This is an optimization exercise on Yosys and OpenROAD, whose aim is small area and a short achievable clock period, not a production implementation. At most, simulation tests tie the RTL to the original design; equivalence was not proved. The series may have gaps, and a smaller design here may also do less where the tests do not look. Only the layout flow was run in runs 1 and 2; the RTL was not checked for function there. Power and IR-drop figures of this design are not reliable: the tool's default activity estimate is inflated in some of its runs.

$ cat flow/design.v
`timescale 1ns / 1ps
module Main(
    input clk, reset,
    input [2:0] user_y,
    input [2:0] choice_y,
    input [1:0] mode_y,
    input [7:0] touch_y,
    input [1:0] baDu_y,
    output tub_sel1,
    output tub_sel2,
    output tub_sel3,
    output tub_sel4,
    output tub_sel5,
    output tub_sel6,
    output tub_sel7,
    output tub_sel8,
    output [7:0] tub_control1,
    output [7:0] tub_control2,
    output [7:0] led,
    output [3:0] length_led,
    output t,
    output speaker
    );
  function [6:0] rom_a(input [1:0] s, input [6:0] i);
    reg [3583:0] tab;
    begin
      tab = 3584'h50a00a9a11203c6ad5ab468c18356ad224078d5ab569124486ad5a4480f1ab56ad1a3060d5ab48901e356ad5b81a2d203c81160c56af543054a1a3078d193464d182a50d183c68c9a3268c152868c1e3464d193460a0000000000000000000000000000000000001b76ed1a31771623d85062018901eba850dc3570d193462dd930730e0c478d96294c9d5a860edcbc68c9425468d9b0710e0c478d96294c9d5a850c5db978d18a850951a378f1eb57b0224380f224fa1426d3a1322407f122418f1203c68c00000000000000000000000000000000000000000000000000000000000000000000000000000000000000000000000000000000000000000000000000000000000000000000000000001a0389102848b143058d1830408d22850b1630669142858b1833409122850b17b068d183040800000000000000000000000000000000000000000000000000000000000000000000000000000000000000000000000000000000000000000000000000000000000000000000000000000000000000000000000000000000000000000000000000000000000000000000000000000000;
      rom_a = tab >> ({s, i} * 7);
    end
  endfunction
  function [21:0] tone(input [4:0] n);
    reg [703:0] tab;
    begin
      tab = 704'h314000dd0003e4001170004a00014c0005d40018b0006ec001f20008b800250000a64002ea000c5c00377000f900045e0012840053200175655100;
      tone = tab >> (n * 22);
    end
  endfunction
  function [7:0] digit(input [2:0] d);
    begin
      case (d)
        3'd0: digit = 8'b11111100;
        3'd1: digit = 8'b01100000;
        3'd2: digit = 8'b11011010;
        3'd3: digit = 8'b11110010;
        3'd4: digit = 8'b01100110;
        3'd5: digit = 8'b10110110;
        3'd6: digit = 8'b10111110;
        default: digit = 8'b11100000;
      endcase
    end
  endfunction
  function [1:0] senc(input [2:0] c);
    begin
      case (c)
        3'b001: senc = 2'd1;
        3'b010: senc = 2'd2;
        3'b100: senc = 2'd3;
        default: senc = 2'd0;
      endcase
    end
  endfunction
  function [2:0] keyidx(input [4:0] n);
    begin
      case (n)
        5'd1, 5'd8, 5'd15: keyidx = 3'd0;
        5'd2, 5'd9, 5'd16: keyidx = 3'd1;
        5'd3, 5'd10, 5'd17: keyidx = 3'd2;
        5'd4, 5'd11, 5'd18: keyidx = 3'd3;
        5'd5, 5'd12, 5'd19: keyidx = 3'd4;
        5'd6, 5'd13, 5'd20: keyidx = 3'd5;
        5'd7, 5'd14, 5'd21: keyidx = 3'd6;
        default: keyidx = 3'd7;
      endcase
    end
  endfunction
  function [2:0] slot(input [23:0] m, input [2:0] k);
    begin
      slot = m >> (k * 3);
    end
  endfunction
  function [7:0] ledpat(input [23:0] m, input [4:0] n);
    reg [2:0] k;
    begin
      k = keyidx(n);
      if (k == 3'd7) ledpat = 8'd0;
      else ledpat = 8'd128 >> slot(m, k);
    end
  endfunction
  assign t = 1'b0;
  reg [13:0] div;
  reg [4:0] sx;       
  reg [7:0] ca;       
  reg [7:0] cl;       
  reg init;           
  always @(posedge clk or negedge reset) begin
    if (!reset) begin
      div <= 14'd0;
      sx <= 5'd0;
      ca <= 8'd0;
      cl <= 8'd0;
      init <= 1'b1;
    end else begin
      div <= div + 14'd1;
      if (sx == 5'd31) sx <= 5'd0;
      else if (div[4:0] == 5'd31) sx <= sx + 5'd1;
      ca <= (ca == 8'd194) ? 8'd0 : ca + 8'd1;
      cl <= (cl == 8'd140) ? 8'd0 : cl + 8'd1;
      if (div[2:0] == 3'd7) init <= 1'b0;
    end
  end
  wire [2:0] ph = div[2:0];
  wire rise = (div == 14'd0);
  wire bps_x = (sx == 5'd31);
  wire bps_a = (ca == 8'd0) && (div[2:0] == 3'd0);
  wire bps_l = (cl == 8'd0) && (div[3:0] == 4'd0) && !init;
  reg [2:0] user, choice;
  reg [1:0] mode, baDu;
  reg [7:0] touch;
  always @(posedge clk or negedge reset) begin
    if (!reset) begin
      user <= 3'd0; choice <= 3'd0; mode <= 2'd0; baDu <= 2'd0; touch <= 8'd0;
    end else if (bps_x) begin
      user <= user_y; choice <= choice_y; mode <= mode_y; baDu <= baDu_y; touch <= touch_y;
    end
  end
  wire [1:0] mode_n  = bps_x ? mode_y  : mode;
  wire [7:0] touch_n = bps_x ? touch_y : touch;
  wire [1:0] baDu_n  = bps_x ? baDu_y  : baDu;
  reg [2:0] last_c, last_u;
  reg [1:0] sel;      
  always @(posedge clk or negedge reset) begin
    if (!reset) begin
      last_c <= 3'd0; last_u <= 3'd0; sel <= 2'd0;
    end else begin
      last_c <= choice; last_u <= user; sel <= senc(last_c);
    end
  end
  wire chg_a = (choice != last_c);
  wire chg_l = chg_a || (user != last_u);
  reg [23:0] anJian;
  reg [2:0] tkey;
  always @(*) begin
    case (touch)
      8'b10000000: tkey = 3'd0;
      8'b01000000: tkey = 3'd1;
      8'b00100000: tkey = 3'd2;
      8'b00010000: tkey = 3'd3;
      8'b00001000: tkey = 3'd4;
      8'b00000100: tkey = 3'd5;
      8'b00000010: tkey = 3'd6;
      8'b00000001: tkey = 3'd7;
      default: tkey = 3'd0;
    endcase
  end
  wire t_oh_q = (touch != 8'd0) && ((touch & (touch - 8'd1)) == 8'd0);
  reg [23:0] anJian_n;
  integer q;
  always @(*) begin
    anJian_n = anJian;
    if (mode == 2'b11)
      for (q = 0; q < 8; q = q + 1)
        if (user == q) anJian_n[q*3 +: 3] = tkey;
  end
  always @(posedge clk or negedge reset) begin
    if (!reset) anJian <= 24'b111_110_101_100_011_010_001_000;
    else anJian <= anJian_n;
  end
  reg [6:0] ia, il;
  wire [6:0] il_n;
  wire [1:0] sel_n = senc(last_c);
  wire rsel = (ph == 3'd4);
  wire [1:0] rs = rsel ? sel : sel_n;
  wire [6:0] ri = rsel ? ia : il_n;
  wire [6:0] ro = rom_a(rs, ri);
  wire [4:0] ro_l = (rs == 2'd2 && ri >= 7'd100) ? ((ri == 7'd100) ? {4'd0, 1'b1} : 5'd0) : ro[4:0];
  reg [6:0] Ac, Lc;
  wire [6:0] Lc_n = rsel ? Lc : {ro[6:5], ro_l};
  always @(posedge clk or negedge reset) begin
    if (!reset) begin
      Ac <= 7'd0; Lc <= 7'd0;
    end else begin
      Lc <= Lc_n;
      if (rsel) Ac <= ro;
    end
  end
  reg [2:0] tpa;
  reg [4:0] ma;
  wire [6:0] ra = Ac;
  wire [2:0] tpA = {1'b0, ra[6:5]} + 3'd2;
  wire wrap_a = (sel == 2'd1) ? (ia == 7'd42) : (sel == 2'd2) ? (ia == 7'd106) :
                (sel == 2'd3) ? (ia == 7'd97) : 1'b0;
  reg [4:0] ma_n;
  always @(*) begin
    if (chg_a) ma_n = 5'd0;
    else if (bps_a) ma_n = (tpa == tpA) ? 5'd0 : ra[4:0];
    else ma_n = ma;
  end
  always @(posedge clk or negedge reset) begin
    if (!reset) begin
      ia <= 7'd0; tpa <= 3'd0; ma <= 5'd0;
    end else begin
      ma <= ma_n;
      if (chg_a) begin
        ia <= 7'd0; tpa <= 3'd0;
      end else if (bps_a) begin
        if (tpa < tpA) tpa <= tpa + 3'd1;
        else begin
          tpa <= 3'd0;
          ia <= wrap_a ? 7'd0 : ia + 7'd1;
        end
      end
    end
  end
  reg [2:0] tpl;
  reg [3:0] ptc, pt;
  reg [1:0] sabr;
  reg [9:0] score, lscore;
  reg once, zflag;
  reg [4:0] ml;
  reg [1:0] lastCheck, moShi;
  wire [4:0] nl = Lc[4:0];
  wire [2:0] tpL = {1'b0, Lc[6:5]} + 3'd2;
  wire [2:0] kl = (nl == 5'd0) ? 3'd7 : keyidx(nl);
  wire wrap_l = (sel == 2'd1) ? (il == 7'd42) : (sel == 2'd2) ? (il == 7'd106) :
                (sel == 2'd3) ? (il == 7'd97) : 1'b0;
  wire [1:0] check = chg_l ? 2'd0 : (t_oh_q && slot(anJian, kl) == tkey) ? 2'd1 : (touch == 8'd0) ? 2'd2 : 2'd0;
  wire [3:0] tpL4 = {1'b0, tpL};
  wire [3:0] diff = (tpL4 >= pt) ? tpL4 - pt : pt - tpL4;
  wire [1:0] sabf = (diff == 4'd1) ? 2'd3 : (diff == 4'd2) ? 2'd2 : (diff == 4'd3) ? 2'd1 : 2'd0;
  wire [1:0] SAB = chg_l ? 2'd0 : sabr;
  wire adv_l = bps_l && !(tpl < tpL) && (moShi == 2'd2) && once;
  assign il_n = chg_l ? 7'd0 : adv_l ? (wrap_l ? 7'd0 : il + 7'd1) : il;
  reg [4:0] ml_n;
  always @(*) begin
    if (chg_l) ml_n = 5'd0;
    else if (bps_l) ml_n = nl;
    else ml_n = ml;
  end
  always @(posedge clk or negedge reset) begin
    if (!reset) begin
      lastCheck <= 2'd0; moShi <= 2'd0;
    end else if (check != lastCheck) begin
      if (check == 2'd1 && lastCheck == 2'd2) moShi <= 2'd1;
      else if (check == 2'd2 && lastCheck == 2'd1) moShi <= 2'd2;
      lastCheck <= check;
    end
  end
  always @(posedge clk or negedge reset) begin
    if (!reset) begin
      il <= 7'd0; tpl <= 3'd0; ptc <= 4'd0; pt <= 4'd0; sabr <= 2'd0;
      score <= 10'd0; lscore <= 10'd0; once <= 1'b1; zflag <= 1'b0; ml <= 5'd0;
    end else begin
      ml <= ml_n;
      if (chg_l) begin
        once <= 1'b1; lscore <= 10'd0; il <= 7'd0; tpl <= 3'd0;
        ptc <= 4'd0; pt <= 4'd0; sabr <= 2'd0; zflag <= 1'b1;
      end else begin
        sabr <= sabf;
        if (zflag && ph == 3'd0) begin
          score <= 10'd0; zflag <= 1'b0;
        end
        if (bps_l) begin
          if (moShi == 2'd1) begin
            once <= 1'b1; ptc <= 4'd0;
          end else if (ptc != 4'd15) ptc <= ptc + 4'd1;
          if (tpl < tpL) tpl <= tpl + 3'd1;
          else if (moShi == 2'd2 && once) begin
            score <= lscore + {8'd0, SAB};
            lscore <= score;
            tpl <= 3'd0;
            if (wrap_l) begin
              il <= 7'd0; pt <= ptc;
            end else il <= il + 7'd1;
            once <= 1'b0;
          end
        end
      end
    end
  end
  reg [79:0] r1, r2, r3;
  wire [9:0] h1 = r1[9:0], h2 = r2[9:0], h3 = r3[9:0];
  wire at_u = (ph == user);
  wire [9:0] hw = (choice == 3'b001) ? h1 : (choice == 3'b010) ? h2 : h3;
  wire wr = at_u && (score > hw);
  wire [9:0] n1 = init ? 10'd0 : (wr && choice == 3'b001) ? score : h1;
  wire [9:0] n2 = init ? 10'd0 : (wr && choice == 3'b010) ? score : h2;
  wire [9:0] n3 = init ? 10'd0 : (wr && choice == 3'b100) ? score : h3;
  always @(posedge clk) begin
    r1 <= {n1, r1[79:10]};
    r2 <= {n2, r2[79:10]};
    r3 <= {n3, r3[79:10]};
  end
  wire [9:0] rd = (choice == 3'b001) ? n1 : (choice == 3'b010) ? n3 :
                  (choice == 3'b100) ? n2 : 10'd0;
  reg [9:0] rref;
  reg [2:0] rcnt;
  always @(posedge clk) begin
    if (at_u) rref <= rd;
    rcnt <= ((ph == 3'd0) ? 3'd0 : rcnt) + {2'd0, (!at_u && rd > rref)};
  end
  wire [2:0] rank = rcnt;
  reg [4:0] mfree;
  reg [2:0] fi;
  reg fhit;
  integer i2;
  always @(*) begin
    fhit = 1'b0; fi = 3'd0;
    for (i2 = 7; i2 >= 0; i2 = i2 - 1)
      if (slot(anJian, i2) == tkey) begin
        fhit = 1'b1; fi = i2;
      end
    if (!fhit || !t_oh_q || fi == 3'd7) mfree = 5'd0;
    else case (baDu)
      2'b00: mfree = 5'd1 + {2'd0, fi};
      2'b01: mfree = 5'd8 + {2'd0, fi};
      2'b11: mfree = 5'd15 + {2'd0, fi};
      default: mfree = 5'd0;
    endcase
  end
  reg [4:0] note;
  always @(*) begin
    case (mode)
      2'b00: note = mfree;
      2'b01: note = ma;
      2'b10: note = ml;
      default: note = (user == 3'd7) ? 5'd0 : 5'd8 + {2'd0, user};
    endcase
  end
  reg [4:0] last;
  reg [21:0] cnt;
  reg pwm;
  wire cz = (cnt == 22'd0);
  always @(posedge clk or negedge reset) begin
    if (!reset) begin
      last <= 5'd0; cnt <= 22'd2445568; pwm <= 1'b0;
    end else begin
      if (last != note || cz) cnt <= tone(note);
      else cnt <= cnt - 22'd1;
      if (last != note) begin
        last <= note; pwm <= 1'b0;
      end else if (cz) pwm <= ~pwm;
    end
  end
  assign speaker = pwm;
  reg [7:0] dec [0:7];      
  reg [7:0] keyused;        
  integer kj;
  always @(*) begin
    keyused = 8'd0;
    for (kj = 0; kj < 8; kj = kj + 1) begin
      dec[kj] = 8'd128 >> anJian[kj*3 +: 3];
      if (kj < 7) keyused = keyused | dec[kj];
    end
  end
  function [6:0] kdec(input [4:0] n);
    integer j;
    begin
      for (j = 0; j < 7; j = j + 1)
        kdec[j] = (n == j + 1) || (n == j + 8) || (n == j + 15);
    end
  endfunction
  wire [6:0] ka_n = kdec(ma_n);
  wire [6:0] kl_n = kdec(ml_n);
  wire [6:0] ks_n = mode_n[0] ? ka_n : kl_n;
  reg [7:0] pat_n;
  integer pj;
  always @(*) begin
    pat_n = 8'd0;
    for (pj = 0; pj < 7; pj = pj + 1)
      if (ks_n[pj]) pat_n = pat_n | dec[pj];
  end
  wire t_oh = (touch_n != 8'd0) && ((touch_n & (touch_n - 8'd1)) == 8'd0);
  wire [7:0] led_free = touch_n & keyused & {8{t_oh && baDu_n != 2'b10}};
  wire [1:0] lb_n = Lc_n[6:5];
  reg [7:0] led_r;
  reg [3:0] len_r;
  always @(posedge clk or negedge reset) begin
    if (!reset) begin
      led_r <= 8'd0; len_r <= 4'd0;
    end else begin
      case (mode_n)
        2'b00: led_r <= led_free;
        2'b01, 2'b10: led_r <= pat_n;
        default: led_r <= touch_n;
      endcase
      if (mode_n == 2'b10)
        case (lb_n)
          2'd0: len_r <= 4'b1110;
          2'd1: len_r <= 4'b1111;
          2'd2: len_r <= 4'b1000;
          default: len_r <= 4'b1100;
        endcase
      else len_r <= 4'd0;
    end
  end
  assign led = led_r;
  assign length_led = len_r;
  reg [2:0] scan;
  reg [7:0] seg_en, seg1, seg2;
  always @(posedge clk or negedge reset) begin
    if (!reset) begin
      scan <= 3'd0; seg_en <= 8'd0; seg1 <= 8'd0; seg2 <= 8'd0;
    end else if (rise) begin
      scan <= scan + 3'd1;
      case (mode)
        2'b00: begin
          seg_en <= 8'b00000001; seg1 <= 8'd0; seg2 <= 8'b10001110;
        end
        2'b01: begin
          seg_en <= 8'b01000001; seg2 <= 8'b11101110; seg1 <= digit(choice);
        end
        2'b10: begin
          case (scan)
            3'd7: begin seg_en <= 8'b1000_0000; seg1 <= digit(user); end
            3'd6: begin seg_en <= 8'b0100_0000; seg1 <= digit(choice); end
            3'd5: begin
              seg_en <= 8'b0010_0000;
              case (SAB)
                2'b01: seg1 <= 8'b1111_1110;
                2'b10: seg1 <= 8'b1110_1110;
                2'b11: seg1 <= 8'b1011_0110;
                default: seg1 <= 8'b1001_1100;
              endcase
            end
            3'd4: begin seg_en <= 8'b0001_0000; seg1 <= digit(rank); end
            3'd0: begin seg_en <= 8'b0000_0001; seg2 <= 8'b0001_1100; end
            default: seg_en <= 8'b0000_0000;
          endcase
        end
        default: begin
          seg_en <= 8'b00000001; seg1 <= 8'b10011100; seg2 <= 8'b10011100;
        end
      endcase
    end
  end
  assign {tub_sel1, tub_sel2, tub_sel3, tub_sel4, tub_sel5, tub_sel6, tub_sel7, tub_sel8} = seg_en;
  assign tub_control1 = seg1;
  assign tub_control2 = seg2;
endmodule
$ cat flow/run.sh
#!/bin/bash
# synth_recipe.tcl (not shown) runs the flow's synth.tcl, then flattens the netlist and writes it again
# the make line also repeats each setting of config.mk as NAME=value (left out here)
make -C /OpenROAD-flow-scripts/flow DESIGN_CONFIG=/design/flow/config.mk WORK_HOME=/design/flow/orfs CLKGATE_MAP_FILE= SYNTH_SCRIPT=/design/flow/synth_recipe.tcl finish
$ cat flow/constraint.sdc
create_clock -name core_clock -period 45.0 [get_ports {clk}]
set_input_delay 9.0000 -clock core_clock [delete_from_list [all_inputs] [get_ports {clk}]]
set_output_delay 9.0000 -clock core_clock [all_outputs]
set_load 0.01 [all_outputs]
$ cat flow/config.mk
export PLATFORM = sky130hd
export DESIGN_NAME = Main
export DESIGN_NICKNAME = Main
export VERILOG_FILES = /design/flow/design.v
export SDC_FILE = /design/flow/constraint.sdc
export NUM_CORES = 4
export LEC_CHECK = 0
export ABC_AREA = 1
export CAP_MARGIN = 20
export CORE_MARGIN = 2
export CORE_UTILIZATION = 65
export CTS_BUF_LIST = sky130_fd_sc_hd__clkbuf_8
export SLEW_MARGIN = 20
**Run 1: sizing map**

The bar under the picture is 50 µm long.
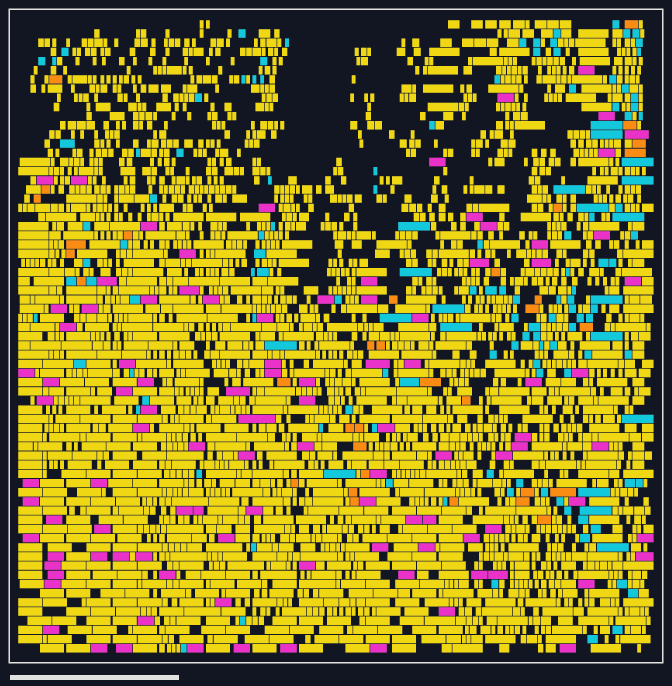
Key: orange = _3 and _4 cells [cells 34]; magenta = _6 and larger [cells 102]; yellow = _0 and _1 cells [cells 2763]; cyan = _2 cells [cells 137]

**Run 1: the metal 3 layer**

The bar under the picture is 50 µm long.
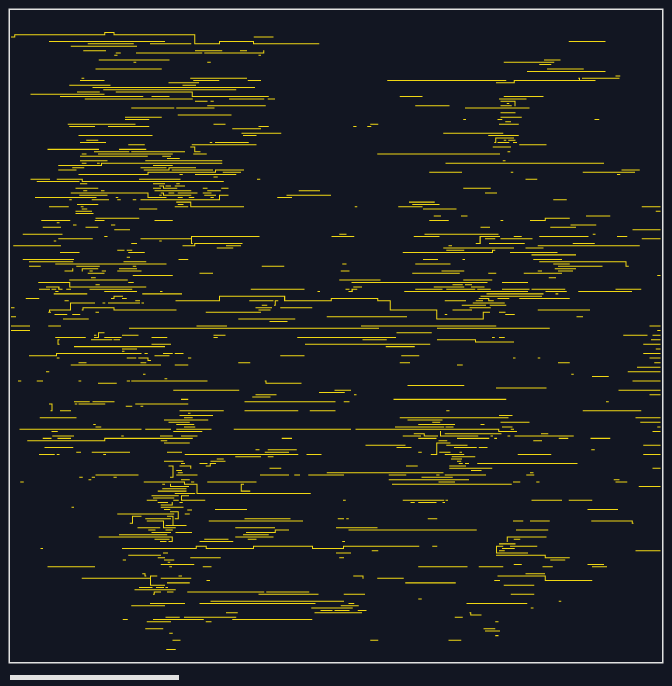
The longest straight run is 73.8 µm. The layer carries 6200 µm of wire. 484 nets have wire on it. The layer holds 8.9% of the routed length. The wires run mostly horizontal.

==> run summary, run 1 <==
The chip height is 193 µm. Ranked by total cell area, the synthesized netlist is headed by sky130_fd_sc_hd__dfrtp_1, sky130_fd_sc_hd__dfxtp_1, sky130_fd_sc_hd__nand2_1, sky130_fd_sc_hd__inv_1, sky130_fd_sc_hd__ha_1. The clock network area share is 5.97%. In the routed design, unresolved DRC markers number 0. The synthesized netlist devotes 12.8% of its cell area to compound gates. The logic depth of the worst setup path including buffers was 12. The tools report the number of slew-limit violations in the final report as 0. The worst setup path is launched from an input port. Dividing the detail-routed via count by the number of cells gives 6.08.

The placed instances occupy a cell area of 24100 µm². Across all setup checks in the final design, the least slack found is 34.01 ns. The count of nets left with antenna violations once routing finished came out at 0. In this design, the stage delay of the slowest critical-path cell is 0.43 ns.

The logs give 479 for the TritonCTS sink count and 6.64% for the met3 layer usage reported by global route. The number of cells on the worst reg-to-reg path is 33. Cells fill 72.4% of the core in the end.

The tools report the hold-critical path endpoint as r2[11]$_DFF_P_. For the count of H-tree levels built during CTS, the log shows 3. Summed over all failing endpoints, the final setup total negative slack is 0 ns.

For the antenna cell count, the log shows 0. The mean instance size in the synthesized netlist was 8.01 µm². The buffers plus inverters on the worst setup path is 3. Summing the areas of all and, or, nand and nor instances in the mapped netlist gives 24.5% of the synthesized area. The maximum net fanout on the critical path is 8. For the pin with the worst max-slew slack, the measured transition is 1.00 ns. The buffering overhead is 2.42%. The portion of netlist area occupied by mux cells was 0.0430%. At the worst endpoint, the arrival time is 11.56 ns.

The share of cell area taken by multi-input logic gates was 41.3%. The logs give 0 for the post-CTS setup-driven buffer insertion count and 86 for the largest net degree at the start of global routing. The clock buffers instantiated in the layout total 90. In the final layout, the share of cells above drive strength 1 is 8.99%. Across the run, the number of max-cap violations was 0.

Clock-pin slew was measured on the worst setup and hold paths at 0.06 ns. The count of nets after finishing is 3102, and the number of hold violations in the final report is 0. The tools report the buffer levels on the longest clock path as 3. The number of ordinary inverters in the final layout came out at 390. End point of the critical path: led_r[2]$_DFF_PN0_. The row count is 69. The logs give 2971 for the DRC marker count from the first detailed-route iteration and 45.57 ns for the required time of the critical path. The routed design could run at a clock period as short as 10.99 ns.

The initial antenna violation count is 0. The tools report the launch point of the critical path as mode_y[0].

The number of global-route vias before repair was 20768; the number of enable flip-flop cells after synthesis was 10. The run gives 69500 µm as the routed wire length. In this run the most critical hold path is launched from r2[21]$_DFF_P_. The number of well taps is 461. The final routed wire length divided by cell count is 19.9 µm, and the total met3 wirelength after detailed routing is 6200 µm. Relative to the synthesized area, the layout overhead comes to 9.99%.

Counting instances, the worst hold path has a depth of 0. The final route contains 21258 vias. In this run the tightest slew margin relative to its limit is 33.1%. The floorplan step defined a die boundary enclosing 37400 µm². The multi-input combinational gate total came out at 1967. The highest routing layer actually used is met4.

The number of non-clock buffers was 65. Setup repair after global routing left no endpoint under its margin. Total placed cells including tap cells: 3362.

The congestion estimate from routability-driven global placement came to 0.982. The busiest layer in global routing is met2. The final-layout worst hold slack came out at 0.314 ns.

The multi-input gate area in the final layout was 10600 µm²; the floorplan core area was 35400 µm². The number of instances resized during post-cts repair came out at 0. The biggest slice of the area belongs to registers. The finished cells cover 25600 µm².

The later-pin clock latency in the skew report was 0.68 ns. The worst setup path is captured at a flop. The first-pass detailed-route iteration total is 8.

After technology mapping, the gate count stands at 2909. The arithmetic-cell share of the synthesized area counting full adders, half adders and majority gates was 5.74%; the number of different library cells in the post-synthesis netlist was 74. The worst hold path belongs to the class flop to flop.

The cell with the largest stage delay on the worst path was sky130_fd_sc_hd__nand4_1. The family with the most delay on the worst path was simple AND/OR/NAND/NOR gates. For this run, the total global-route usage over all layers was measured as 37.2%. Setup violations remaining at the end of the flow were counted as 0.

For this run the aggregate overflow at the end of global routing stands at 0. The register bit total from synthesis was 479. The tools report the register area share after synthesis as 46.6%. Of the post-synthesis cell area, the dominant cell type holds 22.1%.

After legalization and detailed placement, the total HPWL measured 48900 µm. After synthesis, the most frequently instantiated cells are sky130_fd_sc_hd__nand2_1, sky130_fd_sc_hd__inv_1, sky130_fd_sc_hd__dfxtp_1, sky130_fd_sc_hd__nor2_1, sky130_fd_sc_hd__dfrtp_1. The flow ran to the end and the layout has no timing, DRC or antenna violations. The run gives 60.4% as the fraction of met2 tracks used by global routing.

The library cells used most frequently in the layout, excluding fill and tap cells, are sky130_fd_sc_hd__nand2_1, sky130_fd_sc_hd__inv_1, sky130_fd_sc_hd__dfxtp_1. During synthesis, Yosys emitted a total of 2 warnings. Summed over all nets, wire length on met2 after detailed routing comes to 32700 µm. The setup slack after placement was 33.38 ns. The tools report the beginning of the worst register-to-register path as choice[0]$_DFFE_PN0P_. The first global-routing pass estimated 112000 µm of wire.

In the final layout, the registers with the most flip-flops are r1 (80), r2 (80), r3 (80).
**Run 1: static IR drop**

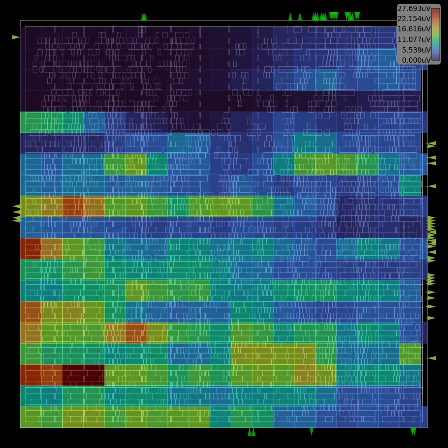

**Run 1: pin map**

Pins as bars across the die edge, other pins in gray.
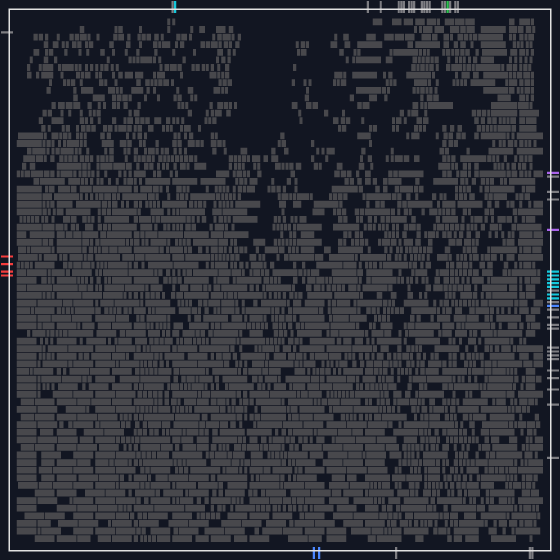

==> run 1 -> run 2 <==
--- a/flow/config.mk
+++ b/flow/config.mk
@@ -9,5 +9,6 @@
 export CAP_MARGIN = 20
 export CORE_MARGIN = 2
 export CORE_UTILIZATION = 65
-export CTS_BUF_LIST = sky130_fd_sc_hd__clkbuf_8
+export CTS_BUF_LIST = sky130_fd_sc_hd__clkbuf_4
+export CTS_CLUSTER_SIZE = 30
 export SLEW_MARGIN = 20
**Run 2: pin map**

Pins as bars across the die edge, other pins in gray.
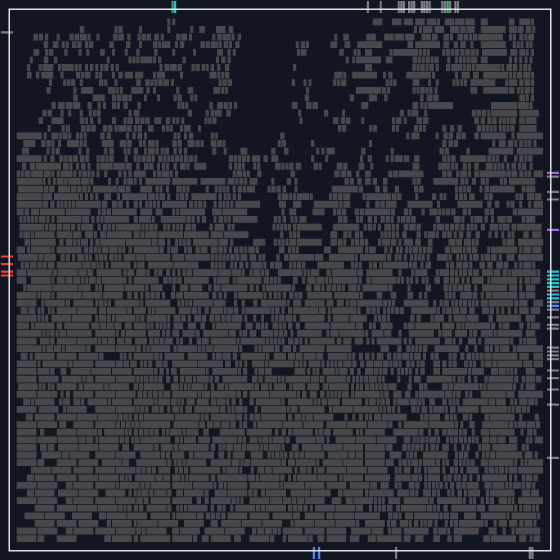
Key: cyan = tub_control2 [pins 8, direction output, edge 7 right, 1 top]; blue = choice_y [pins 3, direction input, edge 2 bottom, 1 right]; green = tub_sel7 [pins 1, direction output, edge top]; red = length_led [pins 4, direction output, edge left]; purple = mode_y [pins 2, direction input, edge right]

**Run 2: sizing map**

The bar under the picture is 50 µm long.
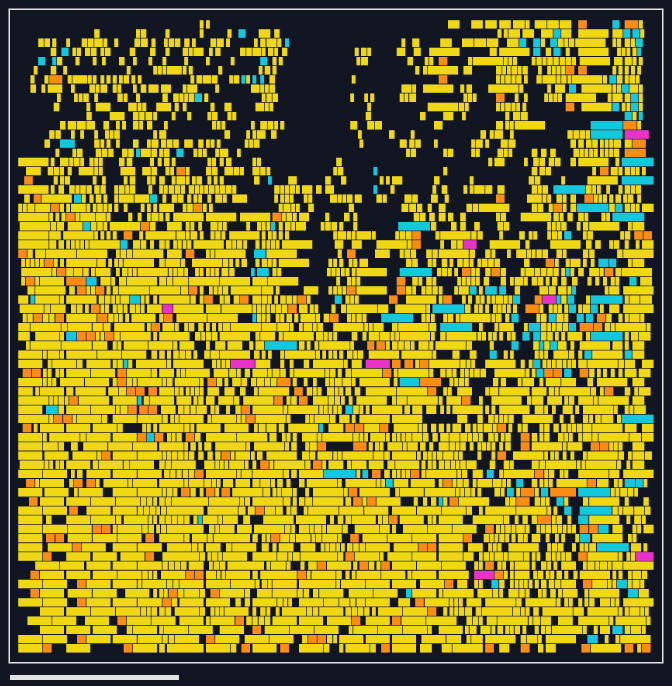
Key: yellow = _0 and _1 cells [cells 2762]; orange = _3 and _4 cells [cells 199]; magenta = _6 and larger [cells 8]; cyan = _2 cells [cells 129]

==> run summary, run 2 <==
The register area share after synthesis is 46.6% (unchanged). Among all cell classes, the greatest summed area belongs to registers. The register bit total from synthesis is 479 (unchanged). In this run the worst setup path begins at seg2[6]$_DFFE_PN0P_. The count of H-tree levels built during CTS came out at 3 (unchanged).

The startpoint identified for the worst hold timing path is r2[54]$_DFF_P_. The sum of met2 wire segment lengths after detailed routing was 33000 µm (+1.0%). End point of the critical path: tub_control2[6]. The fraction of post-synthesis cell area in the top cell type by area is 22.1% (unchanged), and the number of slew-limit violations in the final report is 0 (unchanged). The total placed cells including tap cells is 3362 (unchanged), and the largest net degree at the start of global routing is 86 (unchanged).

The run gives 36.00 ns (-9.57 ns) as the required time of the critical path. The commonest cells after synthesis are sky130_fd_sc_hd__nand2_1, sky130_fd_sc_hd__inv_1, sky130_fd_sc_hd__dfxtp_1, sky130_fd_sc_hd__nor2_1, sky130_fd_sc_hd__dfrtp_1. The length in cells of the worst reg-to-reg path is 33 (unchanged), and the combined global-route utilization of all metal layers is 37.7% (+0.50 points).

The transition time of the tightest slew-check pin is 1.03 ns (+0.0337 ns). The synthesized-area fraction occupied by ao, oa, aoi and oai cells came out at 12.8% (unchanged). The detailed placer's ending HPWL came out at 48900 µm (unchanged). The total met3 wirelength after detailed routing was 6590 µm (+6.3%); the reported max-cap violation count was 0 (unchanged). The largest registers in the layout are r1 (80), r2 (80), r3 (80). The floorplan core area came out at 35400 µm² (unchanged).

Initial antenna violation count: 3 (+3). The run finished with no timing, DRC or antenna violations. The kind of path behind the tightest hold check is flop to flop. The logs give 1.82 ns (-9.74 ns) for the signal arrival time at the worst endpoint and 21557 (+1.4%) for the routed via count.

Final non-filler cell area: 25500 µm² (-0.47%). The cell with the largest stage delay on the worst path was sky130_fd_sc_hd__clkdlybuf4s50_1. The clock period minus final worst setup slack works out to 10.82 ns (-0.179 ns). In this run the critical register-to-register path is launched from choice[0]$_DFFE_PN0P_. The tools report the number of hold violations in the final report as 0 (unchanged). The run gives 3 (unchanged) as the buffer levels on the longest clock path.

The run gives 10600 µm² (unchanged) as the multi-input gate area in the final layout. The setup slack after placement was 33.38 ns (unchanged).

The number of non-clock buffers came out at 65 (unchanged). For the final RePlAce weighted congestion, the log shows 0.982 (unchanged). The run gives 2655 (-11%) as the DRC marker count from the first detailed-route iteration. The highest routing layer actually used was met4. The count of nets after finishing was 3138 (+1.2%).

From synthesis to final layout, the design area changed by 9.47%. The number of design rule violations left after detail routing is 0 (unchanged). The run gives 165 (+83%) as the clock buffer instance count of the final layout.

Fraction of met2 tracks used by global routing: 61.5% (+1.1 points). Setup repair after global routing left no endpoint under its margin. For the final-layout worst hold slack, the log shows 0.285 ns (-0.0284 ns). The number of global-route vias before repair is 21301 (+2.6%).

The number of enable flip-flop cells after synthesis is 10 (unchanged). In this design, the largest share of critical-path delay is due to buffers and inverters.

Number of different library cells in the post-synthesis netlist: 74 (unchanged). The number of instances resized during post-cts repair was 0 (unchanged); the number of setup violations in the final report was 0 (unchanged). The portion of netlist area occupied by mux cells works out to 0.0430% (unchanged). The tools report the multi-input combinational gate total as 1967 (unchanged).

The logic depth of the worst setup path including buffers came out at 1 (-11). The arithmetic-cell share of the synthesized area counting full adders, half adders and majority gates is 5.74% (unchanged), and the routed wire length is 70800 µm (+1.8%). In the post-synthesis netlist, the biggest area contributors are sky130_fd_sc_hd__dfrtp_1, sky130_fd_sc_hd__dfxtp_1, sky130_fd_sc_hd__nand2_1, sky130_fd_sc_hd__inv_1, sky130_fd_sc_hd__ha_1. The library cells used most frequently in the layout, excluding fill and tap cells, are sky130_fd_sc_hd__nand2_1, sky130_fd_sc_hd__inv_1, sky130_fd_sc_hd__dfxtp_1.

The final routed wire length divided by cell count is 19.9 µm (about the same), and the clock network area share is 5.50% (-0.47 points). The chip height is 193 µm (unchanged). For the row count, the log shows 69 (unchanged). The mean instance size in the synthesized netlist was 8.01 µm² (unchanged); the count of antenna-violating nets left after detailed routing was 0 (unchanged). For the number of cells produced by synthesis, the log shows 2909 (unchanged). For the met3 layer usage reported by global route, the log shows 7.65% (+1.0 points).

The ratio of routed vias to standard cells came out at 6.05 (-0.42%). The headroom to the max-slew limit came out at 30.9% (-2.3 points). The buffers plus inverters on the worst setup path is 1 (-2), and the proportion of layout cells with a drive suffix above 1 is 10.8% (+1.9 points). The clock input transition at the sequential cells of the worst setup and hold paths was 0.08 ns (+0.02 ns). The post-synthesis simple-gate area fraction works out to 24.5% (unchanged). The tools report the post-CTS setup-driven buffer insertion count as 0 (unchanged). Busiest layer in global routing: met2. The tools report the global-route wire length before repair as 113000 µm (+1.0%).
**Run 2: static IR drop**

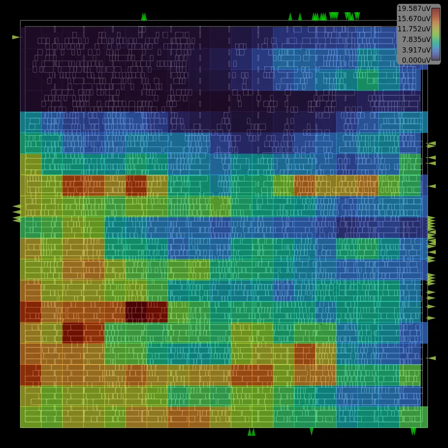

==> run 2 -> run 3 <==
--- a/flow/design.v
+++ b/flow/design.v
@@ -152,7 +152,6 @@
       default: tkey = 3'd0;
     endcase
   end
-  wire t_oh_q = (touch != 8'd0) && ((touch & (touch - 8'd1)) == 8'd0);
   reg [23:0] anJian_n;
   integer q;
   always @(*) begin
@@ -221,9 +220,10 @@
   wire [4:0] nl = Lc[4:0];
   wire [2:0] tpL = {1'b0, Lc[6:5]} + 3'd2;
   wire [2:0] kl = (nl == 5'd0) ? 3'd7 : keyidx(nl);
+  wire [7:0] pat_l = 8'd128 >> slot(anJian, kl);
   wire wrap_l = (sel == 2'd1) ? (il == 7'd42) : (sel == 2'd2) ? (il == 7'd106) :
                 (sel == 2'd3) ? (il == 7'd97) : 1'b0;
-  wire [1:0] check = chg_l ? 2'd0 : (t_oh_q && slot(anJian, kl) == tkey) ? 2'd1 : (touch == 8'd0) ? 2'd2 : 2'd0;
+  wire [1:0] check = chg_l ? 2'd0 : (touch == pat_l) ? 2'd1 : (touch == 8'd0) ? 2'd2 : 2'd0;
   wire [3:0] tpL4 = {1'b0, tpL};
   wire [3:0] diff = (tpL4 >= pt) ? tpL4 - pt : pt - tpL4;
   wire [1:0] sabf = (diff == 4'd1) ? 2'd3 : (diff == 4'd2) ? 2'd2 : (diff == 4'd3) ? 2'd1 : 2'd0;
@@ -299,6 +299,7 @@
     rcnt <= ((ph == 3'd0) ? 3'd0 : rcnt) + {2'd0, (!at_u && rd > rref)};
   end
   wire [2:0] rank = rcnt;
+  wire t_oh_q = (touch != 8'd0) && ((touch & (touch - 8'd1)) == 8'd0);
   reg [4:0] mfree;
   reg [2:0] fi;
   reg fhit;
@@ -329,48 +330,29 @@
   reg [4:0] last;
   reg [21:0] cnt;
   reg pwm;
-  wire cz = (cnt == 22'd0);
   always @(posedge clk or negedge reset) begin
     if (!reset) begin
-      last <= 5'd0; cnt <= 22'd2445568; pwm <= 1'b0;
+      last <= 5'd0; cnt <= 22'd0; pwm <= 1'b0;
+    end else if (last != note) begin
+      last <= note; cnt <= 22'd0; pwm <= 1'b0;
+    end else if (cnt != tone(note)) begin
+      cnt <= cnt + 22'd1;
     end else begin
-      if (last != note || cz) cnt <= tone(note);
-      else cnt <= cnt - 22'd1;
-      if (last != note) begin
-        last <= note; pwm <= 1'b0;
-      end else if (cz) pwm <= ~pwm;
+      pwm <= ~pwm; cnt <= 22'd0;
     end
   end
   assign speaker = pwm;
-  reg [7:0] dec [0:7];      
-  reg [7:0] keyused;        
-  integer kj;
-  always @(*) begin
-    keyused = 8'd0;
-    for (kj = 0; kj < 8; kj = kj + 1) begin
-      dec[kj] = 8'd128 >> anJian[kj*3 +: 3];
-      if (kj < 7) keyused = keyused | dec[kj];
-    end
-  end
-  function [6:0] kdec(input [4:0] n);
-    integer j;
-    begin
-      for (j = 0; j < 7; j = j + 1)
-        kdec[j] = (n == j + 1) || (n == j + 8) || (n == j + 15);
-    end
-  endfunction
-  wire [6:0] ka_n = kdec(ma_n);
-  wire [6:0] kl_n = kdec(ml_n);
-  wire [6:0] ks_n = mode_n[0] ? ka_n : kl_n;
-  reg [7:0] pat_n;
-  integer pj;
-  always @(*) begin
-    pat_n = 8'd0;
-    for (pj = 0; pj < 7; pj = pj + 1)
-      if (ks_n[pj]) pat_n = pat_n | dec[pj];
+  reg [7:0] keyused_n;
+  integer kb, ki;
+  always @(*) begin
+    for (kb = 0; kb < 8; kb = kb + 1) begin
+      keyused_n[kb] = 1'b0;
+      for (ki = 0; ki < 7; ki = ki + 1)
+        if (slot(anJian_n, ki) == 7 - kb) keyused_n[kb] = 1'b1;
+    end
   end
   wire t_oh = (touch_n != 8'd0) && ((touch_n & (touch_n - 8'd1)) == 8'd0);
-  wire [7:0] led_free = touch_n & keyused & {8{t_oh && baDu_n != 2'b10}};
+  wire [7:0] led_free = touch_n & keyused_n & {8{t_oh && baDu_n != 2'b10}};
   wire [1:0] lb_n = Lc_n[6:5];
   reg [7:0] led_r;
   reg [3:0] len_r;
@@ -380,7 +362,8 @@
     end else begin
       case (mode_n)
         2'b00: led_r <= led_free;
-        2'b01, 2'b10: led_r <= pat_n;
+        2'b01: led_r <= ledpat(anJian_n, ma_n);
+        2'b10: led_r <= ledpat(anJian_n, ml_n);
         default: led_r <= touch_n;
       endcase
       if (mode_n == 2'b10)
==> flow/config.mk (replaced) <==
export PLATFORM = sky130hd
export DESIGN_NAME = Main
export DESIGN_NICKNAME = Main
export VERILOG_FILES = /design/flow/design.v
export SDC_FILE = /design/flow/constraint.sdc
export NUM_CORES = 4
export LEC_CHECK = 0
export CAP_MARGIN = 20
export CORE_MARGIN = 2
export CORE_UTILIZATION = 40
export SLEW_MARGIN = 20
**Run 3: static IR drop**

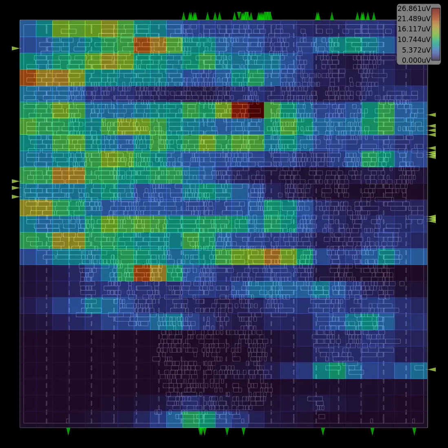

**Run 3: sizing map**

The bar under the picture is 100 µm long.
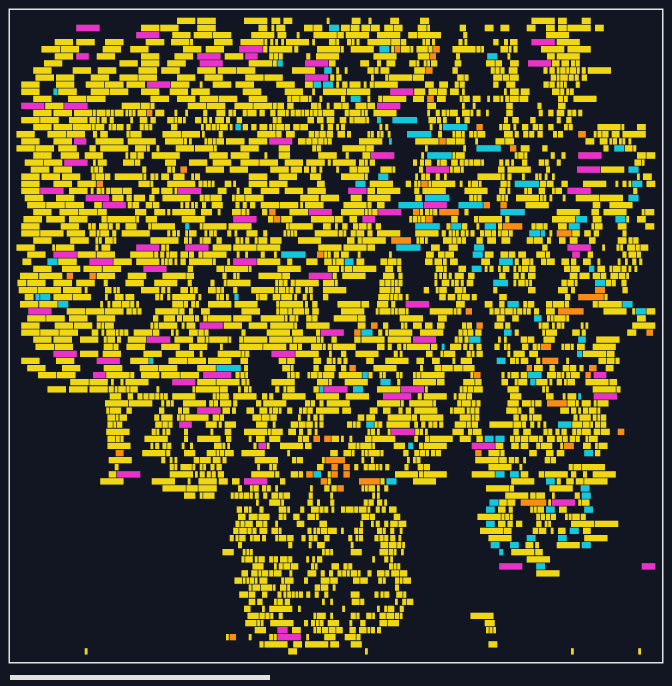
Key: cyan = _2 cells [cells 98]; yellow = _0 and _1 cells [cells 2435]; orange = _3 and _4 cells [cells 59]; magenta = _6 and larger [cells 72]

==> run summary, run 3 <==
The post-CTS setup-driven buffer insertion count is 0 (unchanged), and the count of nets after finishing is 2757 (-12%). The number of setup violations in the final report is 0 (unchanged). The floorplan step defined a die boundary enclosing 62700 µm².

For the routed via count, the log shows 19749 (-8.4%). The arithmetic-cell share of the synthesized area counting full adders, half adders and majority gates was 6.11% (+0.37 points); the count of buffers from port buffering was 51.

The multi-input combinational gate total came out at 1880 (-4.4%). The slowest stage of the critical path is the sky130_fd_sc_hd__clkdlybuf4s50_1 cell. The filler cells instantiated in the layout total 5699. In this run the worst hold path is classified as flop to flop. The tools report the signal arrival time at the worst endpoint as 11.20 ns (+9.38 ns).

The worst setup path is captured at a flop. TritonCTS built the clock tree. The family with the most delay on the worst path is compound AO/OA/AOI/OAI gates.

The number of design rule violations left after detail routing was 0 (unchanged). The clock buffer instance count of the final layout is 77 (-53%), and the post-synthesis simple-gate area fraction is 17.1% (-7.3 points). The initial antenna violation count is 0 (-3), and the logic depth of the worst setup path including buffers is 11 (+10).

Setup slack on the critical path of the routed design comes to 34.31 ns. The placed cell area was 25500 µm². The busiest layer in global routing is met2.

Sort of element at the start of the critical path: an input port. The register area share after synthesis came out at 44.6% (-1.9 points). The tools report the largest net degree at the start of global routing as 117 (+36%).

The flow ran to the end and the layout has no timing, DRC or antenna violations. The logs give 0 (unchanged) for the reported max-cap violation count and 33.2% (-28 points) for the fraction of met2 tracks used by global routing. The post-synthesis cell type with the largest combined area is sky130_fd_sc_hd__dfrtp_1. Clock network area share: 6.53% (+1.0 points).

The top cell class by occupied area was multi-input gates. The final non-filler cell area is 27300 µm² (+6.9%), and the chip height is 250 µm (+30%). The final RePlAce weighted congestion is 0.921 (-6.3%).

The tools report the row count as 90 (+30%). The floorplan core area is 60100 µm² (+70%). For the buffer levels on the longest clock path, the log shows 3 (unchanged). The worst hold path begins at r3[39]$_DFF_P_. The proportion of layout cells with a drive suffix above 1 is 8.60% (-2.2 points).

The clock period minus final worst setup slack came out at 10.69 ns (-0.121 ns). The worst register-to-register path begins at touch[1]$_DFF_PN0_. The later-pin clock latency in the skew report is 0.62 ns, and the highest cell delay on the worst timing path is 0.41 ns. The part of the cycle the worst path needs was 23.8%.

The initial utilization of the core area, before any placement, comes to 40.4%. The mean instance size in the synthesized netlist is 9.27 µm² (+16%). The transition time of the tightest slew-check pin was 1.05 ns (+0.0127 ns); the count of antenna-violating nets left after detailed routing was 0 (unchanged). The run gives 106 (+43%) as the number of different library cells in the post-synthesis netlist. The number of enable flip-flop cells after synthesis came out at 10 (unchanged).

In the final layout, the registers with the most flip-flops are r1 (80), r2 (80), r3 (80). In the synthesized netlist the dominant register cell turns out to be sky130_fd_sc_hd__dfxtp_1. Following the worst setup path forward leads to its endpoint at led_r[4]$_DFF_PN0_. Number of slew-limit violations in the final report: 0 (unchanged).

The worst hold path depth came out at 0. The most critical setup path has its startpoint at touch_y[6]. The tools report the total met3 wirelength after detailed routing as 3530 µm (-46%). The met3 layer usage reported by global route is 3.08% (-4.6 points), and the register bit total from synthesis is 479 (unchanged).

For the routed wire length, the log shows 65400 µm (-7.6%). The headroom to the max-slew limit came out at 30.1% (-0.80 points). The number of instances resized during post-cts repair was 0 (unchanged). The synthesized-area fraction occupied by ao, oa, aoi and oai cells was 19.1% (+6.3 points); the number of global-route vias before repair was 19194 (-9.9%). Setup repair after global routing left no endpoint under its margin. The number of cells produced by synthesis was 2620 (-9.9%). The total placed cells including tap cells is 3349 (-0.39%), and the sum of met2 wire segment lengths after detailed routing is 30200 µm (-8.5%). The number of non-clock buffers is 89 (+37%). The start-to-end type of the worst setup path is input port to flop.

The run gives 20.5% (-17 points) as the combined global-route utilization of all metal layers. The commonest cells after synthesis are sky130_fd_sc_hd__nand2_1, sky130_fd_sc_hd__dfxtp_1, sky130_fd_sc_hd__dfrtp_1, sky130_fd_sc_hd__nor2_1, sky130_fd_sc_hd__o21ai_0. The tools report the final-layout worst hold slack as 0.316 ns (+0.0308 ns).

Reg-to-reg endpoint: pwm$_DFFE_PN0P_. The ratio of routed vias to standard cells works out to 5.73 (-5.3%). The library cell used most frequently in the layout, excluding fill and tap cells, is sky130_fd_sc_hd__nand2_1. The DRC marker count from the first detailed-route iteration was 1999 (-25%); the fraction of area in registers was 39.7%.

The count of H-tree levels built during CTS was 2 (-1). Setup slack after placement: 33.69 ns (+0.302 ns). The required time of the critical path was 45.51 ns (+9.51 ns). The length in cells of the worst reg-to-reg path works out to 23 (-30%). The buffers plus inverters on the worst setup path works out to 1 (unchanged). The tools report the multi-input gate area in the final layout as 12400 µm² (+17%). Highest routing layer actually used: met4. The most frequent cell after synthesis was sky130_fd_sc_hd__nand2_1. Ranked by total cell area, the synthesized netlist is headed by sky130_fd_sc_hd__dfrtp_1, sky130_fd_sc_hd__dfxtp_1, sky130_fd_sc_hd__ha_1, sky130_fd_sc_hd__nand2_1, sky130_fd_sc_hd__o21ai_0. Leaving out fill and tap cells, the most frequent cells in the layout are sky130_fd_sc_hd__nand2_1, sky130_fd_sc_hd__dfxtp_1, sky130_fd_sc_hd__dfrtp_1. The clock input transition at the sequential cells of the worst setup and hold paths is 0.07 ns (about the same), and the portion of netlist area occupied by mux cells is 4.91% (+4.9 points).

For the number of hold violations in the final report, the log shows 0 (unchanged). The area growth from synthesis to layout is 12.3%, and the detailed placer's ending HPWL is 45200 µm (-7.7%). Clock tree synthesis inserted a total of 52 buffers. Global routing finished with a remaining overflow of 0. The global-route wire length before repair came out at 105000 µm (-7.0%). Multi-input gates account for 45.5% of the area.

The final routed wire length divided by cell count was 19.0 µm (-4.5%); the fraction of post-synthesis cell area in the top cell type by area was 21.9% (-0.28 points).
**Run 3: routing congestion**

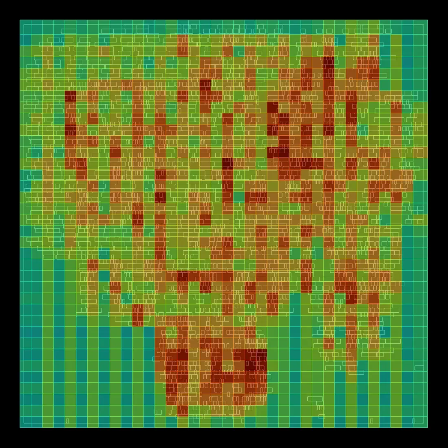

==> run 3 -> run 4 <==
--- a/flow/design.v
+++ b/flow/design.v
@@ -152,6 +152,7 @@
       default: tkey = 3'd0;
     endcase
   end
+  wire t_oh_q = (touch != 8'd0) && ((touch & (touch - 8'd1)) == 8'd0);
   reg [23:0] anJian_n;
   integer q;
   always @(*) begin
@@ -220,10 +221,9 @@
   wire [4:0] nl = Lc[4:0];
   wire [2:0] tpL = {1'b0, Lc[6:5]} + 3'd2;
   wire [2:0] kl = (nl == 5'd0) ? 3'd7 : keyidx(nl);
-  wire [7:0] pat_l = 8'd128 >> slot(anJian, kl);
   wire wrap_l = (sel == 2'd1) ? (il == 7'd42) : (sel == 2'd2) ? (il == 7'd106) :
                 (sel == 2'd3) ? (il == 7'd97) : 1'b0;
-  wire [1:0] check = chg_l ? 2'd0 : (touch == pat_l) ? 2'd1 : (touch == 8'd0) ? 2'd2 : 2'd0;
+  wire [1:0] check = chg_l ? 2'd0 : (t_oh_q && slot(anJian, kl) == tkey) ? 2'd1 : (touch == 8'd0) ? 2'd2 : 2'd0;
   wire [3:0] tpL4 = {1'b0, tpL};
   wire [3:0] diff = (tpL4 >= pt) ? tpL4 - pt : pt - tpL4;
   wire [1:0] sabf = (diff == 4'd1) ? 2'd3 : (diff == 4'd2) ? 2'd2 : (diff == 4'd3) ? 2'd1 : 2'd0;
@@ -299,7 +299,6 @@
     rcnt <= ((ph == 3'd0) ? 3'd0 : rcnt) + {2'd0, (!at_u && rd > rref)};
   end
   wire [2:0] rank = rcnt;
-  wire t_oh_q = (touch != 8'd0) && ((touch & (touch - 8'd1)) == 8'd0);
   reg [4:0] mfree;
   reg [2:0] fi;
   reg fhit;
@@ -330,29 +329,49 @@
   reg [4:0] last;
   reg [21:0] cnt;
   reg pwm;
+  wire cz = (cnt == 22'd0);
   always @(posedge clk or negedge reset) begin
     if (!reset) begin
-      last <= 5'd0; cnt <= 22'd0; pwm <= 1'b0;
-    end else if (last != note) begin
-      last <= note; cnt <= 22'd0; pwm <= 1'b0;
-    end else if (cnt != tone(note)) begin
-      cnt <= cnt + 22'd1;
+      last <= 5'd0; cnt <= 22'd2445568; pwm <= 1'b0;
     end else begin
-      pwm <= ~pwm; cnt <= 22'd0;
+      if (last != note || cz) cnt <= tone(note);
+      else cnt <= cnt - 22'd1;
+      if (last != note) begin
+        last <= note; pwm <= 1'b0;
+      end else if (cz) pwm <= ~pwm;
     end
   end
   assign speaker = pwm;
-  reg [7:0] keyused_n;
-  integer kb, ki;
+  reg [7:0] dec [0:7];      
+  reg [7:0] keyused;        
+  integer kj;
+  always @(*) begin
+    keyused = 8'd0;
+    for (kj = 0; kj < 8; kj = kj + 1) begin
+      dec[kj] = 8'd128 >> anJian[kj*3 +: 3];
+      if (kj < 7) keyused = keyused | dec[kj];
+    end
+  end
+  function [6:0] kdec(input [4:0] n);
+    integer j;
+    begin
+      for (j = 0; j < 7; j = j + 1)
+        kdec[j] = (n == j + 1) || (n == j + 8) || (n == j + 15);
+    end
+  endfunction
+  wire [6:0] ka_n = kdec(ma_n);
+  wire [6:0] kl_n = kdec(ml_n);
+  reg [7:0] pa_n, pl_n;      
+  integer pj;
   always @(*) begin
-    for (kb = 0; kb < 8; kb = kb + 1) begin
-      keyused_n[kb] = 1'b0;
-      for (ki = 0; ki < 7; ki = ki + 1)
-        if (slot(anJian_n, ki) == 7 - kb) keyused_n[kb] = 1'b1;
+    pa_n = 8'd0; pl_n = 8'd0;
+    for (pj = 0; pj < 7; pj = pj + 1) begin
+      if (ka_n[pj]) pa_n = pa_n | dec[pj];
+      if (kl_n[pj]) pl_n = pl_n | dec[pj];
     end
   end
-  wire t_oh = (touch_n != 8'd0) && ((touch_n & (touch_n - 8'd1)) == 8'd0);
-  wire [7:0] led_free = touch_n & keyused_n & {8{t_oh && baDu_n != 2'b10}};
+  wire [7:0] led_n;
+  LedNext u_led(.m(mode_n), .tc(touch_n), .bd(baDu_n), .pa(pa_n), .pl(pl_n), .ku(keyused), .o(led_n));
   wire [1:0] lb_n = Lc_n[6:5];
   reg [7:0] led_r;
   reg [3:0] len_r;
@@ -360,12 +379,7 @@
     if (!reset) begin
       led_r <= 8'd0; len_r <= 4'd0;
     end else begin
-      case (mode_n)
-        2'b00: led_r <= led_free;
-        2'b01: led_r <= ledpat(anJian_n, ma_n);
-        2'b10: led_r <= ledpat(anJian_n, ml_n);
-        default: led_r <= touch_n;
-      endcase
+      led_r <= led_n;
       if (mode_n == 2'b10)
         case (lb_n)
           2'd0: len_r <= 4'b1110;
@@ -420,3 +434,28 @@
   assign tub_control1 = seg1;
   assign tub_control2 = seg2;
 endmodule
+module LedNext(
+    input [1:0] m,
+    input [7:0] tc,
+    input [1:0] bd,
+    input [7:0] pa, pl, ku,
+    output [7:0] o
+    );
+  wire [3:0] a1 = {tc[7] | tc[6], tc[5] | tc[4], tc[3] | tc[2], tc[1] | tc[0]};
+  wire [3:0] a2 = {tc[7] & tc[6], tc[5] & tc[4], tc[3] & tc[2], tc[1] & tc[0]};
+  wire b1l = a1[0] | a1[1], b1h = a1[2] | a1[3];
+  wire b2l = a2[0] | a2[1] | (a1[0] & a1[1]);
+  wire b2h = a2[2] | a2[3] | (a1[2] & a1[3]);
+  wire one = (b1l ^ b1h) & !(b2l | b2h);
+  wire [7:0] f = tc & ku & {8{one && bd != 2'b10}};
+  reg [7:0] r;
+  always @(*) begin
+    case (m)
+      2'b00: r = f;
+      2'b01: r = pa;
+      2'b10: r = pl;
+      default: r = tc;
+    endcase
+  end
+  assign o = r;
+endmodule
==> flow/flow/run.sh (new file) <==
#!/bin/bash
# The standard layout (standard.sh: the ORFS flow and synthesis), with two
# changes to how the layout is made:
#  - ports are buffered with buf_2 cells instead of the delay cells that
#    buffer_ports picks by default;
#  - clock tree synthesis without dummy loads, with larger sink clusters.
# make's output goes to standard.log; each ORFS step logs under orfs/logs/.
set -o pipefail
bash standard.sh \
  "BUFFER_PORTS_ARGS=-buffer_cell sky130_fd_sc_hd__buf_2" \
  "CTS_ARGS=-sink_clustering_enable -repair_clock_nets -dont_use_dummy_load -sink_clustering_size 25 -sink_clustering_max_diameter 100" \
  finish > standard.log 2>&1
==> flow/standard.sh (new file) <==
#!/bin/bash
# synth_recipe.tcl (not shown) runs the flow's synth.tcl, then flattens the netlist and writes it again
# the make line also repeats each setting of config.mk as NAME=value (left out here)
make -C /OpenROAD-flow-scripts/flow DESIGN_CONFIG=/design/flow/config.mk WORK_HOME=/design/flow/orfs CLKGATE_MAP_FILE= SYNTH_SCRIPT=/design/flow/synth_recipe.tcl "${@:-finish}"
--- a/flow/config.mk
+++ b/flow/config.mk
@@ -5,7 +5,10 @@
 export SDC_FILE = /design/flow/constraint.sdc
 export NUM_CORES = 4
 export LEC_CHECK = 0
+export ABC_AREA = 1
 export CAP_MARGIN = 20
 export CORE_MARGIN = 2
-export CORE_UTILIZATION = 40
-export SLEW_MARGIN = 20
+export CORE_UTILIZATION = 50
+export SLEW_MARGIN = 60
+export SYNTH_HIERARCHICAL = 1
+export SYNTH_MINIMUM_KEEP_SIZE = 0
removed: flow/run.sh
**Run 4: routing congestion**

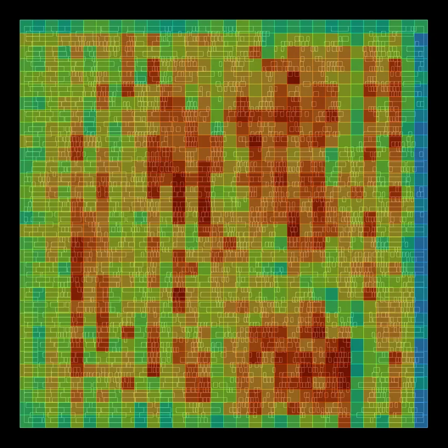
fraction of met2 tracks used by global routing: 47.0%
grt met1 use: 37.4%
final standard cell utilization of the core: 54.1%
Tot GR Track Use: 27.6%

==> run summary, run 4 <==
The synthesized-area fraction occupied by ao, oa, aoi and oai cells was 13.1% (-6.0 points); the initial antenna violation count was 1 (+1). The number of buffers created by CTS came out at 26 (-50%). The count of buffers from port buffering is 51 (unchanged). The flow ran to the end and the layout has no timing, DRC or antenna violations. The clock period minus final worst setup slack is 10.14 ns (-0.555 ns).

Mean instance size in the synthesized netlist: 7.89 µm² (-15%). The family with the most delay on the worst path was flip-flops. The met3 layer usage reported by global route is 3.69% (+0.62 points).

The worst setup path is of the flop to output port kind. The clock input transition at the sequential cells of the worst setup and hold paths is 0.09 ns (+0.02 ns). The tools report the hold path startpoint as r3[17]$_DFF_P_.

The total placed cells including tap cells came out at 3579 (+6.9%). The logs give 67 (-37%) for the number of different library cells in the post-synthesis netlist and 19531 (+1.8%) for the number of global-route vias before repair. The length in cells of the worst reg-to-reg path works out to 34 (+48%).

The number of enable flip-flop cells after synthesis was 10 (unchanged). For the count of H-tree levels built during CTS, the log shows 1 (-1). The clock network area share was 2.58% (-3.9 points). The tools report the number of instances resized during post-cts repair as 0 (unchanged). The full die area is 48900 µm² (-22%). Leaving out fill and tap cells, the most frequent cell in the layout is sky130_fd_sc_hd__nand2_1. The placed cell area came out at 24400 µm² (-4.1%).

The count of nets after finishing was 3128 (+13%). The logic depth of the worst setup path including buffers is 1 (-10). Routed signal wires occupy layers up through met5.

The worst hold path depth came out at 0 (unchanged). Top cell class by occupied area: multi-input gates. The most frequent cell after synthesis was sky130_fd_sc_hd__nand2_1. The kind of path behind the tightest hold check is flop to flop. The largest net degree at the start of global routing was 60 (-49%). Busiest layer in global routing: met2. Cell with the largest stage delay on the worst path: sky130_fd_sc_hd__dfrtp_1. The chip height works out to 221 µm (-12%). The run gives 2043 (+8.7%) as the multi-input combinational gate total. The logs give 79 (-12%) for the row count and 4260 µm (+21%) for the total met3 wirelength after detailed routing. TritonCTS built the clock tree. Highest cell delay on the worst timing path: 0.41 ns (about the same).

The number of design rule violations left after detail routing is 0 (unchanged). The floorplan core area was 46600 µm² (-23%). The tools report the detailed placer's ending HPWL as 51400 µm (+14%). The later-pin clock latency in the skew report was 0.60 ns (-0.02 ns). The run gives 32400 µm (+7.3%) as the sum of met2 wire segment lengths after detailed routing.

The tools report the launch point of the critical path as seg1[3]$_DFFE_PN0P_. Headroom to the max-slew limit: 58.3% (+28 points). The final RePlAce weighted congestion came out at 1.01 (+9.4%). The area growth from synthesis to layout was 6.98%. The number of slew-limit violations in the final report came out at 0 (unchanged). Setup repair after global routing left no endpoint under its margin. For the multi-input gate area in the final layout, the log shows 11000 µm² (-11%).

The routed wire length is 68700 µm (+5.1%). The logs give 0.275 ns (-0.0413 ns) for the final-layout worst hold slack and 2985 (+14%) for the number of cells produced by synthesis. The part of the cycle the worst path needs was 22.5% (-1.2 points); the register bit total from synthesis was 479 (unchanged). The run gives 20385 (+3.2%) as the routed via count.
**Run 4: static IR drop**

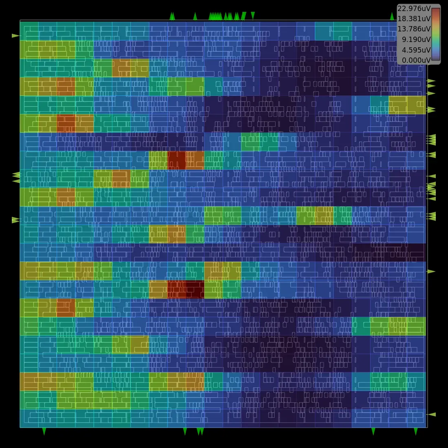

**Run 4: close-up of the layout**

Region (96, 51) to (126, 81) µm. Cells in gray, sequential cells in the stronger gray; small squares are vias.
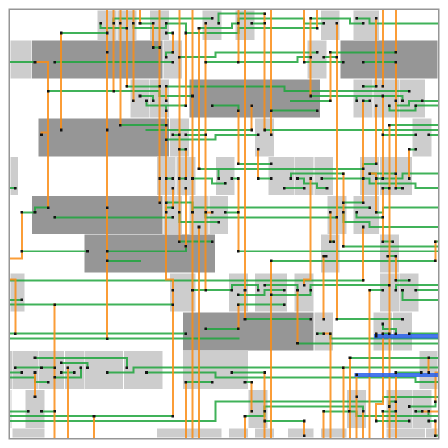

==> run 4 -> run 5 <==
--- a/flow/design.v
+++ b/flow/design.v
@@ -153,6 +153,11 @@
     endcase
   end
   wire t_oh_q = (touch != 8'd0) && ((touch & (touch - 8'd1)) == 8'd0);
+  reg [7:0] keq;
+  integer qe;
+  always @(*)
+    for (qe = 0; qe < 8; qe = qe + 1)
+      keq[qe] = (anJian[qe*3 +: 3] == tkey);
   reg [23:0] anJian_n;
   integer q;
   always @(*) begin
@@ -223,10 +228,24 @@
   wire [2:0] kl = (nl == 5'd0) ? 3'd7 : keyidx(nl);
   wire wrap_l = (sel == 2'd1) ? (il == 7'd42) : (sel == 2'd2) ? (il == 7'd106) :
                 (sel == 2'd3) ? (il == 7'd97) : 1'b0;
-  wire [1:0] check = chg_l ? 2'd0 : (t_oh_q && slot(anJian, kl) == tkey) ? 2'd1 : (touch == 8'd0) ? 2'd2 : 2'd0;
+  reg hitl;
+  integer hj;
+  always @(*) begin
+    hitl = 1'b0;
+    for (hj = 0; hj < 8; hj = hj + 1)
+      if (kl == hj && keq[hj]) hitl = 1'b1;
+  end
+  wire [1:0] check = chg_l ? 2'd0 : (t_oh_q && hitl) ? 2'd1 : (touch == 8'd0) ? 2'd2 : 2'd0;
   wire [3:0] tpL4 = {1'b0, tpL};
-  wire [3:0] diff = (tpL4 >= pt) ? tpL4 - pt : pt - tpL4;
-  wire [1:0] sabf = (diff == 4'd1) ? 2'd3 : (diff == 4'd2) ? 2'd2 : (diff == 4'd3) ? 2'd1 : 2'd0;
+  reg [1:0] sabf;
+  always @(*) begin
+    case ({tpL4, pt})
+      8'h21, 8'h32, 8'h43, 8'h54, 8'h23, 8'h34, 8'h45, 8'h56: sabf = 2'd3;
+      8'h20, 8'h31, 8'h42, 8'h53, 8'h24, 8'h35, 8'h46, 8'h57: sabf = 2'd2;
+      8'h30, 8'h41, 8'h52, 8'h25, 8'h36, 8'h47, 8'h58: sabf = 2'd1;
+      default: sabf = 2'd0;
+    endcase
+  end
   wire [1:0] SAB = chg_l ? 2'd0 : sabr;
   wire adv_l = bps_l && !(tpl < tpL) && (moShi == 2'd2) && once;
   assign il_n = chg_l ? 7'd0 : adv_l ? (wrap_l ? 7'd0 : il + 7'd1) : il;
@@ -306,7 +325,7 @@
   always @(*) begin
     fhit = 1'b0; fi = 3'd0;
     for (i2 = 7; i2 >= 0; i2 = i2 - 1)
-      if (slot(anJian, i2) == tkey) begin
+      if (keq[i2]) begin
         fhit = 1'b1; fi = i2;
       end
     if (!fhit || !t_oh_q || fi == 3'd7) mfree = 5'd0;
@@ -362,13 +381,16 @@
   wire [6:0] ka_n = kdec(ma_n);
   wire [6:0] kl_n = kdec(ml_n);
   reg [7:0] pa_n, pl_n;      
+  reg [2:0] sa, sl;
   integer pj;
   always @(*) begin
-    pa_n = 8'd0; pl_n = 8'd0;
+    sa = 3'd0; sl = 3'd0;
     for (pj = 0; pj < 7; pj = pj + 1) begin
-      if (ka_n[pj]) pa_n = pa_n | dec[pj];
-      if (kl_n[pj]) pl_n = pl_n | dec[pj];
+      if (ka_n[pj]) sa = sa | anJian[pj*3 +: 3];
+      if (kl_n[pj]) sl = sl | anJian[pj*3 +: 3];
     end
+    pa_n = (ka_n != 7'd0) ? 8'd128 >> sa : 8'd0;
+    pl_n = (kl_n != 7'd0) ? 8'd128 >> sl : 8'd0;
   end
   wire [7:0] led_n;
   LedNext u_led(.m(mode_n), .tc(touch_n), .bd(baDu_n), .pa(pa_n), .pl(pl_n), .ku(keyused), .o(led_n));
@@ -393,6 +415,7 @@
   assign led = led_r;
   assign length_led = len_r;
   reg [2:0] scan;
+  wire [7:0] dig = digit((mode == 2'b01 || scan == 3'd6) ? choice : (scan == 3'd7) ? user : rank);
   reg [7:0] seg_en, seg1, seg2;
   always @(posedge clk or negedge reset) begin
     if (!reset) begin
@@ -404,12 +427,12 @@
           seg_en <= 8'b00000001; seg1 <= 8'd0; seg2 <= 8'b10001110;
         end
         2'b01: begin
-          seg_en <= 8'b01000001; seg2 <= 8'b11101110; seg1 <= digit(choice);
+          seg_en <= 8'b01000001; seg2 <= 8'b11101110; seg1 <= dig;
         end
         2'b10: begin
           case (scan)
-            3'd7: begin seg_en <= 8'b1000_0000; seg1 <= digit(user); end
-            3'd6: begin seg_en <= 8'b0100_0000; seg1 <= digit(choice); end
+            3'd7: begin seg_en <= 8'b1000_0000; seg1 <= dig; end
+            3'd6: begin seg_en <= 8'b0100_0000; seg1 <= dig; end
             3'd5: begin
               seg_en <= 8'b0010_0000;
               case (SAB)
@@ -419,7 +442,7 @@
                 default: seg1 <= 8'b1001_1100;
               endcase
             end
-            3'd4: begin seg_en <= 8'b0001_0000; seg1 <= digit(rank); end
+            3'd4: begin seg_en <= 8'b0001_0000; seg1 <= dig; end
             3'd0: begin seg_en <= 8'b0000_0001; seg2 <= 8'b0001_1100; end
             default: seg_en <= 8'b0000_0000;
           endcase
**Run 5: close-up of the layout**

Region (94, 51) to (124, 81) µm. Cells in gray, sequential cells in the stronger gray; small squares are vias.
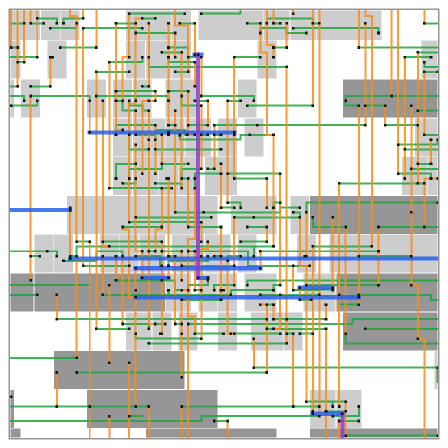
Key: orange = metal 2; green = metal 1; purple = metal 4; blue = metal 3
Sequential cells in the window: 7. Most frequent: nor2_1 (15), inv_1 (10), nand2_1 (8). 67 logic cells have their middle in the window. Netlist names of flops here include pt (3), ptc (3).

**Run 5: sizing map**

The bar under the picture is 50 µm long.
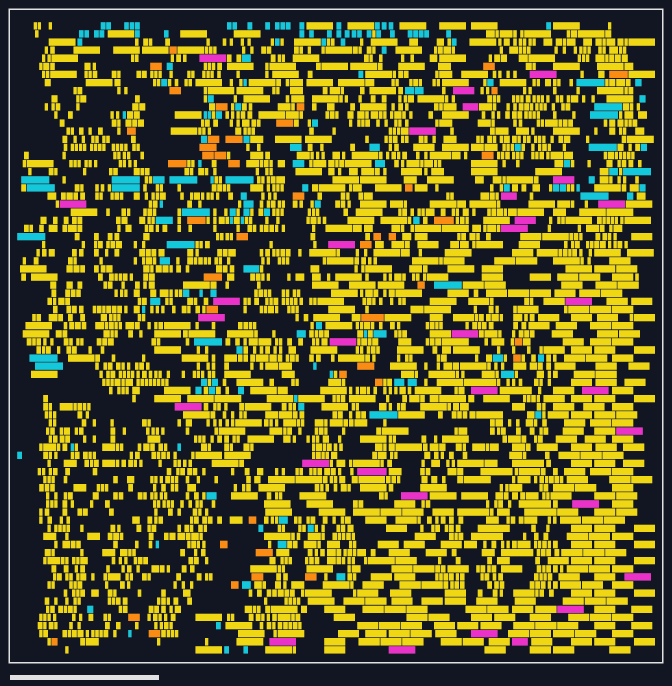
Key: yellow = _0 and _1 cells [cells 2706]; cyan = _2 cells [cells 157]; magenta = _6 and larger [cells 31]; orange = _3 and _4 cells [cells 44]

==> run summary, run 5 <==
The flow ran to the end and the layout has no timing, DRC or antenna violations. The tools report the launch point of the critical path as len_r[0]$_DFF_PN0_. For this run, the register share of the synthesized area comes to 47.0%.

Met3 layer usage reported by global route: 2.54% (-1.2 points). The library cells used most frequently in the layout, excluding fill and tap cells, are sky130_fd_sc_hd__nand2_1, sky130_fd_sc_hd__inv_1, sky130_fd_sc_hd__nor2_1. The headroom to the max-slew limit was 63.6% (+5.3 points). The final-layout worst hold slack is 0.290 ns (+0.0156 ns). The buffering overhead was 1.87%. Count of H-tree levels built during CTS: 1 (unchanged). Xor and xnor area share after synthesis: 2.12%. The multi-input gate area in the final layout is 10600 µm² (-3.8%), and the arithmetic-cell share of the synthesized area counting full adders, half adders and majority gates is 5.24%.

The mapped netlist covers 23100 µm². The logs give 3 for the buffer levels on the longest clock path and 45500 µm² (-2.3%) for the floorplan core area. The run gives 26.1% (-1.5 points) as the combined global-route utilization of all metal layers. The tools report the number of buffers created by CTS as 24 (-7.7%). Register bit total from synthesis: 479 (unchanged). The transition time of the tightest slew-check pin was 0.544 ns; the length in cells of the worst reg-to-reg path was 31 (-8.8%). The full die area was 47900 µm² (-2.0%).

For the later-pin clock latency in the skew report, the log shows 0.59 ns (about the same). The number of warnings issued by yosys is 9, and the initial standard-cell utilization of the core is 50.7%.

The biggest area contributor in the post-synthesis netlist is sky130_fd_sc_hd__dfrtp_1. The tools report the signal arrival time at the worst endpoint as 1.18 ns.

The logic depth of the worst setup path including buffers is 1 (unchanged). By count the netlist is led by sky130_fd_sc_hd__nand2_1, sky130_fd_sc_hd__inv_1, sky130_fd_sc_hd__nor2_1, sky130_fd_sc_hd__dfxtp_1, sky130_fd_sc_hd__dfrtp_1. The setup slack after placement is 34.42 ns, and the count of nets after finishing is 3056 (-2.3%). Total negative slack: 0 ns. After global routing the overflow that remains totals 0. The run gives 479 as the TritonCTS sink count.

Setup repair after global routing left no endpoint under its margin. The highest routing layer actually used was met4. The synthesized design devotes to its leading area cell type 22.3% of total area. Traced cell by cell, the critical path runs through buf_2. In the final layout, the share of cells above drive strength 1 is 7.90%. The first detailed-routing pass ran for 9 iterations.

met2 is the most crowded layer. The worst hold path terminates at r2[59]$_DFF_P_. Most frequent cell after synthesis: sky130_fd_sc_hd__nand2_1.

The worst register-to-register path ends at rcnt[2]$_DFF_P_. The multi-input combinational gate total is 1996 (-2.3%), and the detailed placer's ending HPWL is 46000 µm (-11%). The run gives 0 as the post-CTS setup-driven buffer insertion count. The final routed wire length divided by cell count came out at 17.7 µm.

The run gives 78 (-1.3%) as the row count. The number of design rule violations left after detail routing was 0 (unchanged); the clock network area share was 2.44% (-0.14 points). Kind of path behind the tightest hold check: flop to flop. The synthesized-area fraction occupied by ao, oa, aoi and oai cells was 11.9% (-1.2 points). After synthesis, the cell types taking the most area are sky130_fd_sc_hd__dfrtp_1, sky130_fd_sc_hd__dfxtp_1, sky130_fd_sc_hd__nand2_1, sky130_fd_sc_hd__inv_1, sky130_fd_sc_hd__ha_1. Number of global-route vias before repair: 18772 (-3.9%).

Endpoint class of the critical path: an output port. Leaving out fill and tap cells, the most frequent cell in the layout is sky130_fd_sc_hd__nand2_1. The chip height is 219 µm (-0.99%), and the async set-reset flop share out of synthesis is 47.2%. The fraction of met2 tracks used by global routing is 44.4% (-2.7 points), and the area growth from synthesis to layout is 6.69%.

The setup check on the worst reg-to-reg path leaves a slack of 39.31 ns. The final layout contains a sequential cell count of 479. The family with the most delay on the worst path was flip-flops. The clock period minus final worst setup slack was 10.18 ns (+0.0395 ns).

In the final layout, the registers with the most flip-flops are r1 (80), r2 (80), r3 (80). The buffers plus inverters on the worst setup path was 1. Of the post-synthesis cell area, the part taken by muxes is 0.0976%. End point of the critical path: length_led[0]. The global-route wire length before repair was 99900 µm. The number of hold violations in the final report came out at 0. Antenna cell count: 0. The run gives 54.1% (about the same) as the post-layout utilization of the core. Counting plain and timing-repair buffers in the layout gives 69.

The worst hold path depth works out to 0 (unchanged). The number of slew-limit violations in the final report is 0 (unchanged), and the number of enable flip-flop cells after synthesis is 10 (unchanged). Total met3 wirelength after detailed routing: 3140 µm (-26%). The run gives 600 as the number of well taps. Clock tree synthesis selected as its root buffer the cell sky130_fd_sc_hd__clkbuf_16.

The tools report the hold path startpoint as r2[69]$_DFF_P_. The synthesized netlist devotes 25.8% of its cell area to simple gates. The clock input transition at the sequential cells of the worst setup and hold paths was 0.11 ns (+0.02 ns); the required time of the critical path was 36.00 ns. The layout filler cell count is 4341, and the routed via count is 19579 (-4.0%). For the number of setup violations in the final report, the log shows 0. The logs give 2917 (-2.3%) for the number of cells produced by synthesis and 29700 µm (-8.5%) for the sum of met2 wire segment lengths after detailed routing.

Dividing the detail-routed via count by the number of cells gives 5.53. The tools report the largest net degree at the start of global routing as 74 (+23%). The reported max-cap violation count is 0.

TritonCTS built the clock tree. The initial antenna violation count was 0 (-1); the fraction of area in registers was 44.0%. The tools report the number of different library cells in the post-synthesis netlist as 76 (+13%). In this run the remaining antenna-violating nets after routing total 0. Based on the critical path, the design can be clocked at up to 98.2 MHz. The worst register-to-register path begins at choice[1]$_DFFE_PN0P_.

The final clock skew is 0.0584 ns, and the placed cell area is 23900 µm² (-2.0%). The count of buffers from port buffering came out at 51 (unchanged). The combinational family with the most area after synthesis is simple AND/OR/NAND/NOR gates.

Cell with the largest stage delay on the worst path: sky130_fd_sc_hd__dfrtp_1. In this run, the number of DRC markers left after iteration 0 of detailed routing was 1624. The run gives 3512 (-1.9%) as the total placed cells including tap cells.

The mean instance size in the synthesized netlist was 7.91 µm² (+0.28%). The maximum net fanout on the critical path is 1. Start-to-end type of the worst setup path: flop to output port.

The post-layout instance count excluding filler cells is 3538. The number of hold buffers added after cts is 0, and the routed wire length is 62600 µm (-8.9%). The floorplan step set the die width to 219 µm. The fraction of met1 tracks used by global routing came out at 35.6% (-1.8 points). The layout has 370 inverters outside the clock class. For this design the top-level I/O count stands at 58. The part of the cycle the worst path needs was 22.6% (+0.088 points).

By area, registers come first. The number of instances resized during post-cts repair came out at 0 (unchanged). The final RePlAce weighted congestion was 0.983 (-2.4%); the clock buffer instance count of the final layout was 24.

For this run, the leading register cell type out of synthesis is sky130_fd_sc_hd__dfxtp_1. The run gives 10800 µm² as the sequential cell area. The worst setup path is launched from a flop. The highest cell delay on the worst timing path works out to 0.44 ns (+0.03 ns). The logs give 28100 µm for the routed length on met1 and 34.82 ns for the worst setup slack after layout. Multi-input gates account for 42.9% of the area. The tools report the final non-filler cell area as 24600 µm².
**Run 5: static IR drop**

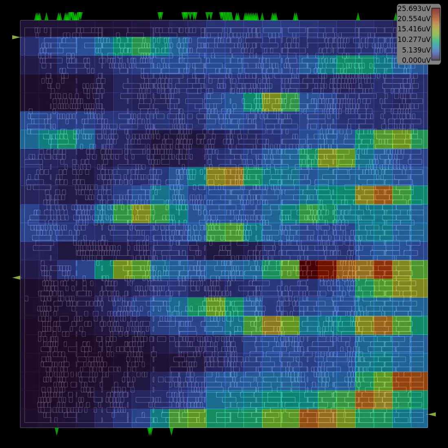

==> run 5 -> run 6 <==
--- a/flow/design.v
+++ b/flow/design.v
@@ -126,17 +126,17 @@
   wire [1:0] mode_n  = bps_x ? mode_y  : mode;
   wire [7:0] touch_n = bps_x ? touch_y : touch;
   wire [1:0] baDu_n  = bps_x ? baDu_y  : baDu;
-  reg [2:0] last_c, last_u;
+  reg chg_a, chg_l;
   reg [1:0] sel;      
   always @(posedge clk or negedge reset) begin
     if (!reset) begin
-      last_c <= 3'd0; last_u <= 3'd0; sel <= 2'd0;
+      chg_a <= 1'b0; chg_l <= 1'b0; sel <= 2'd0;
     end else begin
-      last_c <= choice; last_u <= user; sel <= senc(last_c);
+      chg_a <= bps_x && (choice_y != choice);
+      chg_l <= bps_x && (choice_y != choice || user_y != user);
+      if (!chg_a) sel <= senc(choice);
     end
   end
-  wire chg_a = (choice != last_c);
-  wire chg_l = chg_a || (user != last_u);
   reg [23:0] anJian;
   reg [2:0] tkey;
   always @(*) begin
@@ -172,7 +172,7 @@
   end
   reg [6:0] ia, il;
   wire [6:0] il_n;
-  wire [1:0] sel_n = senc(last_c);
+  wire [1:0] sel_n = chg_a ? sel : senc(choice);
   wire rsel = (ph == 3'd4);
   wire [1:0] rs = rsel ? sel : sel_n;
   wire [6:0] ri = rsel ? ia : il_n;
@@ -218,7 +218,6 @@
   end
   reg [2:0] tpl;
   reg [3:0] ptc, pt;
-  reg [1:0] sabr;
   reg [9:0] score, lscore;
   reg once, zflag;
   reg [4:0] ml;
@@ -246,7 +245,7 @@
       default: sabf = 2'd0;
     endcase
   end
-  wire [1:0] SAB = chg_l ? 2'd0 : sabr;
+  wire [1:0] SAB = chg_l ? 2'd0 : sabf;
   wire adv_l = bps_l && !(tpl < tpL) && (moShi == 2'd2) && once;
   assign il_n = chg_l ? 7'd0 : adv_l ? (wrap_l ? 7'd0 : il + 7'd1) : il;
   reg [4:0] ml_n;
@@ -266,15 +265,14 @@
   end
   always @(posedge clk or negedge reset) begin
     if (!reset) begin
-      il <= 7'd0; tpl <= 3'd0; ptc <= 4'd0; pt <= 4'd0; sabr <= 2'd0;
+      il <= 7'd0; tpl <= 3'd0; ptc <= 4'd0; pt <= 4'd0;
       score <= 10'd0; lscore <= 10'd0; once <= 1'b1; zflag <= 1'b0; ml <= 5'd0;
     end else begin
       ml <= ml_n;
       if (chg_l) begin
         once <= 1'b1; lscore <= 10'd0; il <= 7'd0; tpl <= 3'd0;
-        ptc <= 4'd0; pt <= 4'd0; sabr <= 2'd0; zflag <= 1'b1;
+        ptc <= 4'd0; pt <= 4'd0; zflag <= 1'b1;
       end else begin
-        sabr <= sabf;
         if (zflag && ph == 3'd0) begin
           score <= 10'd0; zflag <= 1'b0;
         end
==> flow/flow/run.sh (replaced) <==
#!/bin/bash
# The standard layout (standard.sh: the ORFS flow), with these changes to
# how the layout is made:
#  - synthesis is the standard synthesis script with a stronger ABC
#    script for the combinational logic (flow/synth.tcl, flow/abc_deep.script);
#    registers are mapped exactly as in the standard synthesis;
#  - ports are buffered with buf_2 cells instead of the delay cells that
#    buffer_ports picks by default;
#  - clock tree synthesis without dummy loads, with larger sink clusters.
# make's output goes to synth.log and standard.log; each ORFS step also logs
# under orfs/logs/.
set -o pipefail
export MY_ABC_SCRIPT=$PWD/flow/abc_deep.script
bash standard.sh SYNTH_SCRIPT=$PWD/flow/synth.tcl synth > synth.log 2>&1 || exit 1
bash standard.sh \
  "BUFFER_PORTS_ARGS=-buffer_cell sky130_fd_sc_hd__buf_2" \
  "CTS_ARGS=-sink_clustering_enable -repair_clock_nets -dont_use_dummy_load -sink_clustering_size 25 -sink_clustering_max_diameter 100" \
  finish > standard.log 2>&1
==> flow/flow/abc_deep.script (new file) <==
strash
&get -n
&deepsyn -T 300
&put
dch -f
map -a
topo
stime -c
buffer -c
upsize -c
dnsize -c
==> flow/flow/synth.tcl (new file) <==
# synth_recipe.tcl (the standard synthesis), with one change: the abc call
# maps the top module's combinational logic with the ABC script named by
# MY_ABC_SCRIPT; the other modules keep ORFS's script.
proc synth {args} { yosys synth -nofsm -noshare {*}$args }
proc abc {args} {
  set i [lsearch -exact $args -script]
  if {$i >= 0 && [info exists ::env(MY_ABC_SCRIPT)]} {
    set deep $args
    lset deep [expr {$i+1}] $::env(MY_ABC_SCRIPT)
    yosys abc {*}$deep $::env(DESIGN_NAME)
    yosys abc {*}$args LedNext
  } else {
    yosys abc {*}$args
  }
}
source $::env(SCRIPTS_DIR)/synth.tcl
# left out here: clear keep_hierarchy, flatten, clean up, hide names made inside functions, write 1_2_yosys.v
**Run 6: static IR drop**

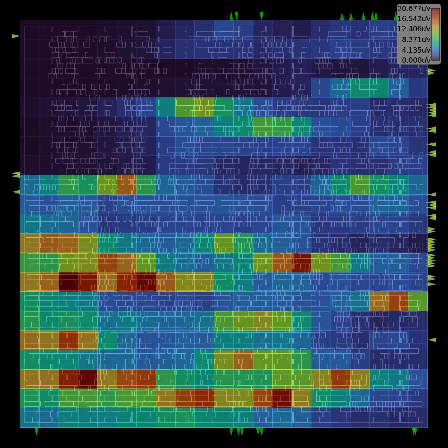

==> run summary, run 6 <==
Fraction of area in registers: 46.8% (+2.7 points). The portion of netlist area occupied by mux cells came out at 0.106% (+0.0087 points). The tools report the total met3 wirelength after detailed routing as 3310 µm (+5.5%). Length in cells of the worst reg-to-reg path: 31 (unchanged). Transition time of the tightest slew-check pin: 0.611 ns (+0.0670 ns).

By area the synthesized netlist is led by sky130_fd_sc_hd__dfrtp_1, sky130_fd_sc_hd__dfxtp_1, sky130_fd_sc_hd__inv_1, sky130_fd_sc_hd__nand2_1, sky130_fd_sc_hd__ha_1. The run gives 44100 µm² (-8.0%) as the full die area. DRC marker count from the first detailed-route iteration: 1629 (+0.31%).

The endpoint identified for the worst register-to-register timing path is rcnt[2]$_DFF_P_. The post-synthesis simple-gate area fraction is 18.1% (-7.8 points), and the number of enable flip-flop cells after synthesis is 10 (unchanged). The maximum net fanout on the critical path came out at 2 (+1). The library cells used most frequently in the layout, excluding fill and tap cells, are sky130_fd_sc_hd__inv_1, sky130_fd_sc_hd__nand2_1, sky130_fd_sc_hd__nor2_1. The post-CTS setup-driven buffer insertion count is 0 (unchanged).

The part of the cycle the worst path needs came out at 22.4% (-0.17 points). The setup slack after placement came out at 34.70 ns (+0.283 ns). The number of well taps is 539 (-10%). The clock period minus final worst setup slack is 10.10 ns (-0.0774 ns), and the sequential cell area is 10700 µm² (-1.4%).

The met3 layer usage reported by global route was 3.40% (+0.86 points); the final-layout worst hold slack was 0.301 ns (+0.0109 ns). The clock buffer instance count of the final layout is 24 (unchanged). The most frequent standard cell in the layout excluding fill and tap cells was sky130_fd_sc_hd__inv_1.

Largest net degree at the start of global routing: 54 (-27%). The number of slew-limit violations in the final report is 0 (unchanged). The arithmetic-cell share of the synthesized area counting full adders, half adders and majority gates works out to 5.58% (+0.35 points). The reported max-cap violation count was 0 (unchanged); the initial standard-cell utilization of the core was 50.6% (-0.10 points). The largest registers in the layout are r1 (80), r2 (80), r3 (80). The area growth from synthesis to layout was 7.83%. Share of cell area taken by multi-input logic gates: 39.6% (-3.3 points).

sky130_fd_sc_hd__dfrtp_1 takes more of the synthesized area than any other cell. The signal arrival time at the worst endpoint was 1.10 ns (-0.08 ns). The tools report the hold path startpoint as r3[35]$_DFF_P_. The global-route wire length before repair was 90900 µm (-9.0%); the multi-input combinational gate total was 1573 (-21%). The count of antenna-violating nets left after detailed routing is 0 (unchanged), and the highest cell delay on the worst timing path is 0.40 ns (-0.04 ns). The logs give 24 (unchanged) for the number of buffers created by CTS and 9 (unchanged) for the number of warnings issued by yosys. The setup path with the least slack is of type flop to output port. Busiest layer in global routing: met2. The layout filler cell count is 3894 (-10%).

For the number of design rule violations left after detail routing, the log shows 0 (unchanged). The tools report the routed wire length as 57900 µm (-7.5%). The run gives 78 (+2.6%) as the number of different library cells in the post-synthesis netlist.

For the combined global-route utilization of all metal layers, the log shows 26.1% (-0.040 points). The slowest stage of the critical path is the sky130_fd_sc_hd__dfrtp_1 cell. The number of global-route vias before repair is 16401 (-13%). The family with the most delay on the worst path is flip-flops.

The logs give 3042 (-14%) for the post-layout instance count excluding filler cells and 2619 (-14%) for the count of nets after finishing. The highest routing layer actually used is met4. The worst setup slack after layout was 34.90 ns (+0.0774 ns); the register-to-register setup slack was 38.56 ns (-0.75 ns). The buffers plus inverters on the worst setup path was 1 (unchanged); the initial antenna violation count was 0 (unchanged). The remaining global-route overflow is 0 (unchanged). The top cell class by occupied area is registers. The worst register-to-register path begins at choice[0]$_DFFE_PN0P_.

The multi-input gate area in the final layout was 9050 µm² (-14%). The run finished with no timing, DRC or antenna violations. Setup repair after global routing left no endpoint under its margin. The final non-filler cell area was 22900 µm² (-7.2%); the fraction of met1 tracks used by global routing was 37.7% (+2.1 points). For the antenna cell count, the log shows 0 (unchanged). The total negative slack came out at 0 ns (unchanged). The run gives 75 (-3.8%) as the row count. The run gives 0.0618 ns (+0.00337 ns) as the final clock skew.

The count of buffers from port buffering was 51 (unchanged). Combinational family with the most area after synthesis: simple AND/OR/NAND/NOR gates. The detailed placer's ending HPWL is 43100 µm (-6.4%), and the total placed cells including tap cells is 3016 (-14%). The tools report the final sequential cell count as 473 (-1.3%). The most critical setup path has its endpoint at speaker. TritonCTS built the clock tree. The number of hold buffers added after cts was 0 (unchanged). The async set-reset flop share out of synthesis came out at 46.5% (-0.67 points).

The run gives 40.8% (-3.6 points) as the fraction of met2 tracks used by global routing. The number of ordinary inverters in the final layout came out at 360 (-2.7%).

The kind of path behind the tightest hold check was flop to flop. The buffering overhead came out at 2.07% (+0.20 points). The clock input transition at the sequential cells of the worst setup and hold paths works out to 0.10 ns (about the same). Hold-critical path endpoint: r3[25]$_DFF_P_. The post-layout utilization of the core came out at 54.6% (+0.47 points).

Endpoint class of the critical path: an output port. The ratio of routed vias to standard cells is 5.71 (+3.1%), and the number of instances resized during post-cts repair is 0 (unchanged). The netlist area before placement is 21200 µm² (-8.2%), and the synthesized-area fraction occupied by ao, oa, aoi and oai cells is 16.1% (+4.2 points). The run gives 6 (-3) as the first-pass detailed-route iteration total.

The chip height came out at 210 µm (-4.1%). Ranked by instance count, the synthesized netlist is headed by sky130_fd_sc_hd__inv_1, sky130_fd_sc_hd__nand2_1, sky130_fd_sc_hd__nor2_1, sky130_fd_sc_hd__dfxtp_1, sky130_fd_sc_hd__dfrtp_1. The top-level I/O count is 58 (unchanged).

Most frequent cell after synthesis: sky130_fd_sc_hd__inv_1. The tools report the top achievable clock speed as 99.0 MHz (+0.77%). The logic depth of the worst setup path including buffers was 1 (unchanged); the number of non-clock buffers was 73 (+5.8%).

The run gives 58.6% (-5.0 points) as the headroom to the max-slew limit. The final routed wire length divided by cell count is 19.0 µm (+7.6%), and the register area share after synthesis is 50.5% (+3.5 points). Proportion of layout cells with a drive suffix above 1: 8.67% (+0.77 points). The worst hold path depth is 0 (unchanged), and the floorplan core area is 41900 µm² (-8.0%). The tools report the routed via count as 17360 (-11%). The count of H-tree levels built during CTS is 1 (unchanged). The die outline width was 210 µm (-4.1%).

The xor and xnor area share after synthesis came out at 1.94% (-0.18 points). The critical path goes through buf_2. The mean instance size in the synthesized netlist is 8.63 µm² (+9.0%), and the final RePlAce weighted congestion is 0.969 (-1.5%). The later-pin clock latency in the skew report is 0.58 ns (about the same), and the fraction of post-synthesis cell area in the top cell type by area is 23.6% (+1.3 points). Number of hold violations in the final report: 0 (unchanged).
**Run 6: the metal 3 layer**

The bar under the picture is 50 µm long.
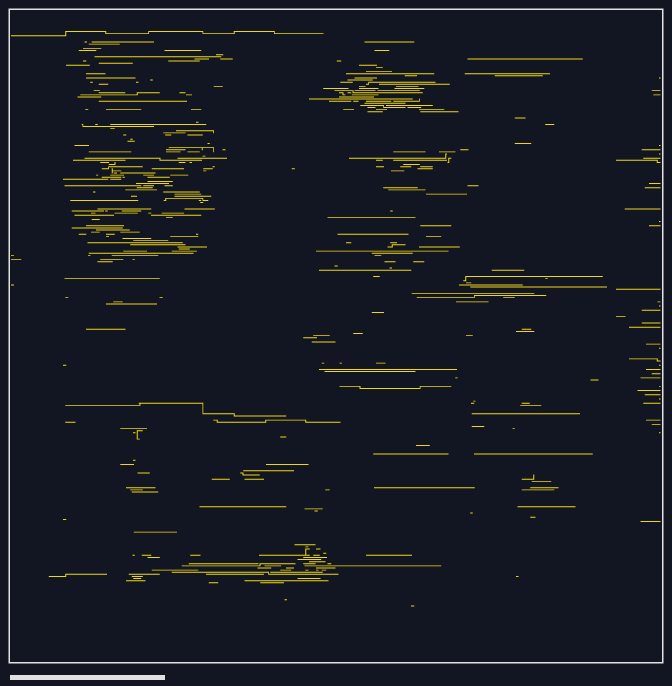
The longest straight run is 44.2 µm. 243 nets have wire on it. The wires run mostly horizontal.

**Run 6: close-up of the layout**

Region (90, 48) to (120, 78) µm. Cells in gray, sequential cells in the stronger gray; small squares are vias.
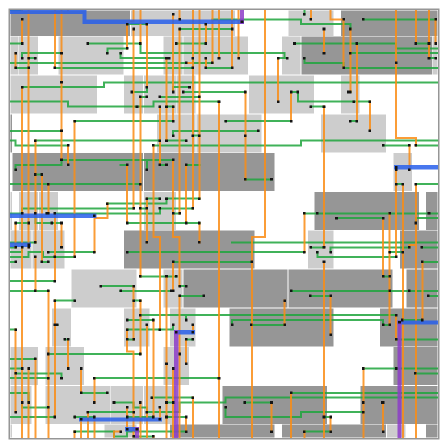

==> run 6 -> run 7 <==
--- a/flow/design.v
+++ b/flow/design.v
@@ -60,17 +60,10 @@
     end
   endfunction
   function [2:0] keyidx(input [4:0] n);
+    reg [4:0] d;
     begin
-      case (n)
-        5'd1, 5'd8, 5'd15: keyidx = 3'd0;
-        5'd2, 5'd9, 5'd16: keyidx = 3'd1;
-        5'd3, 5'd10, 5'd17: keyidx = 3'd2;
-        5'd4, 5'd11, 5'd18: keyidx = 3'd3;
-        5'd5, 5'd12, 5'd19: keyidx = 3'd4;
-        5'd6, 5'd13, 5'd20: keyidx = 3'd5;
-        5'd7, 5'd14, 5'd21: keyidx = 3'd6;
-        default: keyidx = 3'd7;
-      endcase
+      d = (n >= 5'd15) ? n - 5'd15 : (n >= 5'd8) ? n - 5'd8 : n - 5'd1;
+      keyidx = (n == 5'd0 || n >= 5'd22) ? 3'd7 : d[2:0];
     end
   endfunction
   function [2:0] slot(input [23:0] m, input [2:0] k);
@@ -129,13 +122,12 @@
   reg chg_a, chg_l;
   reg [1:0] sel;      
   always @(posedge clk or negedge reset) begin
-    if (!reset) begin
-      chg_a <= 1'b0; chg_l <= 1'b0; sel <= 2'd0;
-    end else begin
-      chg_a <= bps_x && (choice_y != choice);
-      chg_l <= bps_x && (choice_y != choice || user_y != user);
-      if (!chg_a) sel <= senc(choice);
-    end
+    if (!reset) chg_a <= 1'b0;
+    else chg_a <= bps_x && (choice_y != choice);
+  end
+  always @(posedge clk) begin
+    chg_l <= bps_x && (choice_y != choice || user_y != user);
+    if (!chg_a) sel <= senc(choice);
   end
   reg [23:0] anJian;
   reg [2:0] tkey;
@@ -181,13 +173,10 @@
   reg [6:0] Ac, Lc;
   wire [6:0] Lc_n = rsel ? Lc : {ro[6:5], ro_l};
   always @(posedge clk or negedge reset) begin
-    if (!reset) begin
-      Ac <= 7'd0; Lc <= 7'd0;
-    end else begin
-      Lc <= Lc_n;
-      if (rsel) Ac <= ro;
-    end
+    if (!reset) Ac <= 7'd0;
+    else if (rsel) Ac <= ro;
   end
+  always @(posedge clk) Lc <= Lc_n;
   reg [2:0] tpa;
   reg [4:0] ma;
   wire [6:0] ra = Ac;
@@ -255,14 +244,11 @@
     else ml_n = ml;
   end
   always @(posedge clk or negedge reset) begin
-    if (!reset) begin
-      lastCheck <= 2'd0; moShi <= 2'd0;
-    end else if (check != lastCheck) begin
-      if (check == 2'd1 && lastCheck == 2'd2) moShi <= 2'd1;
-      else if (check == 2'd2 && lastCheck == 2'd1) moShi <= 2'd2;
-      lastCheck <= check;
-    end
+    if (!reset) moShi <= 2'd0;
+    else if (check == 2'd1 && lastCheck == 2'd2) moShi <= 2'd1;
+    else if (check == 2'd2 && lastCheck == 2'd1) moShi <= 2'd2;
   end
+  always @(posedge clk) lastCheck <= check;
   always @(posedge clk or negedge reset) begin
     if (!reset) begin
       il <= 7'd0; tpl <= 3'd0; ptc <= 4'd0; pt <= 4'd0;
@@ -347,15 +333,15 @@
   reg [21:0] cnt;
   reg pwm;
   wire cz = (cnt == 22'd0);
+  always @(posedge clk) last <= note;
   always @(posedge clk or negedge reset) begin
     if (!reset) begin
-      last <= 5'd0; cnt <= 22'd2445568; pwm <= 1'b0;
+      cnt <= 22'd2445568; pwm <= 1'b0;
     end else begin
       if (last != note || cz) cnt <= tone(note);
       else cnt <= cnt - 22'd1;
-      if (last != note) begin
-        last <= note; pwm <= 1'b0;
-      end else if (cz) pwm <= ~pwm;
+      if (last != note) pwm <= 1'b0;
+      else if (cz) pwm <= ~pwm;
     end
   end
   assign speaker = pwm;
==> flow/flow/abc_deep.script (replaced) <==
strash
&get -n
&deepsyn -T 300
&put
dch -f
amap
topo
**Run 7: close-up of the layout**

Region (88, 47) to (118, 77) µm. Cells in gray, sequential cells in the stronger gray; small squares are vias.
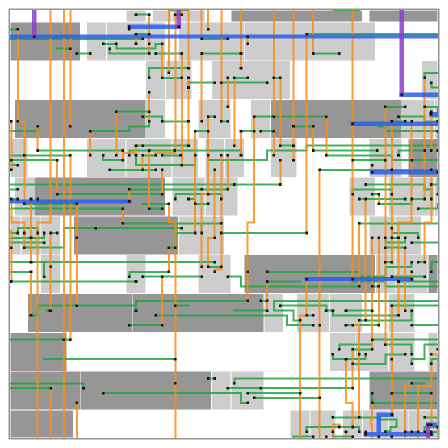
Key: orange = metal 2; green = metal 1; blue = metal 3; purple = metal 4
Netlist names of flops here include lscore (5), il (3), sel (2). Most frequent: clkinv_1 (8), dfrtp_1 (8). 63 logic cells have their middle in the window. Sequential cells in the window: 12.

**Run 7: sizing map**

The bar under the picture is 50 µm long.
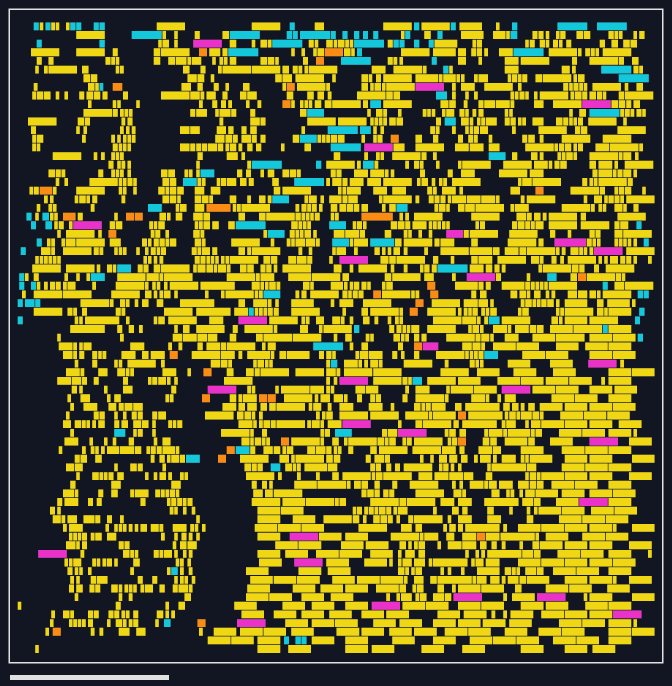
Key: cyan = _2 cells [cells 110]; magenta = _6 and larger [cells 28]; orange = _3 and _4 cells [cells 35]; yellow = _0 and _1 cells [cells 2159]

==> run summary, run 7 <==
For the reported max-cap violation count, the log shows 0 (unchanged). The post-layout instance count excluding filler cells is 2857 (-6.1%). The count of antenna-violating nets left after detailed routing is 0 (unchanged), and the number of buffers created by CTS is 24 (unchanged).

Final clock skew: 0.0491 ns (-0.0127 ns). The tools report the post-CTS setup-driven buffer insertion count as 0 (unchanged). The mean instance size in the synthesized netlist is 9.07 µm² (+5.1%). The xor and xnor area share after synthesis is 0.0433% (-1.9 points), and the number of hold violations in the final report is 0 (unchanged). The run finished with no timing, DRC or antenna violations. Leaving out fill and tap cells, the most frequent cell in the layout is sky130_fd_sc_hd__nor2_1.

The number of warnings issued by yosys was 9 (unchanged); the part of the cycle the worst path needs was 22.6% (+0.10 points). The number of design rule violations left after detail routing came out at 0 (unchanged). The full die area is 42000 µm² (-4.6%).

The number of ordinary inverters in the final layout is 335 (-6.9%). The post-layout utilization of the core was 55.7% (+1.1 points). The portion of netlist area occupied by mux cells is 0% (-0.11 points), and the worst setup slack after layout is 34.85 ns (-0.0466 ns).

The fraction of post-synthesis cell area in the top cell type by area was 25.3% (+1.6 points). The worst hold path depth works out to 0 (unchanged).

The run gives 37.8% (+0.17 points) as the fraction of met1 tracks used by global routing. In the layout the commonest cells are sky130_fd_sc_hd__nor2_1, sky130_fd_sc_hd__clkinv_1, sky130_fd_sc_hd__dfxtp_1. The setup path with the least slack is of type flop to output port. First-pass detailed-route iteration total: 7 (+1).

The tools report the top-level I/O count as 58 (unchanged). The logic depth of the worst setup path including buffers came out at 1 (unchanged).

The number of enable flip-flop cells after synthesis was 15 (+5); the multi-input combinational gate total was 1416 (-10%). Hold path startpoint: r3[48]$_DFF_P_. The number of non-clock buffers works out to 84 (+15%).

The transition time of the tightest slew-check pin works out to 0.642 ns (+0.0308 ns). After synthesis, the most frequently instantiated cells are sky130_fd_sc_hd__nor2_1, sky130_fd_sc_hd__clkinv_1, sky130_fd_sc_hd__dfxtp_1, sky130_fd_sc_hd__dfrtp_1, sky130_fd_sc_hd__nand2_1. The synthesized design spends more area on one cell type than any other, namely sky130_fd_sc_hd__dfxtp_1.

Setup slack after placement: 34.45 ns (-0.246 ns). Setup repair after global routing left no endpoint under its margin. The length in cells of the worst reg-to-reg path was 35 (+13%); the initial standard-cell utilization of the core was 50.8% (+0.11 points). The worst register-to-register path ends at cnt[8]$_DFF_PN1_. The path with the worst hold slack has its endpoint at r3[38]$_DFF_P_. The global-route wire length before repair was 91200 µm (+0.34%).

The most common cell in the synthesized netlist is sky130_fd_sc_hd__nor2_1. The row count is 73 (-2.7%), and the top achievable clock speed is 98.5 MHz (-0.46%). The async set-reset flop share out of synthesis works out to 42.9% (-3.6 points). The run gives 61 (-22%) as the number of different library cells in the post-synthesis netlist.

The fraction of area in registers is 48.0% (+1.2 points). The run gives 0.58 ns (about the same) as the later-pin clock latency in the skew report. The signal arrival time at the worst endpoint is 1.15 ns (+0.05 ns), and the layout filler cell count is 3562 (-8.5%). The critical path goes through buf_2. The tools report the antenna cell count as 0 (unchanged).

The number of global-route vias before repair was 16594 (+1.2%). The count of H-tree levels built during CTS was 1 (unchanged); the buffers plus inverters on the worst setup path was 1 (unchanged). The detailed placer's ending HPWL was 42200 µm (-2.0%); the fraction of met2 tracks used by global routing was 43.6% (+2.9 points).

The number of hold buffers added after cts is 0 (unchanged). The multi-input gate area in the final layout was 8460 µm² (-6.6%).
**Run 7: static IR drop**

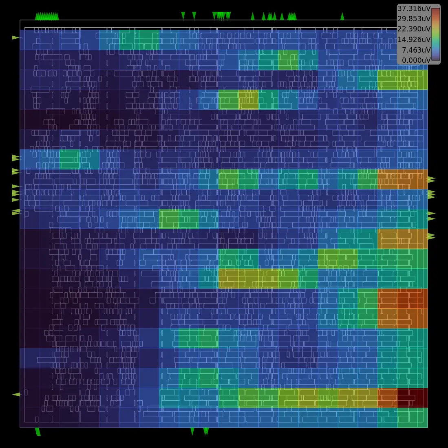

==> run 7 -> run 8 <==
--- a/flow/design.v
+++ b/flow/design.v
@@ -24,14 +24,14 @@
   function [6:0] rom_a(input [1:0] s, input [6:0] i);
     reg [3583:0] tab;
     begin
-      tab = 3584'h50a00a9a11203c6ad5ab468c18356ad224078d5ab569124486ad5a4480f1ab56ad1a3060d5ab48901e356ad5b81a2d203c81160c56af543054a1a3078d193464d182a50d183c68c9a3268c152868c1e3464d193460a0000000000000000000000000000000000001b76ed1a31771623d85062018901eba850dc3570d193462dd930730e0c478d96294c9d5a860edcbc68c9425468d9b0710e0c478d96294c9d5a850c5db978d18a850951a378f1eb57b0224380f224fa1426d3a1322407f122418f1203c68c00000000000000000000000000000000000000000000000000000000000000000000000000000000000000000000000000000000000000000000000000000000000000000000000000001a0389102848b143058d1830408d22850b1630669142858b1833409122850b17b068d183040800000000000000000000000000000000000000000000000000000000000000000000000000000000000000000000000000000000000000000000000000000000000000000000000000000000000000000000000000000000000000000000000000000000000000000000000000000000;
+      tab = 3584'he1c3870e1c3870e1c3870e1c3870e1c3870e1c3870e1c3870e1c50a0ea9a9222406ad5ab468c18356ad244480d5ab5692264c6ad5a488901ab56ad1a3060d5ab491120356ad5b9daad224089262c96b0543054a1a3080d193464d182a50d184068c9a3268c152868c203464d193460a0e1c3870e1c3870e1c3870e1c3870e1c3870fb76ed1a3177264418d1641d91120ba8d1dc3570d193462dd930731e2c880d96294c9d5a860edcc068c9425468d9b0711e2c880d96294c9d5a850c5db980d18a850951a381020b583124478902453a9528d7a9424448722445972224068c0e1c3870e1c3870e1c3870e1c3870e1c3870e1c3870e1c3870e1c3870e1c3870e1c3870e1c3870e1c3870e1c3870e1c3870e1c3870e1c3870e1c3870e1c3870e1c3870e1c3870e1c3870fa0309102848b143058d1830408d22850b1630669142858b1833409122850b17b068d18304080e1c3870e1c3870e1c3870e1c3870e1c3870e1c3870e1c3870e1c3870e1c3870e1c3870e1c3870e1c3870e1c3870e1c3870e1c3870e1c3870e1c3870e1c3870e1c3870e1c3870e1c3870e1c3870e1c3870e1c3870e1c3870e1c3870e1c3870e1c3870e1c3870e1c3870e1c3870e1c387;
       rom_a = tab >> ({s, i} * 7);
     end
   endfunction
   function [21:0] tone(input [4:0] n);
     reg [703:0] tab;
     begin
-      tab = 704'h314000dd0003e4001170004a00014c0005d40018b0006ec001f20008b800250000a64002ea000c5c00377000f900045e0012840053200175655100;
+      tab = 704'hc5000374000f900045c00128000530001750000000018b0006ec001f20008b800250000a64002ea95440000317000ddc003e4001178004a10014c8005d5;
       tone = tab >> (n * 22);
     end
   endfunction
@@ -59,26 +59,6 @@
       endcase
     end
   endfunction
-  function [2:0] keyidx(input [4:0] n);
-    reg [4:0] d;
-    begin
-      d = (n >= 5'd15) ? n - 5'd15 : (n >= 5'd8) ? n - 5'd8 : n - 5'd1;
-      keyidx = (n == 5'd0 || n >= 5'd22) ? 3'd7 : d[2:0];
-    end
-  endfunction
-  function [2:0] slot(input [23:0] m, input [2:0] k);
-    begin
-      slot = m >> (k * 3);
-    end
-  endfunction
-  function [7:0] ledpat(input [23:0] m, input [4:0] n);
-    reg [2:0] k;
-    begin
-      k = keyidx(n);
-      if (k == 3'd7) ledpat = 8'd0;
-      else ledpat = 8'd128 >> slot(m, k);
-    end
-  endfunction
   assign t = 1'b0;
   reg [13:0] div;
   reg [4:0] sx;       
@@ -169,11 +149,11 @@
   wire [1:0] rs = rsel ? sel : sel_n;
   wire [6:0] ri = rsel ? ia : il_n;
   wire [6:0] ro = rom_a(rs, ri);
-  wire [4:0] ro_l = (rs == 2'd2 && ri >= 7'd100) ? ((ri == 7'd100) ? {4'd0, 1'b1} : 5'd0) : ro[4:0];
+  wire [4:0] ro_l = (rs == 2'd2 && ri >= 7'd100) ? ((ri == 7'd100) ? 5'd0 : 5'd7) : ro[4:0];
   reg [6:0] Ac, Lc;
   wire [6:0] Lc_n = rsel ? Lc : {ro[6:5], ro_l};
   always @(posedge clk or negedge reset) begin
-    if (!reset) Ac <= 7'd0;
+    if (!reset) Ac <= 7'd7;
     else if (rsel) Ac <= ro;
   end
   always @(posedge clk) Lc <= Lc_n;
@@ -185,13 +165,13 @@
                 (sel == 2'd3) ? (ia == 7'd97) : 1'b0;
   reg [4:0] ma_n;
   always @(*) begin
-    if (chg_a) ma_n = 5'd0;
-    else if (bps_a) ma_n = (tpa == tpA) ? 5'd0 : ra[4:0];
+    if (chg_a) ma_n = 5'd7;
+    else if (bps_a) ma_n = (tpa == tpA) ? 5'd7 : ra[4:0];
     else ma_n = ma;
   end
   always @(posedge clk or negedge reset) begin
     if (!reset) begin
-      ia <= 7'd0; tpa <= 3'd0; ma <= 5'd0;
+      ia <= 7'd0; tpa <= 3'd0; ma <= 5'd7;
     end else begin
       ma <= ma_n;
       if (chg_a) begin
@@ -213,7 +193,7 @@
   reg [1:0] lastCheck, moShi;
   wire [4:0] nl = Lc[4:0];
   wire [2:0] tpL = {1'b0, Lc[6:5]} + 3'd2;
-  wire [2:0] kl = (nl == 5'd0) ? 3'd7 : keyidx(nl);
+  wire [2:0] kl = nl[2:0];
   wire wrap_l = (sel == 2'd1) ? (il == 7'd42) : (sel == 2'd2) ? (il == 7'd106) :
                 (sel == 2'd3) ? (il == 7'd97) : 1'b0;
   reg hitl;
@@ -239,7 +219,7 @@
   assign il_n = chg_l ? 7'd0 : adv_l ? (wrap_l ? 7'd0 : il + 7'd1) : il;
   reg [4:0] ml_n;
   always @(*) begin
-    if (chg_l) ml_n = 5'd0;
+    if (chg_l) ml_n = 5'd7;
     else if (bps_l) ml_n = nl;
     else ml_n = ml;
   end
@@ -252,7 +232,7 @@
   always @(posedge clk or negedge reset) begin
     if (!reset) begin
       il <= 7'd0; tpl <= 3'd0; ptc <= 4'd0; pt <= 4'd0;
-      score <= 10'd0; lscore <= 10'd0; once <= 1'b1; zflag <= 1'b0; ml <= 5'd0;
+      score <= 10'd0; lscore <= 10'd0; once <= 1'b1; zflag <= 1'b0; ml <= 5'd7;
     end else begin
       ml <= ml_n;
       if (chg_l) begin
@@ -312,13 +292,8 @@
       if (keq[i2]) begin
         fhit = 1'b1; fi = i2;
       end
-    if (!fhit || !t_oh_q || fi == 3'd7) mfree = 5'd0;
-    else case (baDu)
-      2'b00: mfree = 5'd1 + {2'd0, fi};
-      2'b01: mfree = 5'd8 + {2'd0, fi};
-      2'b11: mfree = 5'd15 + {2'd0, fi};
-      default: mfree = 5'd0;
-    endcase
+    if (!fhit || !t_oh_q || fi == 3'd7 || baDu == 2'b10) mfree = 5'd7;
+    else mfree = {baDu[1], baDu[0] & !baDu[1], fi};
   end
   reg [4:0] note;
   always @(*) begin
@@ -326,7 +301,7 @@
       2'b00: note = mfree;
       2'b01: note = ma;
       2'b10: note = ml;
-      default: note = (user == 3'd7) ? 5'd0 : 5'd8 + {2'd0, user};
+      default: note = {1'b0, user != 3'd7, user};
     endcase
   end
   reg [4:0] last;
@@ -359,7 +334,7 @@
     integer j;
     begin
       for (j = 0; j < 7; j = j + 1)
-        kdec[j] = (n == j + 1) || (n == j + 8) || (n == j + 15);
+        kdec[j] = (n[2:0] == j);
     end
   endfunction
   wire [6:0] ka_n = kdec(ma_n);
--- a/flow/config.mk
+++ b/flow/config.mk
@@ -9,6 +9,6 @@
 export CAP_MARGIN = 20
 export CORE_MARGIN = 2
 export CORE_UTILIZATION = 50
-export SLEW_MARGIN = 60
+export SLEW_MARGIN = 40
 export SYNTH_HIERARCHICAL = 1
 export SYNTH_MINIMUM_KEEP_SIZE = 0
**Run 8: static IR drop**

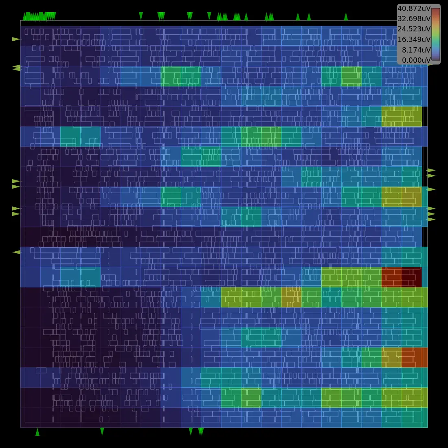

==> run summary, run 8 <==
The async set-reset flop share out of synthesis was 42.9% (unchanged); the full die area was 41100 µm² (-2.1%). The part of the cycle the worst path needs was 22.9% (+0.34 points); the count of antenna-violating nets left after detailed routing was 0 (unchanged). Logic depth of the worst setup path including buffers: 3 (+2).

The xor and xnor area share after synthesis came out at 0.0443% (+0.00097 points). The run finished with no timing, DRC or antenna violations. The number of hold buffers added after cts was 0 (unchanged). The number of hold violations in the final report is 0 (unchanged).

The library cells used most frequently in the layout, excluding fill and tap cells, are sky130_fd_sc_hd__nor2_1, sky130_fd_sc_hd__clkinv_1, sky130_fd_sc_hd__dfxtp_1. Signal arrival time at the worst endpoint: 10.92 ns (+9.77 ns). Transition time of the tightest slew-check pin: 0.837 ns (+0.196 ns). The tools report the post-layout instance count excluding filler cells as 2736 (-4.2%).

The fraction of met2 tracks used by global routing was 42.4% (-1.3 points); the multi-input gate area in the final layout was 7940 µm² (-6.2%). The library cell used most frequently in the layout, excluding fill and tap cells, is sky130_fd_sc_hd__nor2_1. The tools report the top achievable clock speed as 97.1 MHz (-1.5%). The antenna cell count came out at 0 (unchanged). By count the netlist is led by sky130_fd_sc_hd__nor2_1, sky130_fd_sc_hd__clkinv_1, sky130_fd_sc_hd__dfxtp_1, sky130_fd_sc_hd__dfrtp_1, sky130_fd_sc_hd__nand2_1. The number of design rule violations left after detail routing was 0 (unchanged); the DRC marker count from the first detailed-route iteration was 1650. The run gives 0.0341 ns (-0.0150 ns) as the final clock skew. The detailed placer's ending HPWL was 40900 µm (-3.2%).

Worst hold path depth: 0 (unchanged). The mean instance size in the synthesized netlist is 9.31 µm² (+2.7%). Setup repair after global routing left no endpoint under its margin. For hold timing, the worst endpoint is r3[52]$_DFF_P_.

The run gives 3505 (-1.6%) as the layout filler cell count. The startpoint identified for the worst register-to-register timing path is div[0]$_DFF_PN0_. By instance count, the leading cell after synthesis is sky130_fd_sc_hd__nor2_1. Global routing used 26.6% of the available tracks across all layers.

The count of H-tree levels built during CTS was 1 (unchanged); the post-CTS setup-driven buffer insertion count was 0 (unchanged). The reported max-cap violation count came out at 0 (unchanged). Global routing consumed, on the met3 layer, 4.46% of the routing resources.

Traced cell by cell, the critical path runs through clkbuf_8, buf_4, buf_6. For the fraction of met1 tracks used by global routing, the log shows 37.1% (-0.76 points). The number of warnings issued by yosys is 9 (unchanged), and the initial standard-cell utilization of the core is 50.9% (+0.16 points). After technology mapping, the gate count stands at 2123. Number of different library cells in the post-synthesis netlist: 61 (unchanged).

The fraction of post-synthesis cell area in the top cell type by area works out to 25.8% (+0.57 points). The run gives 34.70 ns (-0.151 ns) as the worst setup slack after layout. The logs give 19800 µm² for the netlist area before placement and 16245 for the routed via count. The number of buffers created by CTS is 23 (-4.2%).

Post-layout utilization of the core: 55.3% (-0.46 points). The portion of netlist area occupied by mux cells came out at 0% (unchanged). In this run the most critical hold path is launched from r3[62]$_DFF_P_. The row count is 72 (-1.4%). The setup path with the least slack is of type input port to asynchronous set/reset pin.

In this run the critical register-to-register path is captured at len_r[2]$_DFF_PN0_. The top-level I/O count was 58 (unchanged). The global-route wire length before repair is 86000 µm (-5.7%), and the multi-input combinational gate total is 1335 (-5.7%). The largest total area in the synthesized netlist belongs to sky130_fd_sc_hd__dfxtp_1.

The number of ordinary inverters in the final layout is 310 (-7.5%). Ratio of routed vias to standard cells: 5.94. For the first-pass detailed-route iteration total, the log shows 7 (unchanged).
**Run 8: close-up of the layout**

Region (86, 46) to (116, 76) µm. Cells in gray, sequential cells in the stronger gray; small squares are vias.
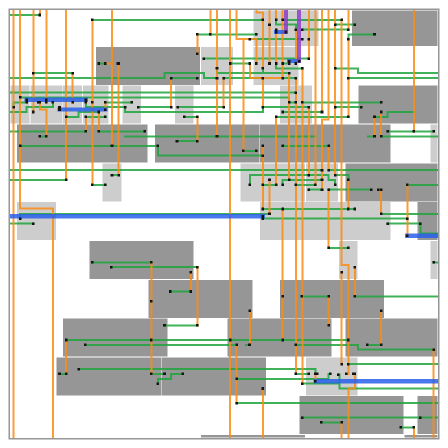
Key: green = metal 1; purple = metal 4; blue = metal 3; orange = metal 2
Sequential cells in the window: 16. 34 logic cells have their middle in the window. Netlist names of flops here include r2 (6), il (3), r1 (3). Most frequent: dfxtp_1 (11), clkinv_1 (6).

**Run 8: the metal 3 layer**

The bar under the picture is 50 µm long.
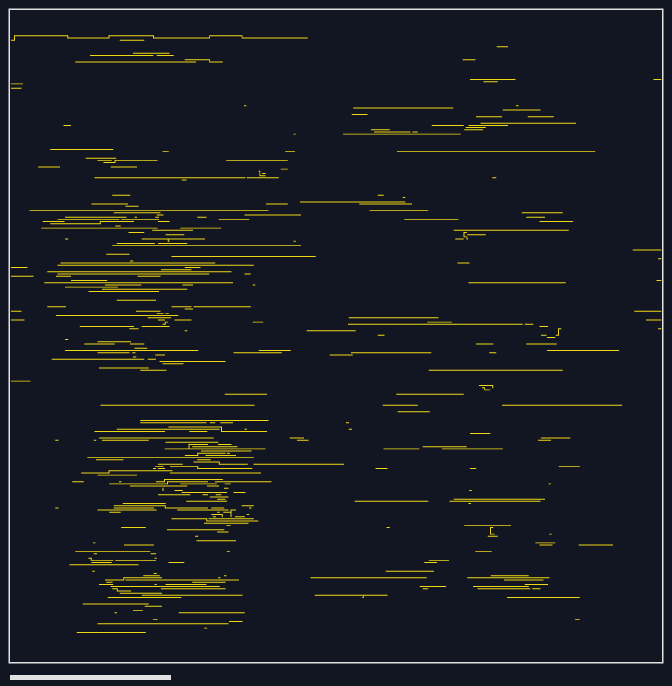

==> run 8 -> run 9 <==
==> flow/flow/run.sh (replaced) <==
#!/bin/bash
# The standard layout (standard.sh: the ORFS flow), with these changes to
# how the layout is made:
#  - synthesis is the standard synthesis script with a stronger ABC
#    script for the combinational logic (flow/synth.tcl, flow/abc_deep.script);
#    registers are mapped exactly as in the standard synthesis;
#  - ports are buffered with buf_2 cells instead of the delay cells that
#    buffer_ports picks by default;
#  - clock tree synthesis without dummy loads, with clkbuf_8 leaf buffers
#    over clusters of up to 18 sinks.
# make's output goes to synth.log and standard.log; each ORFS step also logs
# under orfs/logs/.
set -o pipefail
export MY_ABC_SCRIPT=$PWD/flow/abc_deep.script
bash standard.sh SYNTH_SCRIPT=$PWD/flow/synth.tcl synth > synth.log 2>&1 || exit 1
bash standard.sh \
  "BUFFER_PORTS_ARGS=-buffer_cell sky130_fd_sc_hd__buf_2" \
  "CTS_ARGS=-sink_clustering_enable -repair_clock_nets -dont_use_dummy_load -sink_clustering_size 18 -sink_clustering_max_diameter 70 -buf_list sky130_fd_sc_hd__clkbuf_8 -root_buf sky130_fd_sc_hd__clkbuf_16" \
  finish > standard.log 2>&1
--- a/flow/config.mk
+++ b/flow/config.mk
@@ -9,6 +9,6 @@
 export CAP_MARGIN = 20
 export CORE_MARGIN = 2
 export CORE_UTILIZATION = 50
-export SLEW_MARGIN = 40
+export SLEW_MARGIN = 60
 export SYNTH_HIERARCHICAL = 1
 export SYNTH_MINIMUM_KEEP_SIZE = 0
**Run 9: the metal 3 layer**

The bar under the picture is 50 µm long.
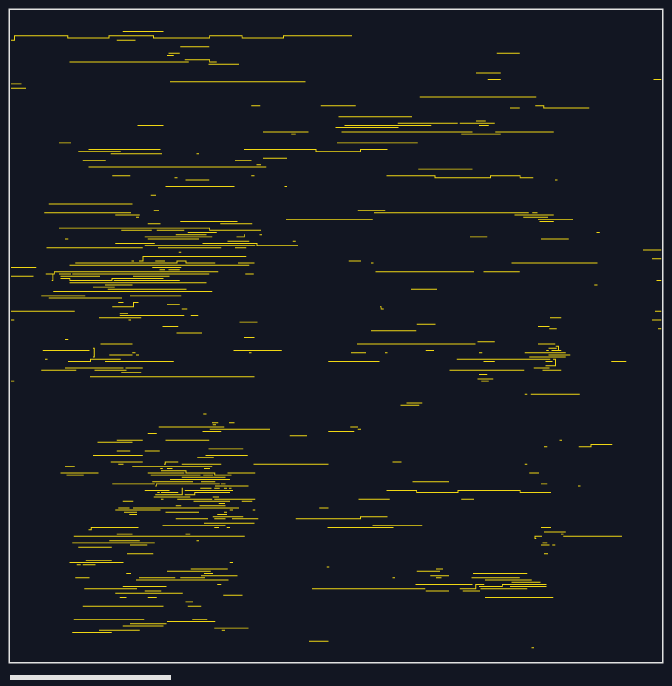
The layer carries 4010 µm of wire. The wires run mostly horizontal. The longest straight run is 55.7 µm.

==> run summary, run 9 <==
The worst setup path is of the flop to output port kind. The setup check on the worst reg-to-reg path leaves a slack of 36.95 ns. Xor and xnor area share after synthesis: 0.0443% (unchanged). Async set-reset flop share out of synthesis: 42.9% (unchanged).

The tools report the DRC marker count from the first detailed-route iteration as 1854 (+12%). The netlist area before placement was 19800 µm² (unchanged). The fraction of post-synthesis cell area in the top cell type by area is 25.8% (unchanged), and the ratio of routed vias to standard cells is 5.95 (+0.13%). The run finished with no timing, DRC or antenna violations. The run gives 41000 µm (+0.20%) as the detailed placer's ending HPWL.

The logic depth of the worst setup path including buffers works out to 1 (-2). The run gives 0 (unchanged) as the count of antenna-violating nets left after detailed routing. The mean instance size in the synthesized netlist was 9.31 µm² (unchanged). The tools report the multi-input gate area in the final layout as 8140 µm² (+2.6%). Counting instances in the post-synthesis netlist gives the leading cell types as sky130_fd_sc_hd__nor2_1, sky130_fd_sc_hd__clkinv_1, sky130_fd_sc_hd__dfxtp_1, sky130_fd_sc_hd__dfrtp_1, sky130_fd_sc_hd__nand2_1. The path with the worst hold slack has its endpoint at r1[43]$_DFF_P_. The reported max-cap violation count was 0 (unchanged); the fraction of met1 tracks used by global routing was 37.6% (+0.50 points). For the routed via count, the log shows 16368 (+0.76%). The run gives 41100 µm² (unchanged) as the full die area. In this run the critical register-to-register path is captured at len_r[2]$_DFF_PN0_.

For the count of H-tree levels built during CTS, the log shows 2 (+1). Transition time of the tightest slew-check pin: 0.570 ns (-0.268 ns). The top-level I/O count is 58 (unchanged).

The most frequent cell after synthesis was sky130_fd_sc_hd__nor2_1. The portion of netlist area occupied by mux cells is 0% (unchanged). The startpoint identified for the worst register-to-register timing path is div[1]$_DFF_PN0_. In the layout the commonest cells are sky130_fd_sc_hd__nor2_1, sky130_fd_sc_hd__clkinv_1, sky130_fd_sc_hd__dfxtp_1. The number of buffers created by CTS came out at 35 (+52%). The row count is 72 (unchanged), and the number of cells produced by synthesis is 2123 (unchanged). The antenna cell count was 0 (unchanged). The tools report the post-layout instance count excluding filler cells as 2753 (+0.62%).

The global-route wire length before repair was 87000 µm (+1.1%). For the combined global-route utilization of all metal layers, the log shows 27.0% (+0.40 points).

The initial antenna violation count is 0, and the final clock skew is 0.0520 ns (+0.0179 ns). Tap insertion was completed with 518 tapcells.

Part of the cycle the worst path needs: 22.5% (-0.39 points). The number of design rule violations left after detail routing is 0 (unchanged). The top achievable clock speed was 98.8 MHz (+1.7%).

In this run the most critical hold path is launched from r1[53]$_DFF_P_. The number of warnings issued by yosys came out at 9 (unchanged). In the final layout, flip-flops and latches take up 49.1% of the cell area. The library cell used most frequently in the layout, excluding fill and tap cells, is sky130_fd_sc_hd__nor2_1. The first-pass detailed-route iteration total is 11 (+4). The worst hold path depth was 0 (unchanged); the layout filler cell count was 3444 (-1.7%).

For the number of hold violations in the final report, the log shows 0 (unchanged). The multi-input combinational gate total came out at 1335 (unchanged). Walking the worst path, the cells encountered are buf_2. The logs give 473 for the final sequential cell count and 1.12 ns (-9.80 ns) for the signal arrival time at the worst endpoint.

The tools report the initial standard-cell utilization of the core as 50.9% (unchanged). The met3 layer usage reported by global route was 4.86% (+0.40 points). The largest total area in the synthesized netlist belongs to sky130_fd_sc_hd__dfxtp_1.

Setup repair after global routing left no endpoint under its margin.
**Run 9: routing congestion**

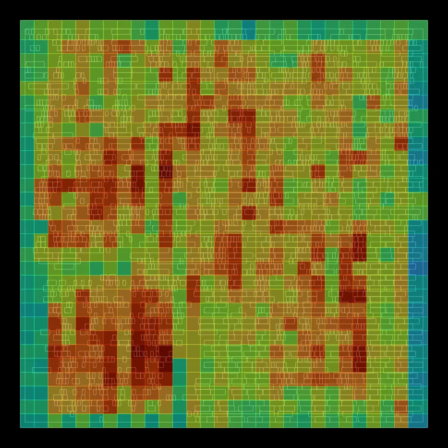
fraction of met2 tracks used by global routing: 42.3%
final standard cell utilization of the core: 55.9%
drt wl/cell: 20.2 µm


==> screenshots <==
Routing congestion.
image #1
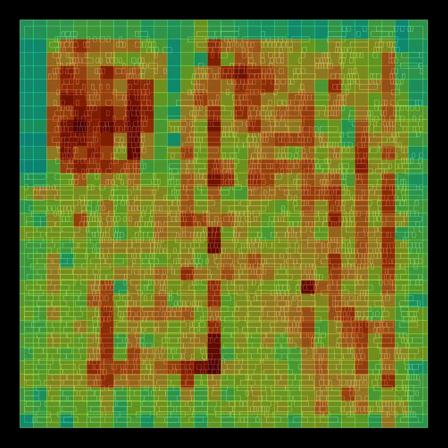
image #2
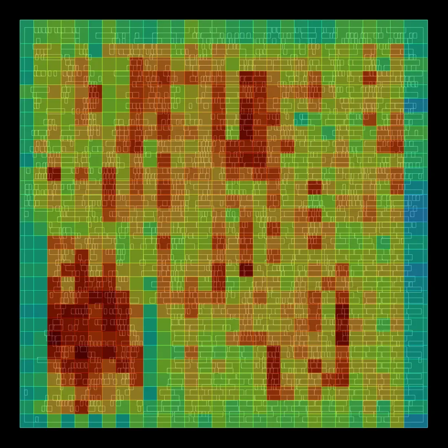
image #3
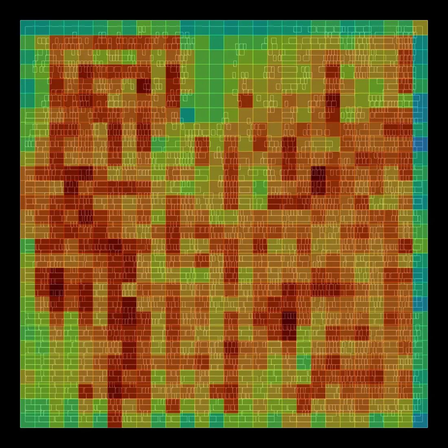
image #4
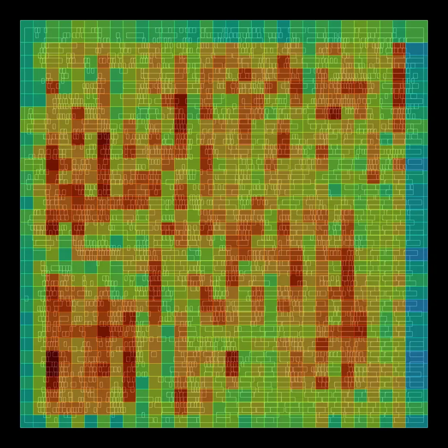
- highest utilization: image #3
- highest track usage: image #3
- run 7 = image #2
- run 5 = image #4
- run 1 = image #3
- run 6 = image #1


==> screenshots <==
The metal 3 layer.
picture 1
The bar under the picture is 50 µm long.
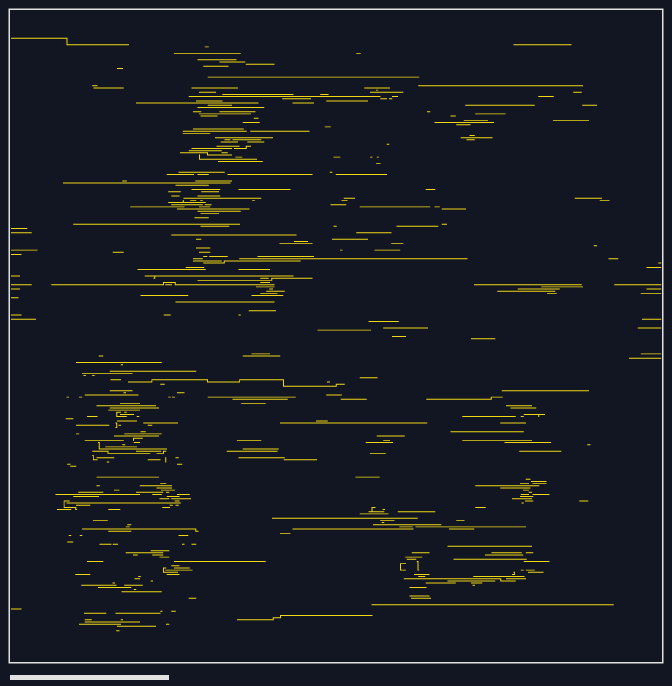
picture 2
The bar under the picture is 100 µm long.
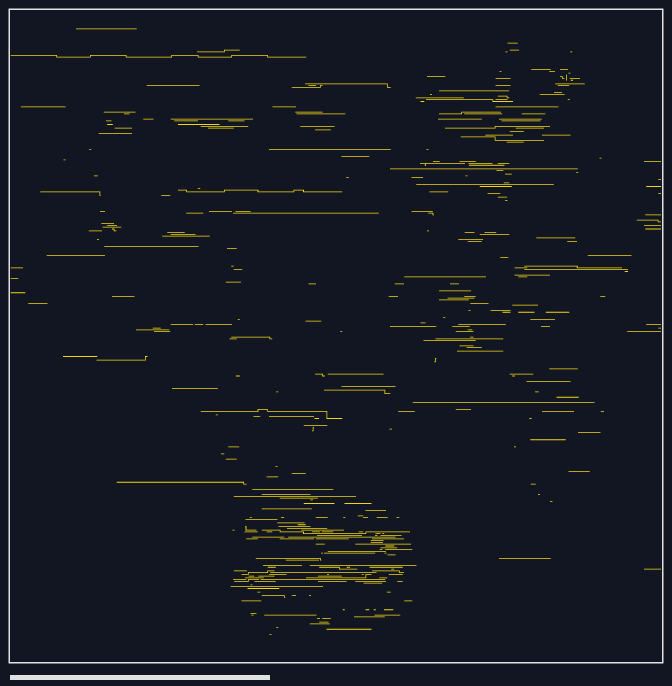
picture 3
The bar under the picture is 50 µm long.
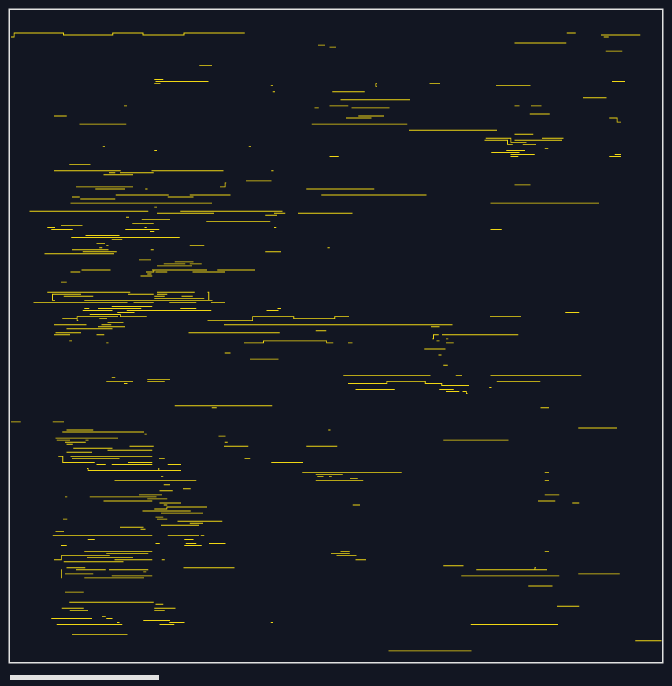
picture 4
The bar under the picture is 50 µm long.
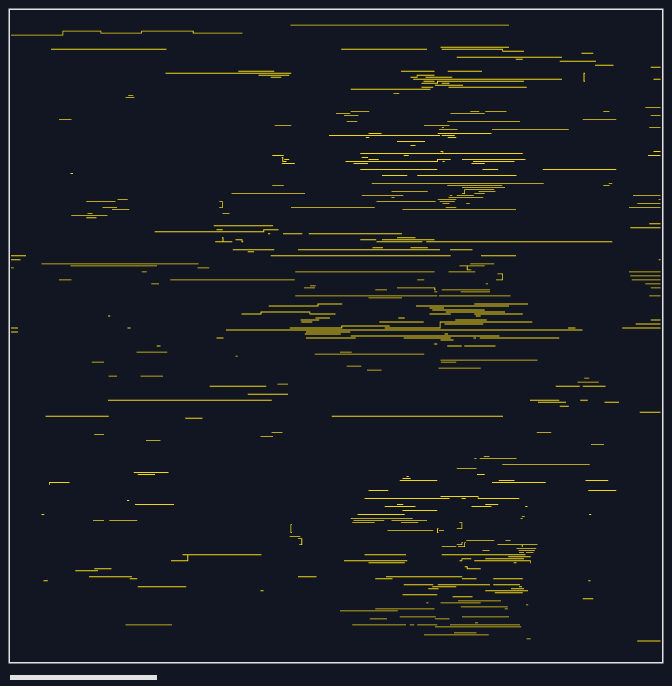
The one with the largest die is picture 2.
- picture 1 = run 7
- picture 3 = run 5
- picture 4 = run 4
- picture 2 = run 3

Key to picture 2:
The layer carries 3530 µm of wire. 217 nets have wire on it. The layer holds 5.4% of the routed length. The wires run mostly horizontal. The longest straight run is 71.8 µm.

[separate check: timing with driven ports]
How much do the figures lean on ideal ports? The routed layouts below were timed once more, with nothing changed but the port constraints.
Step 1 assumes that a clkbuf_16 drives the clock port and a buf_2 every other input.
Step 2 times the ports against the registers' clock, not the clock port: input delays grow and output delays shrink by t, the midpoint of the rising clock arrivals with the driver on.
Three values: ideal, step 1, step 2; two values: the first two.
| run | shift t [ns] | setup slack, ns | hold WS [ns] | worst register clock-pin slew, ns | cell pins on the clock port's net |
|---|---|---|---|---|---|
| run 1 | 0.701 | 34.006 / 34.031 / 33.330 | 0.314 / 0.314 / 0.314 | 0.08 / 0.08 | 1 |
| run 2 | 0.884 | 34.185 / 34.132 / 33.335 | 0.285 / 0.285 / 0.285 | 0.09 / 0.09 | 1 |
| run 3 | 0.659 | 34.306 / 34.339 / 33.680 | 0.316 / 0.316 / 0.316 | 0.07 / 0.07 | 1 |
| run 4 | 0.629 | 34.861 / 34.800 / 34.351 | 0.275 / 0.275 / 0.275 | 0.10 / 0.10 | 1 |
| run 5 | 0.619 | 34.821 / 34.762 / 34.335 | 0.290 / 0.290 / 0.290 | 0.11 / 0.11 | 1 |
| run 6 | 0.605 | 34.898 / 34.842 / 34.695 | 0.301 / 0.301 / 0.301 | 0.11 / 0.11 | 1 |
| run 7 | 0.615 | 34.852 / 34.793 / 34.390 | 0.277 / 0.277 / 0.277 | 0.11 / 0.11 | 1 |
| run 8 | 0.599 | 34.700 / 34.715 / 34.116 | 0.316 / 0.316 / 0.316 | 0.10 / 0.10 | 1 |
| run 9 | 0.574 | 34.876 / 34.815 / 34.510 | 0.277 / 0.277 / 0.277 | 0.11 / 0.11 | 1 |
After both steps setup and hold are still met in every run listed. For run 2, which loses most, drivers alone change the setup slack by -0.053 ns; drivers and shift together by -0.850 ns. The worst setup slack also covers recovery checks on asynchronous resets.
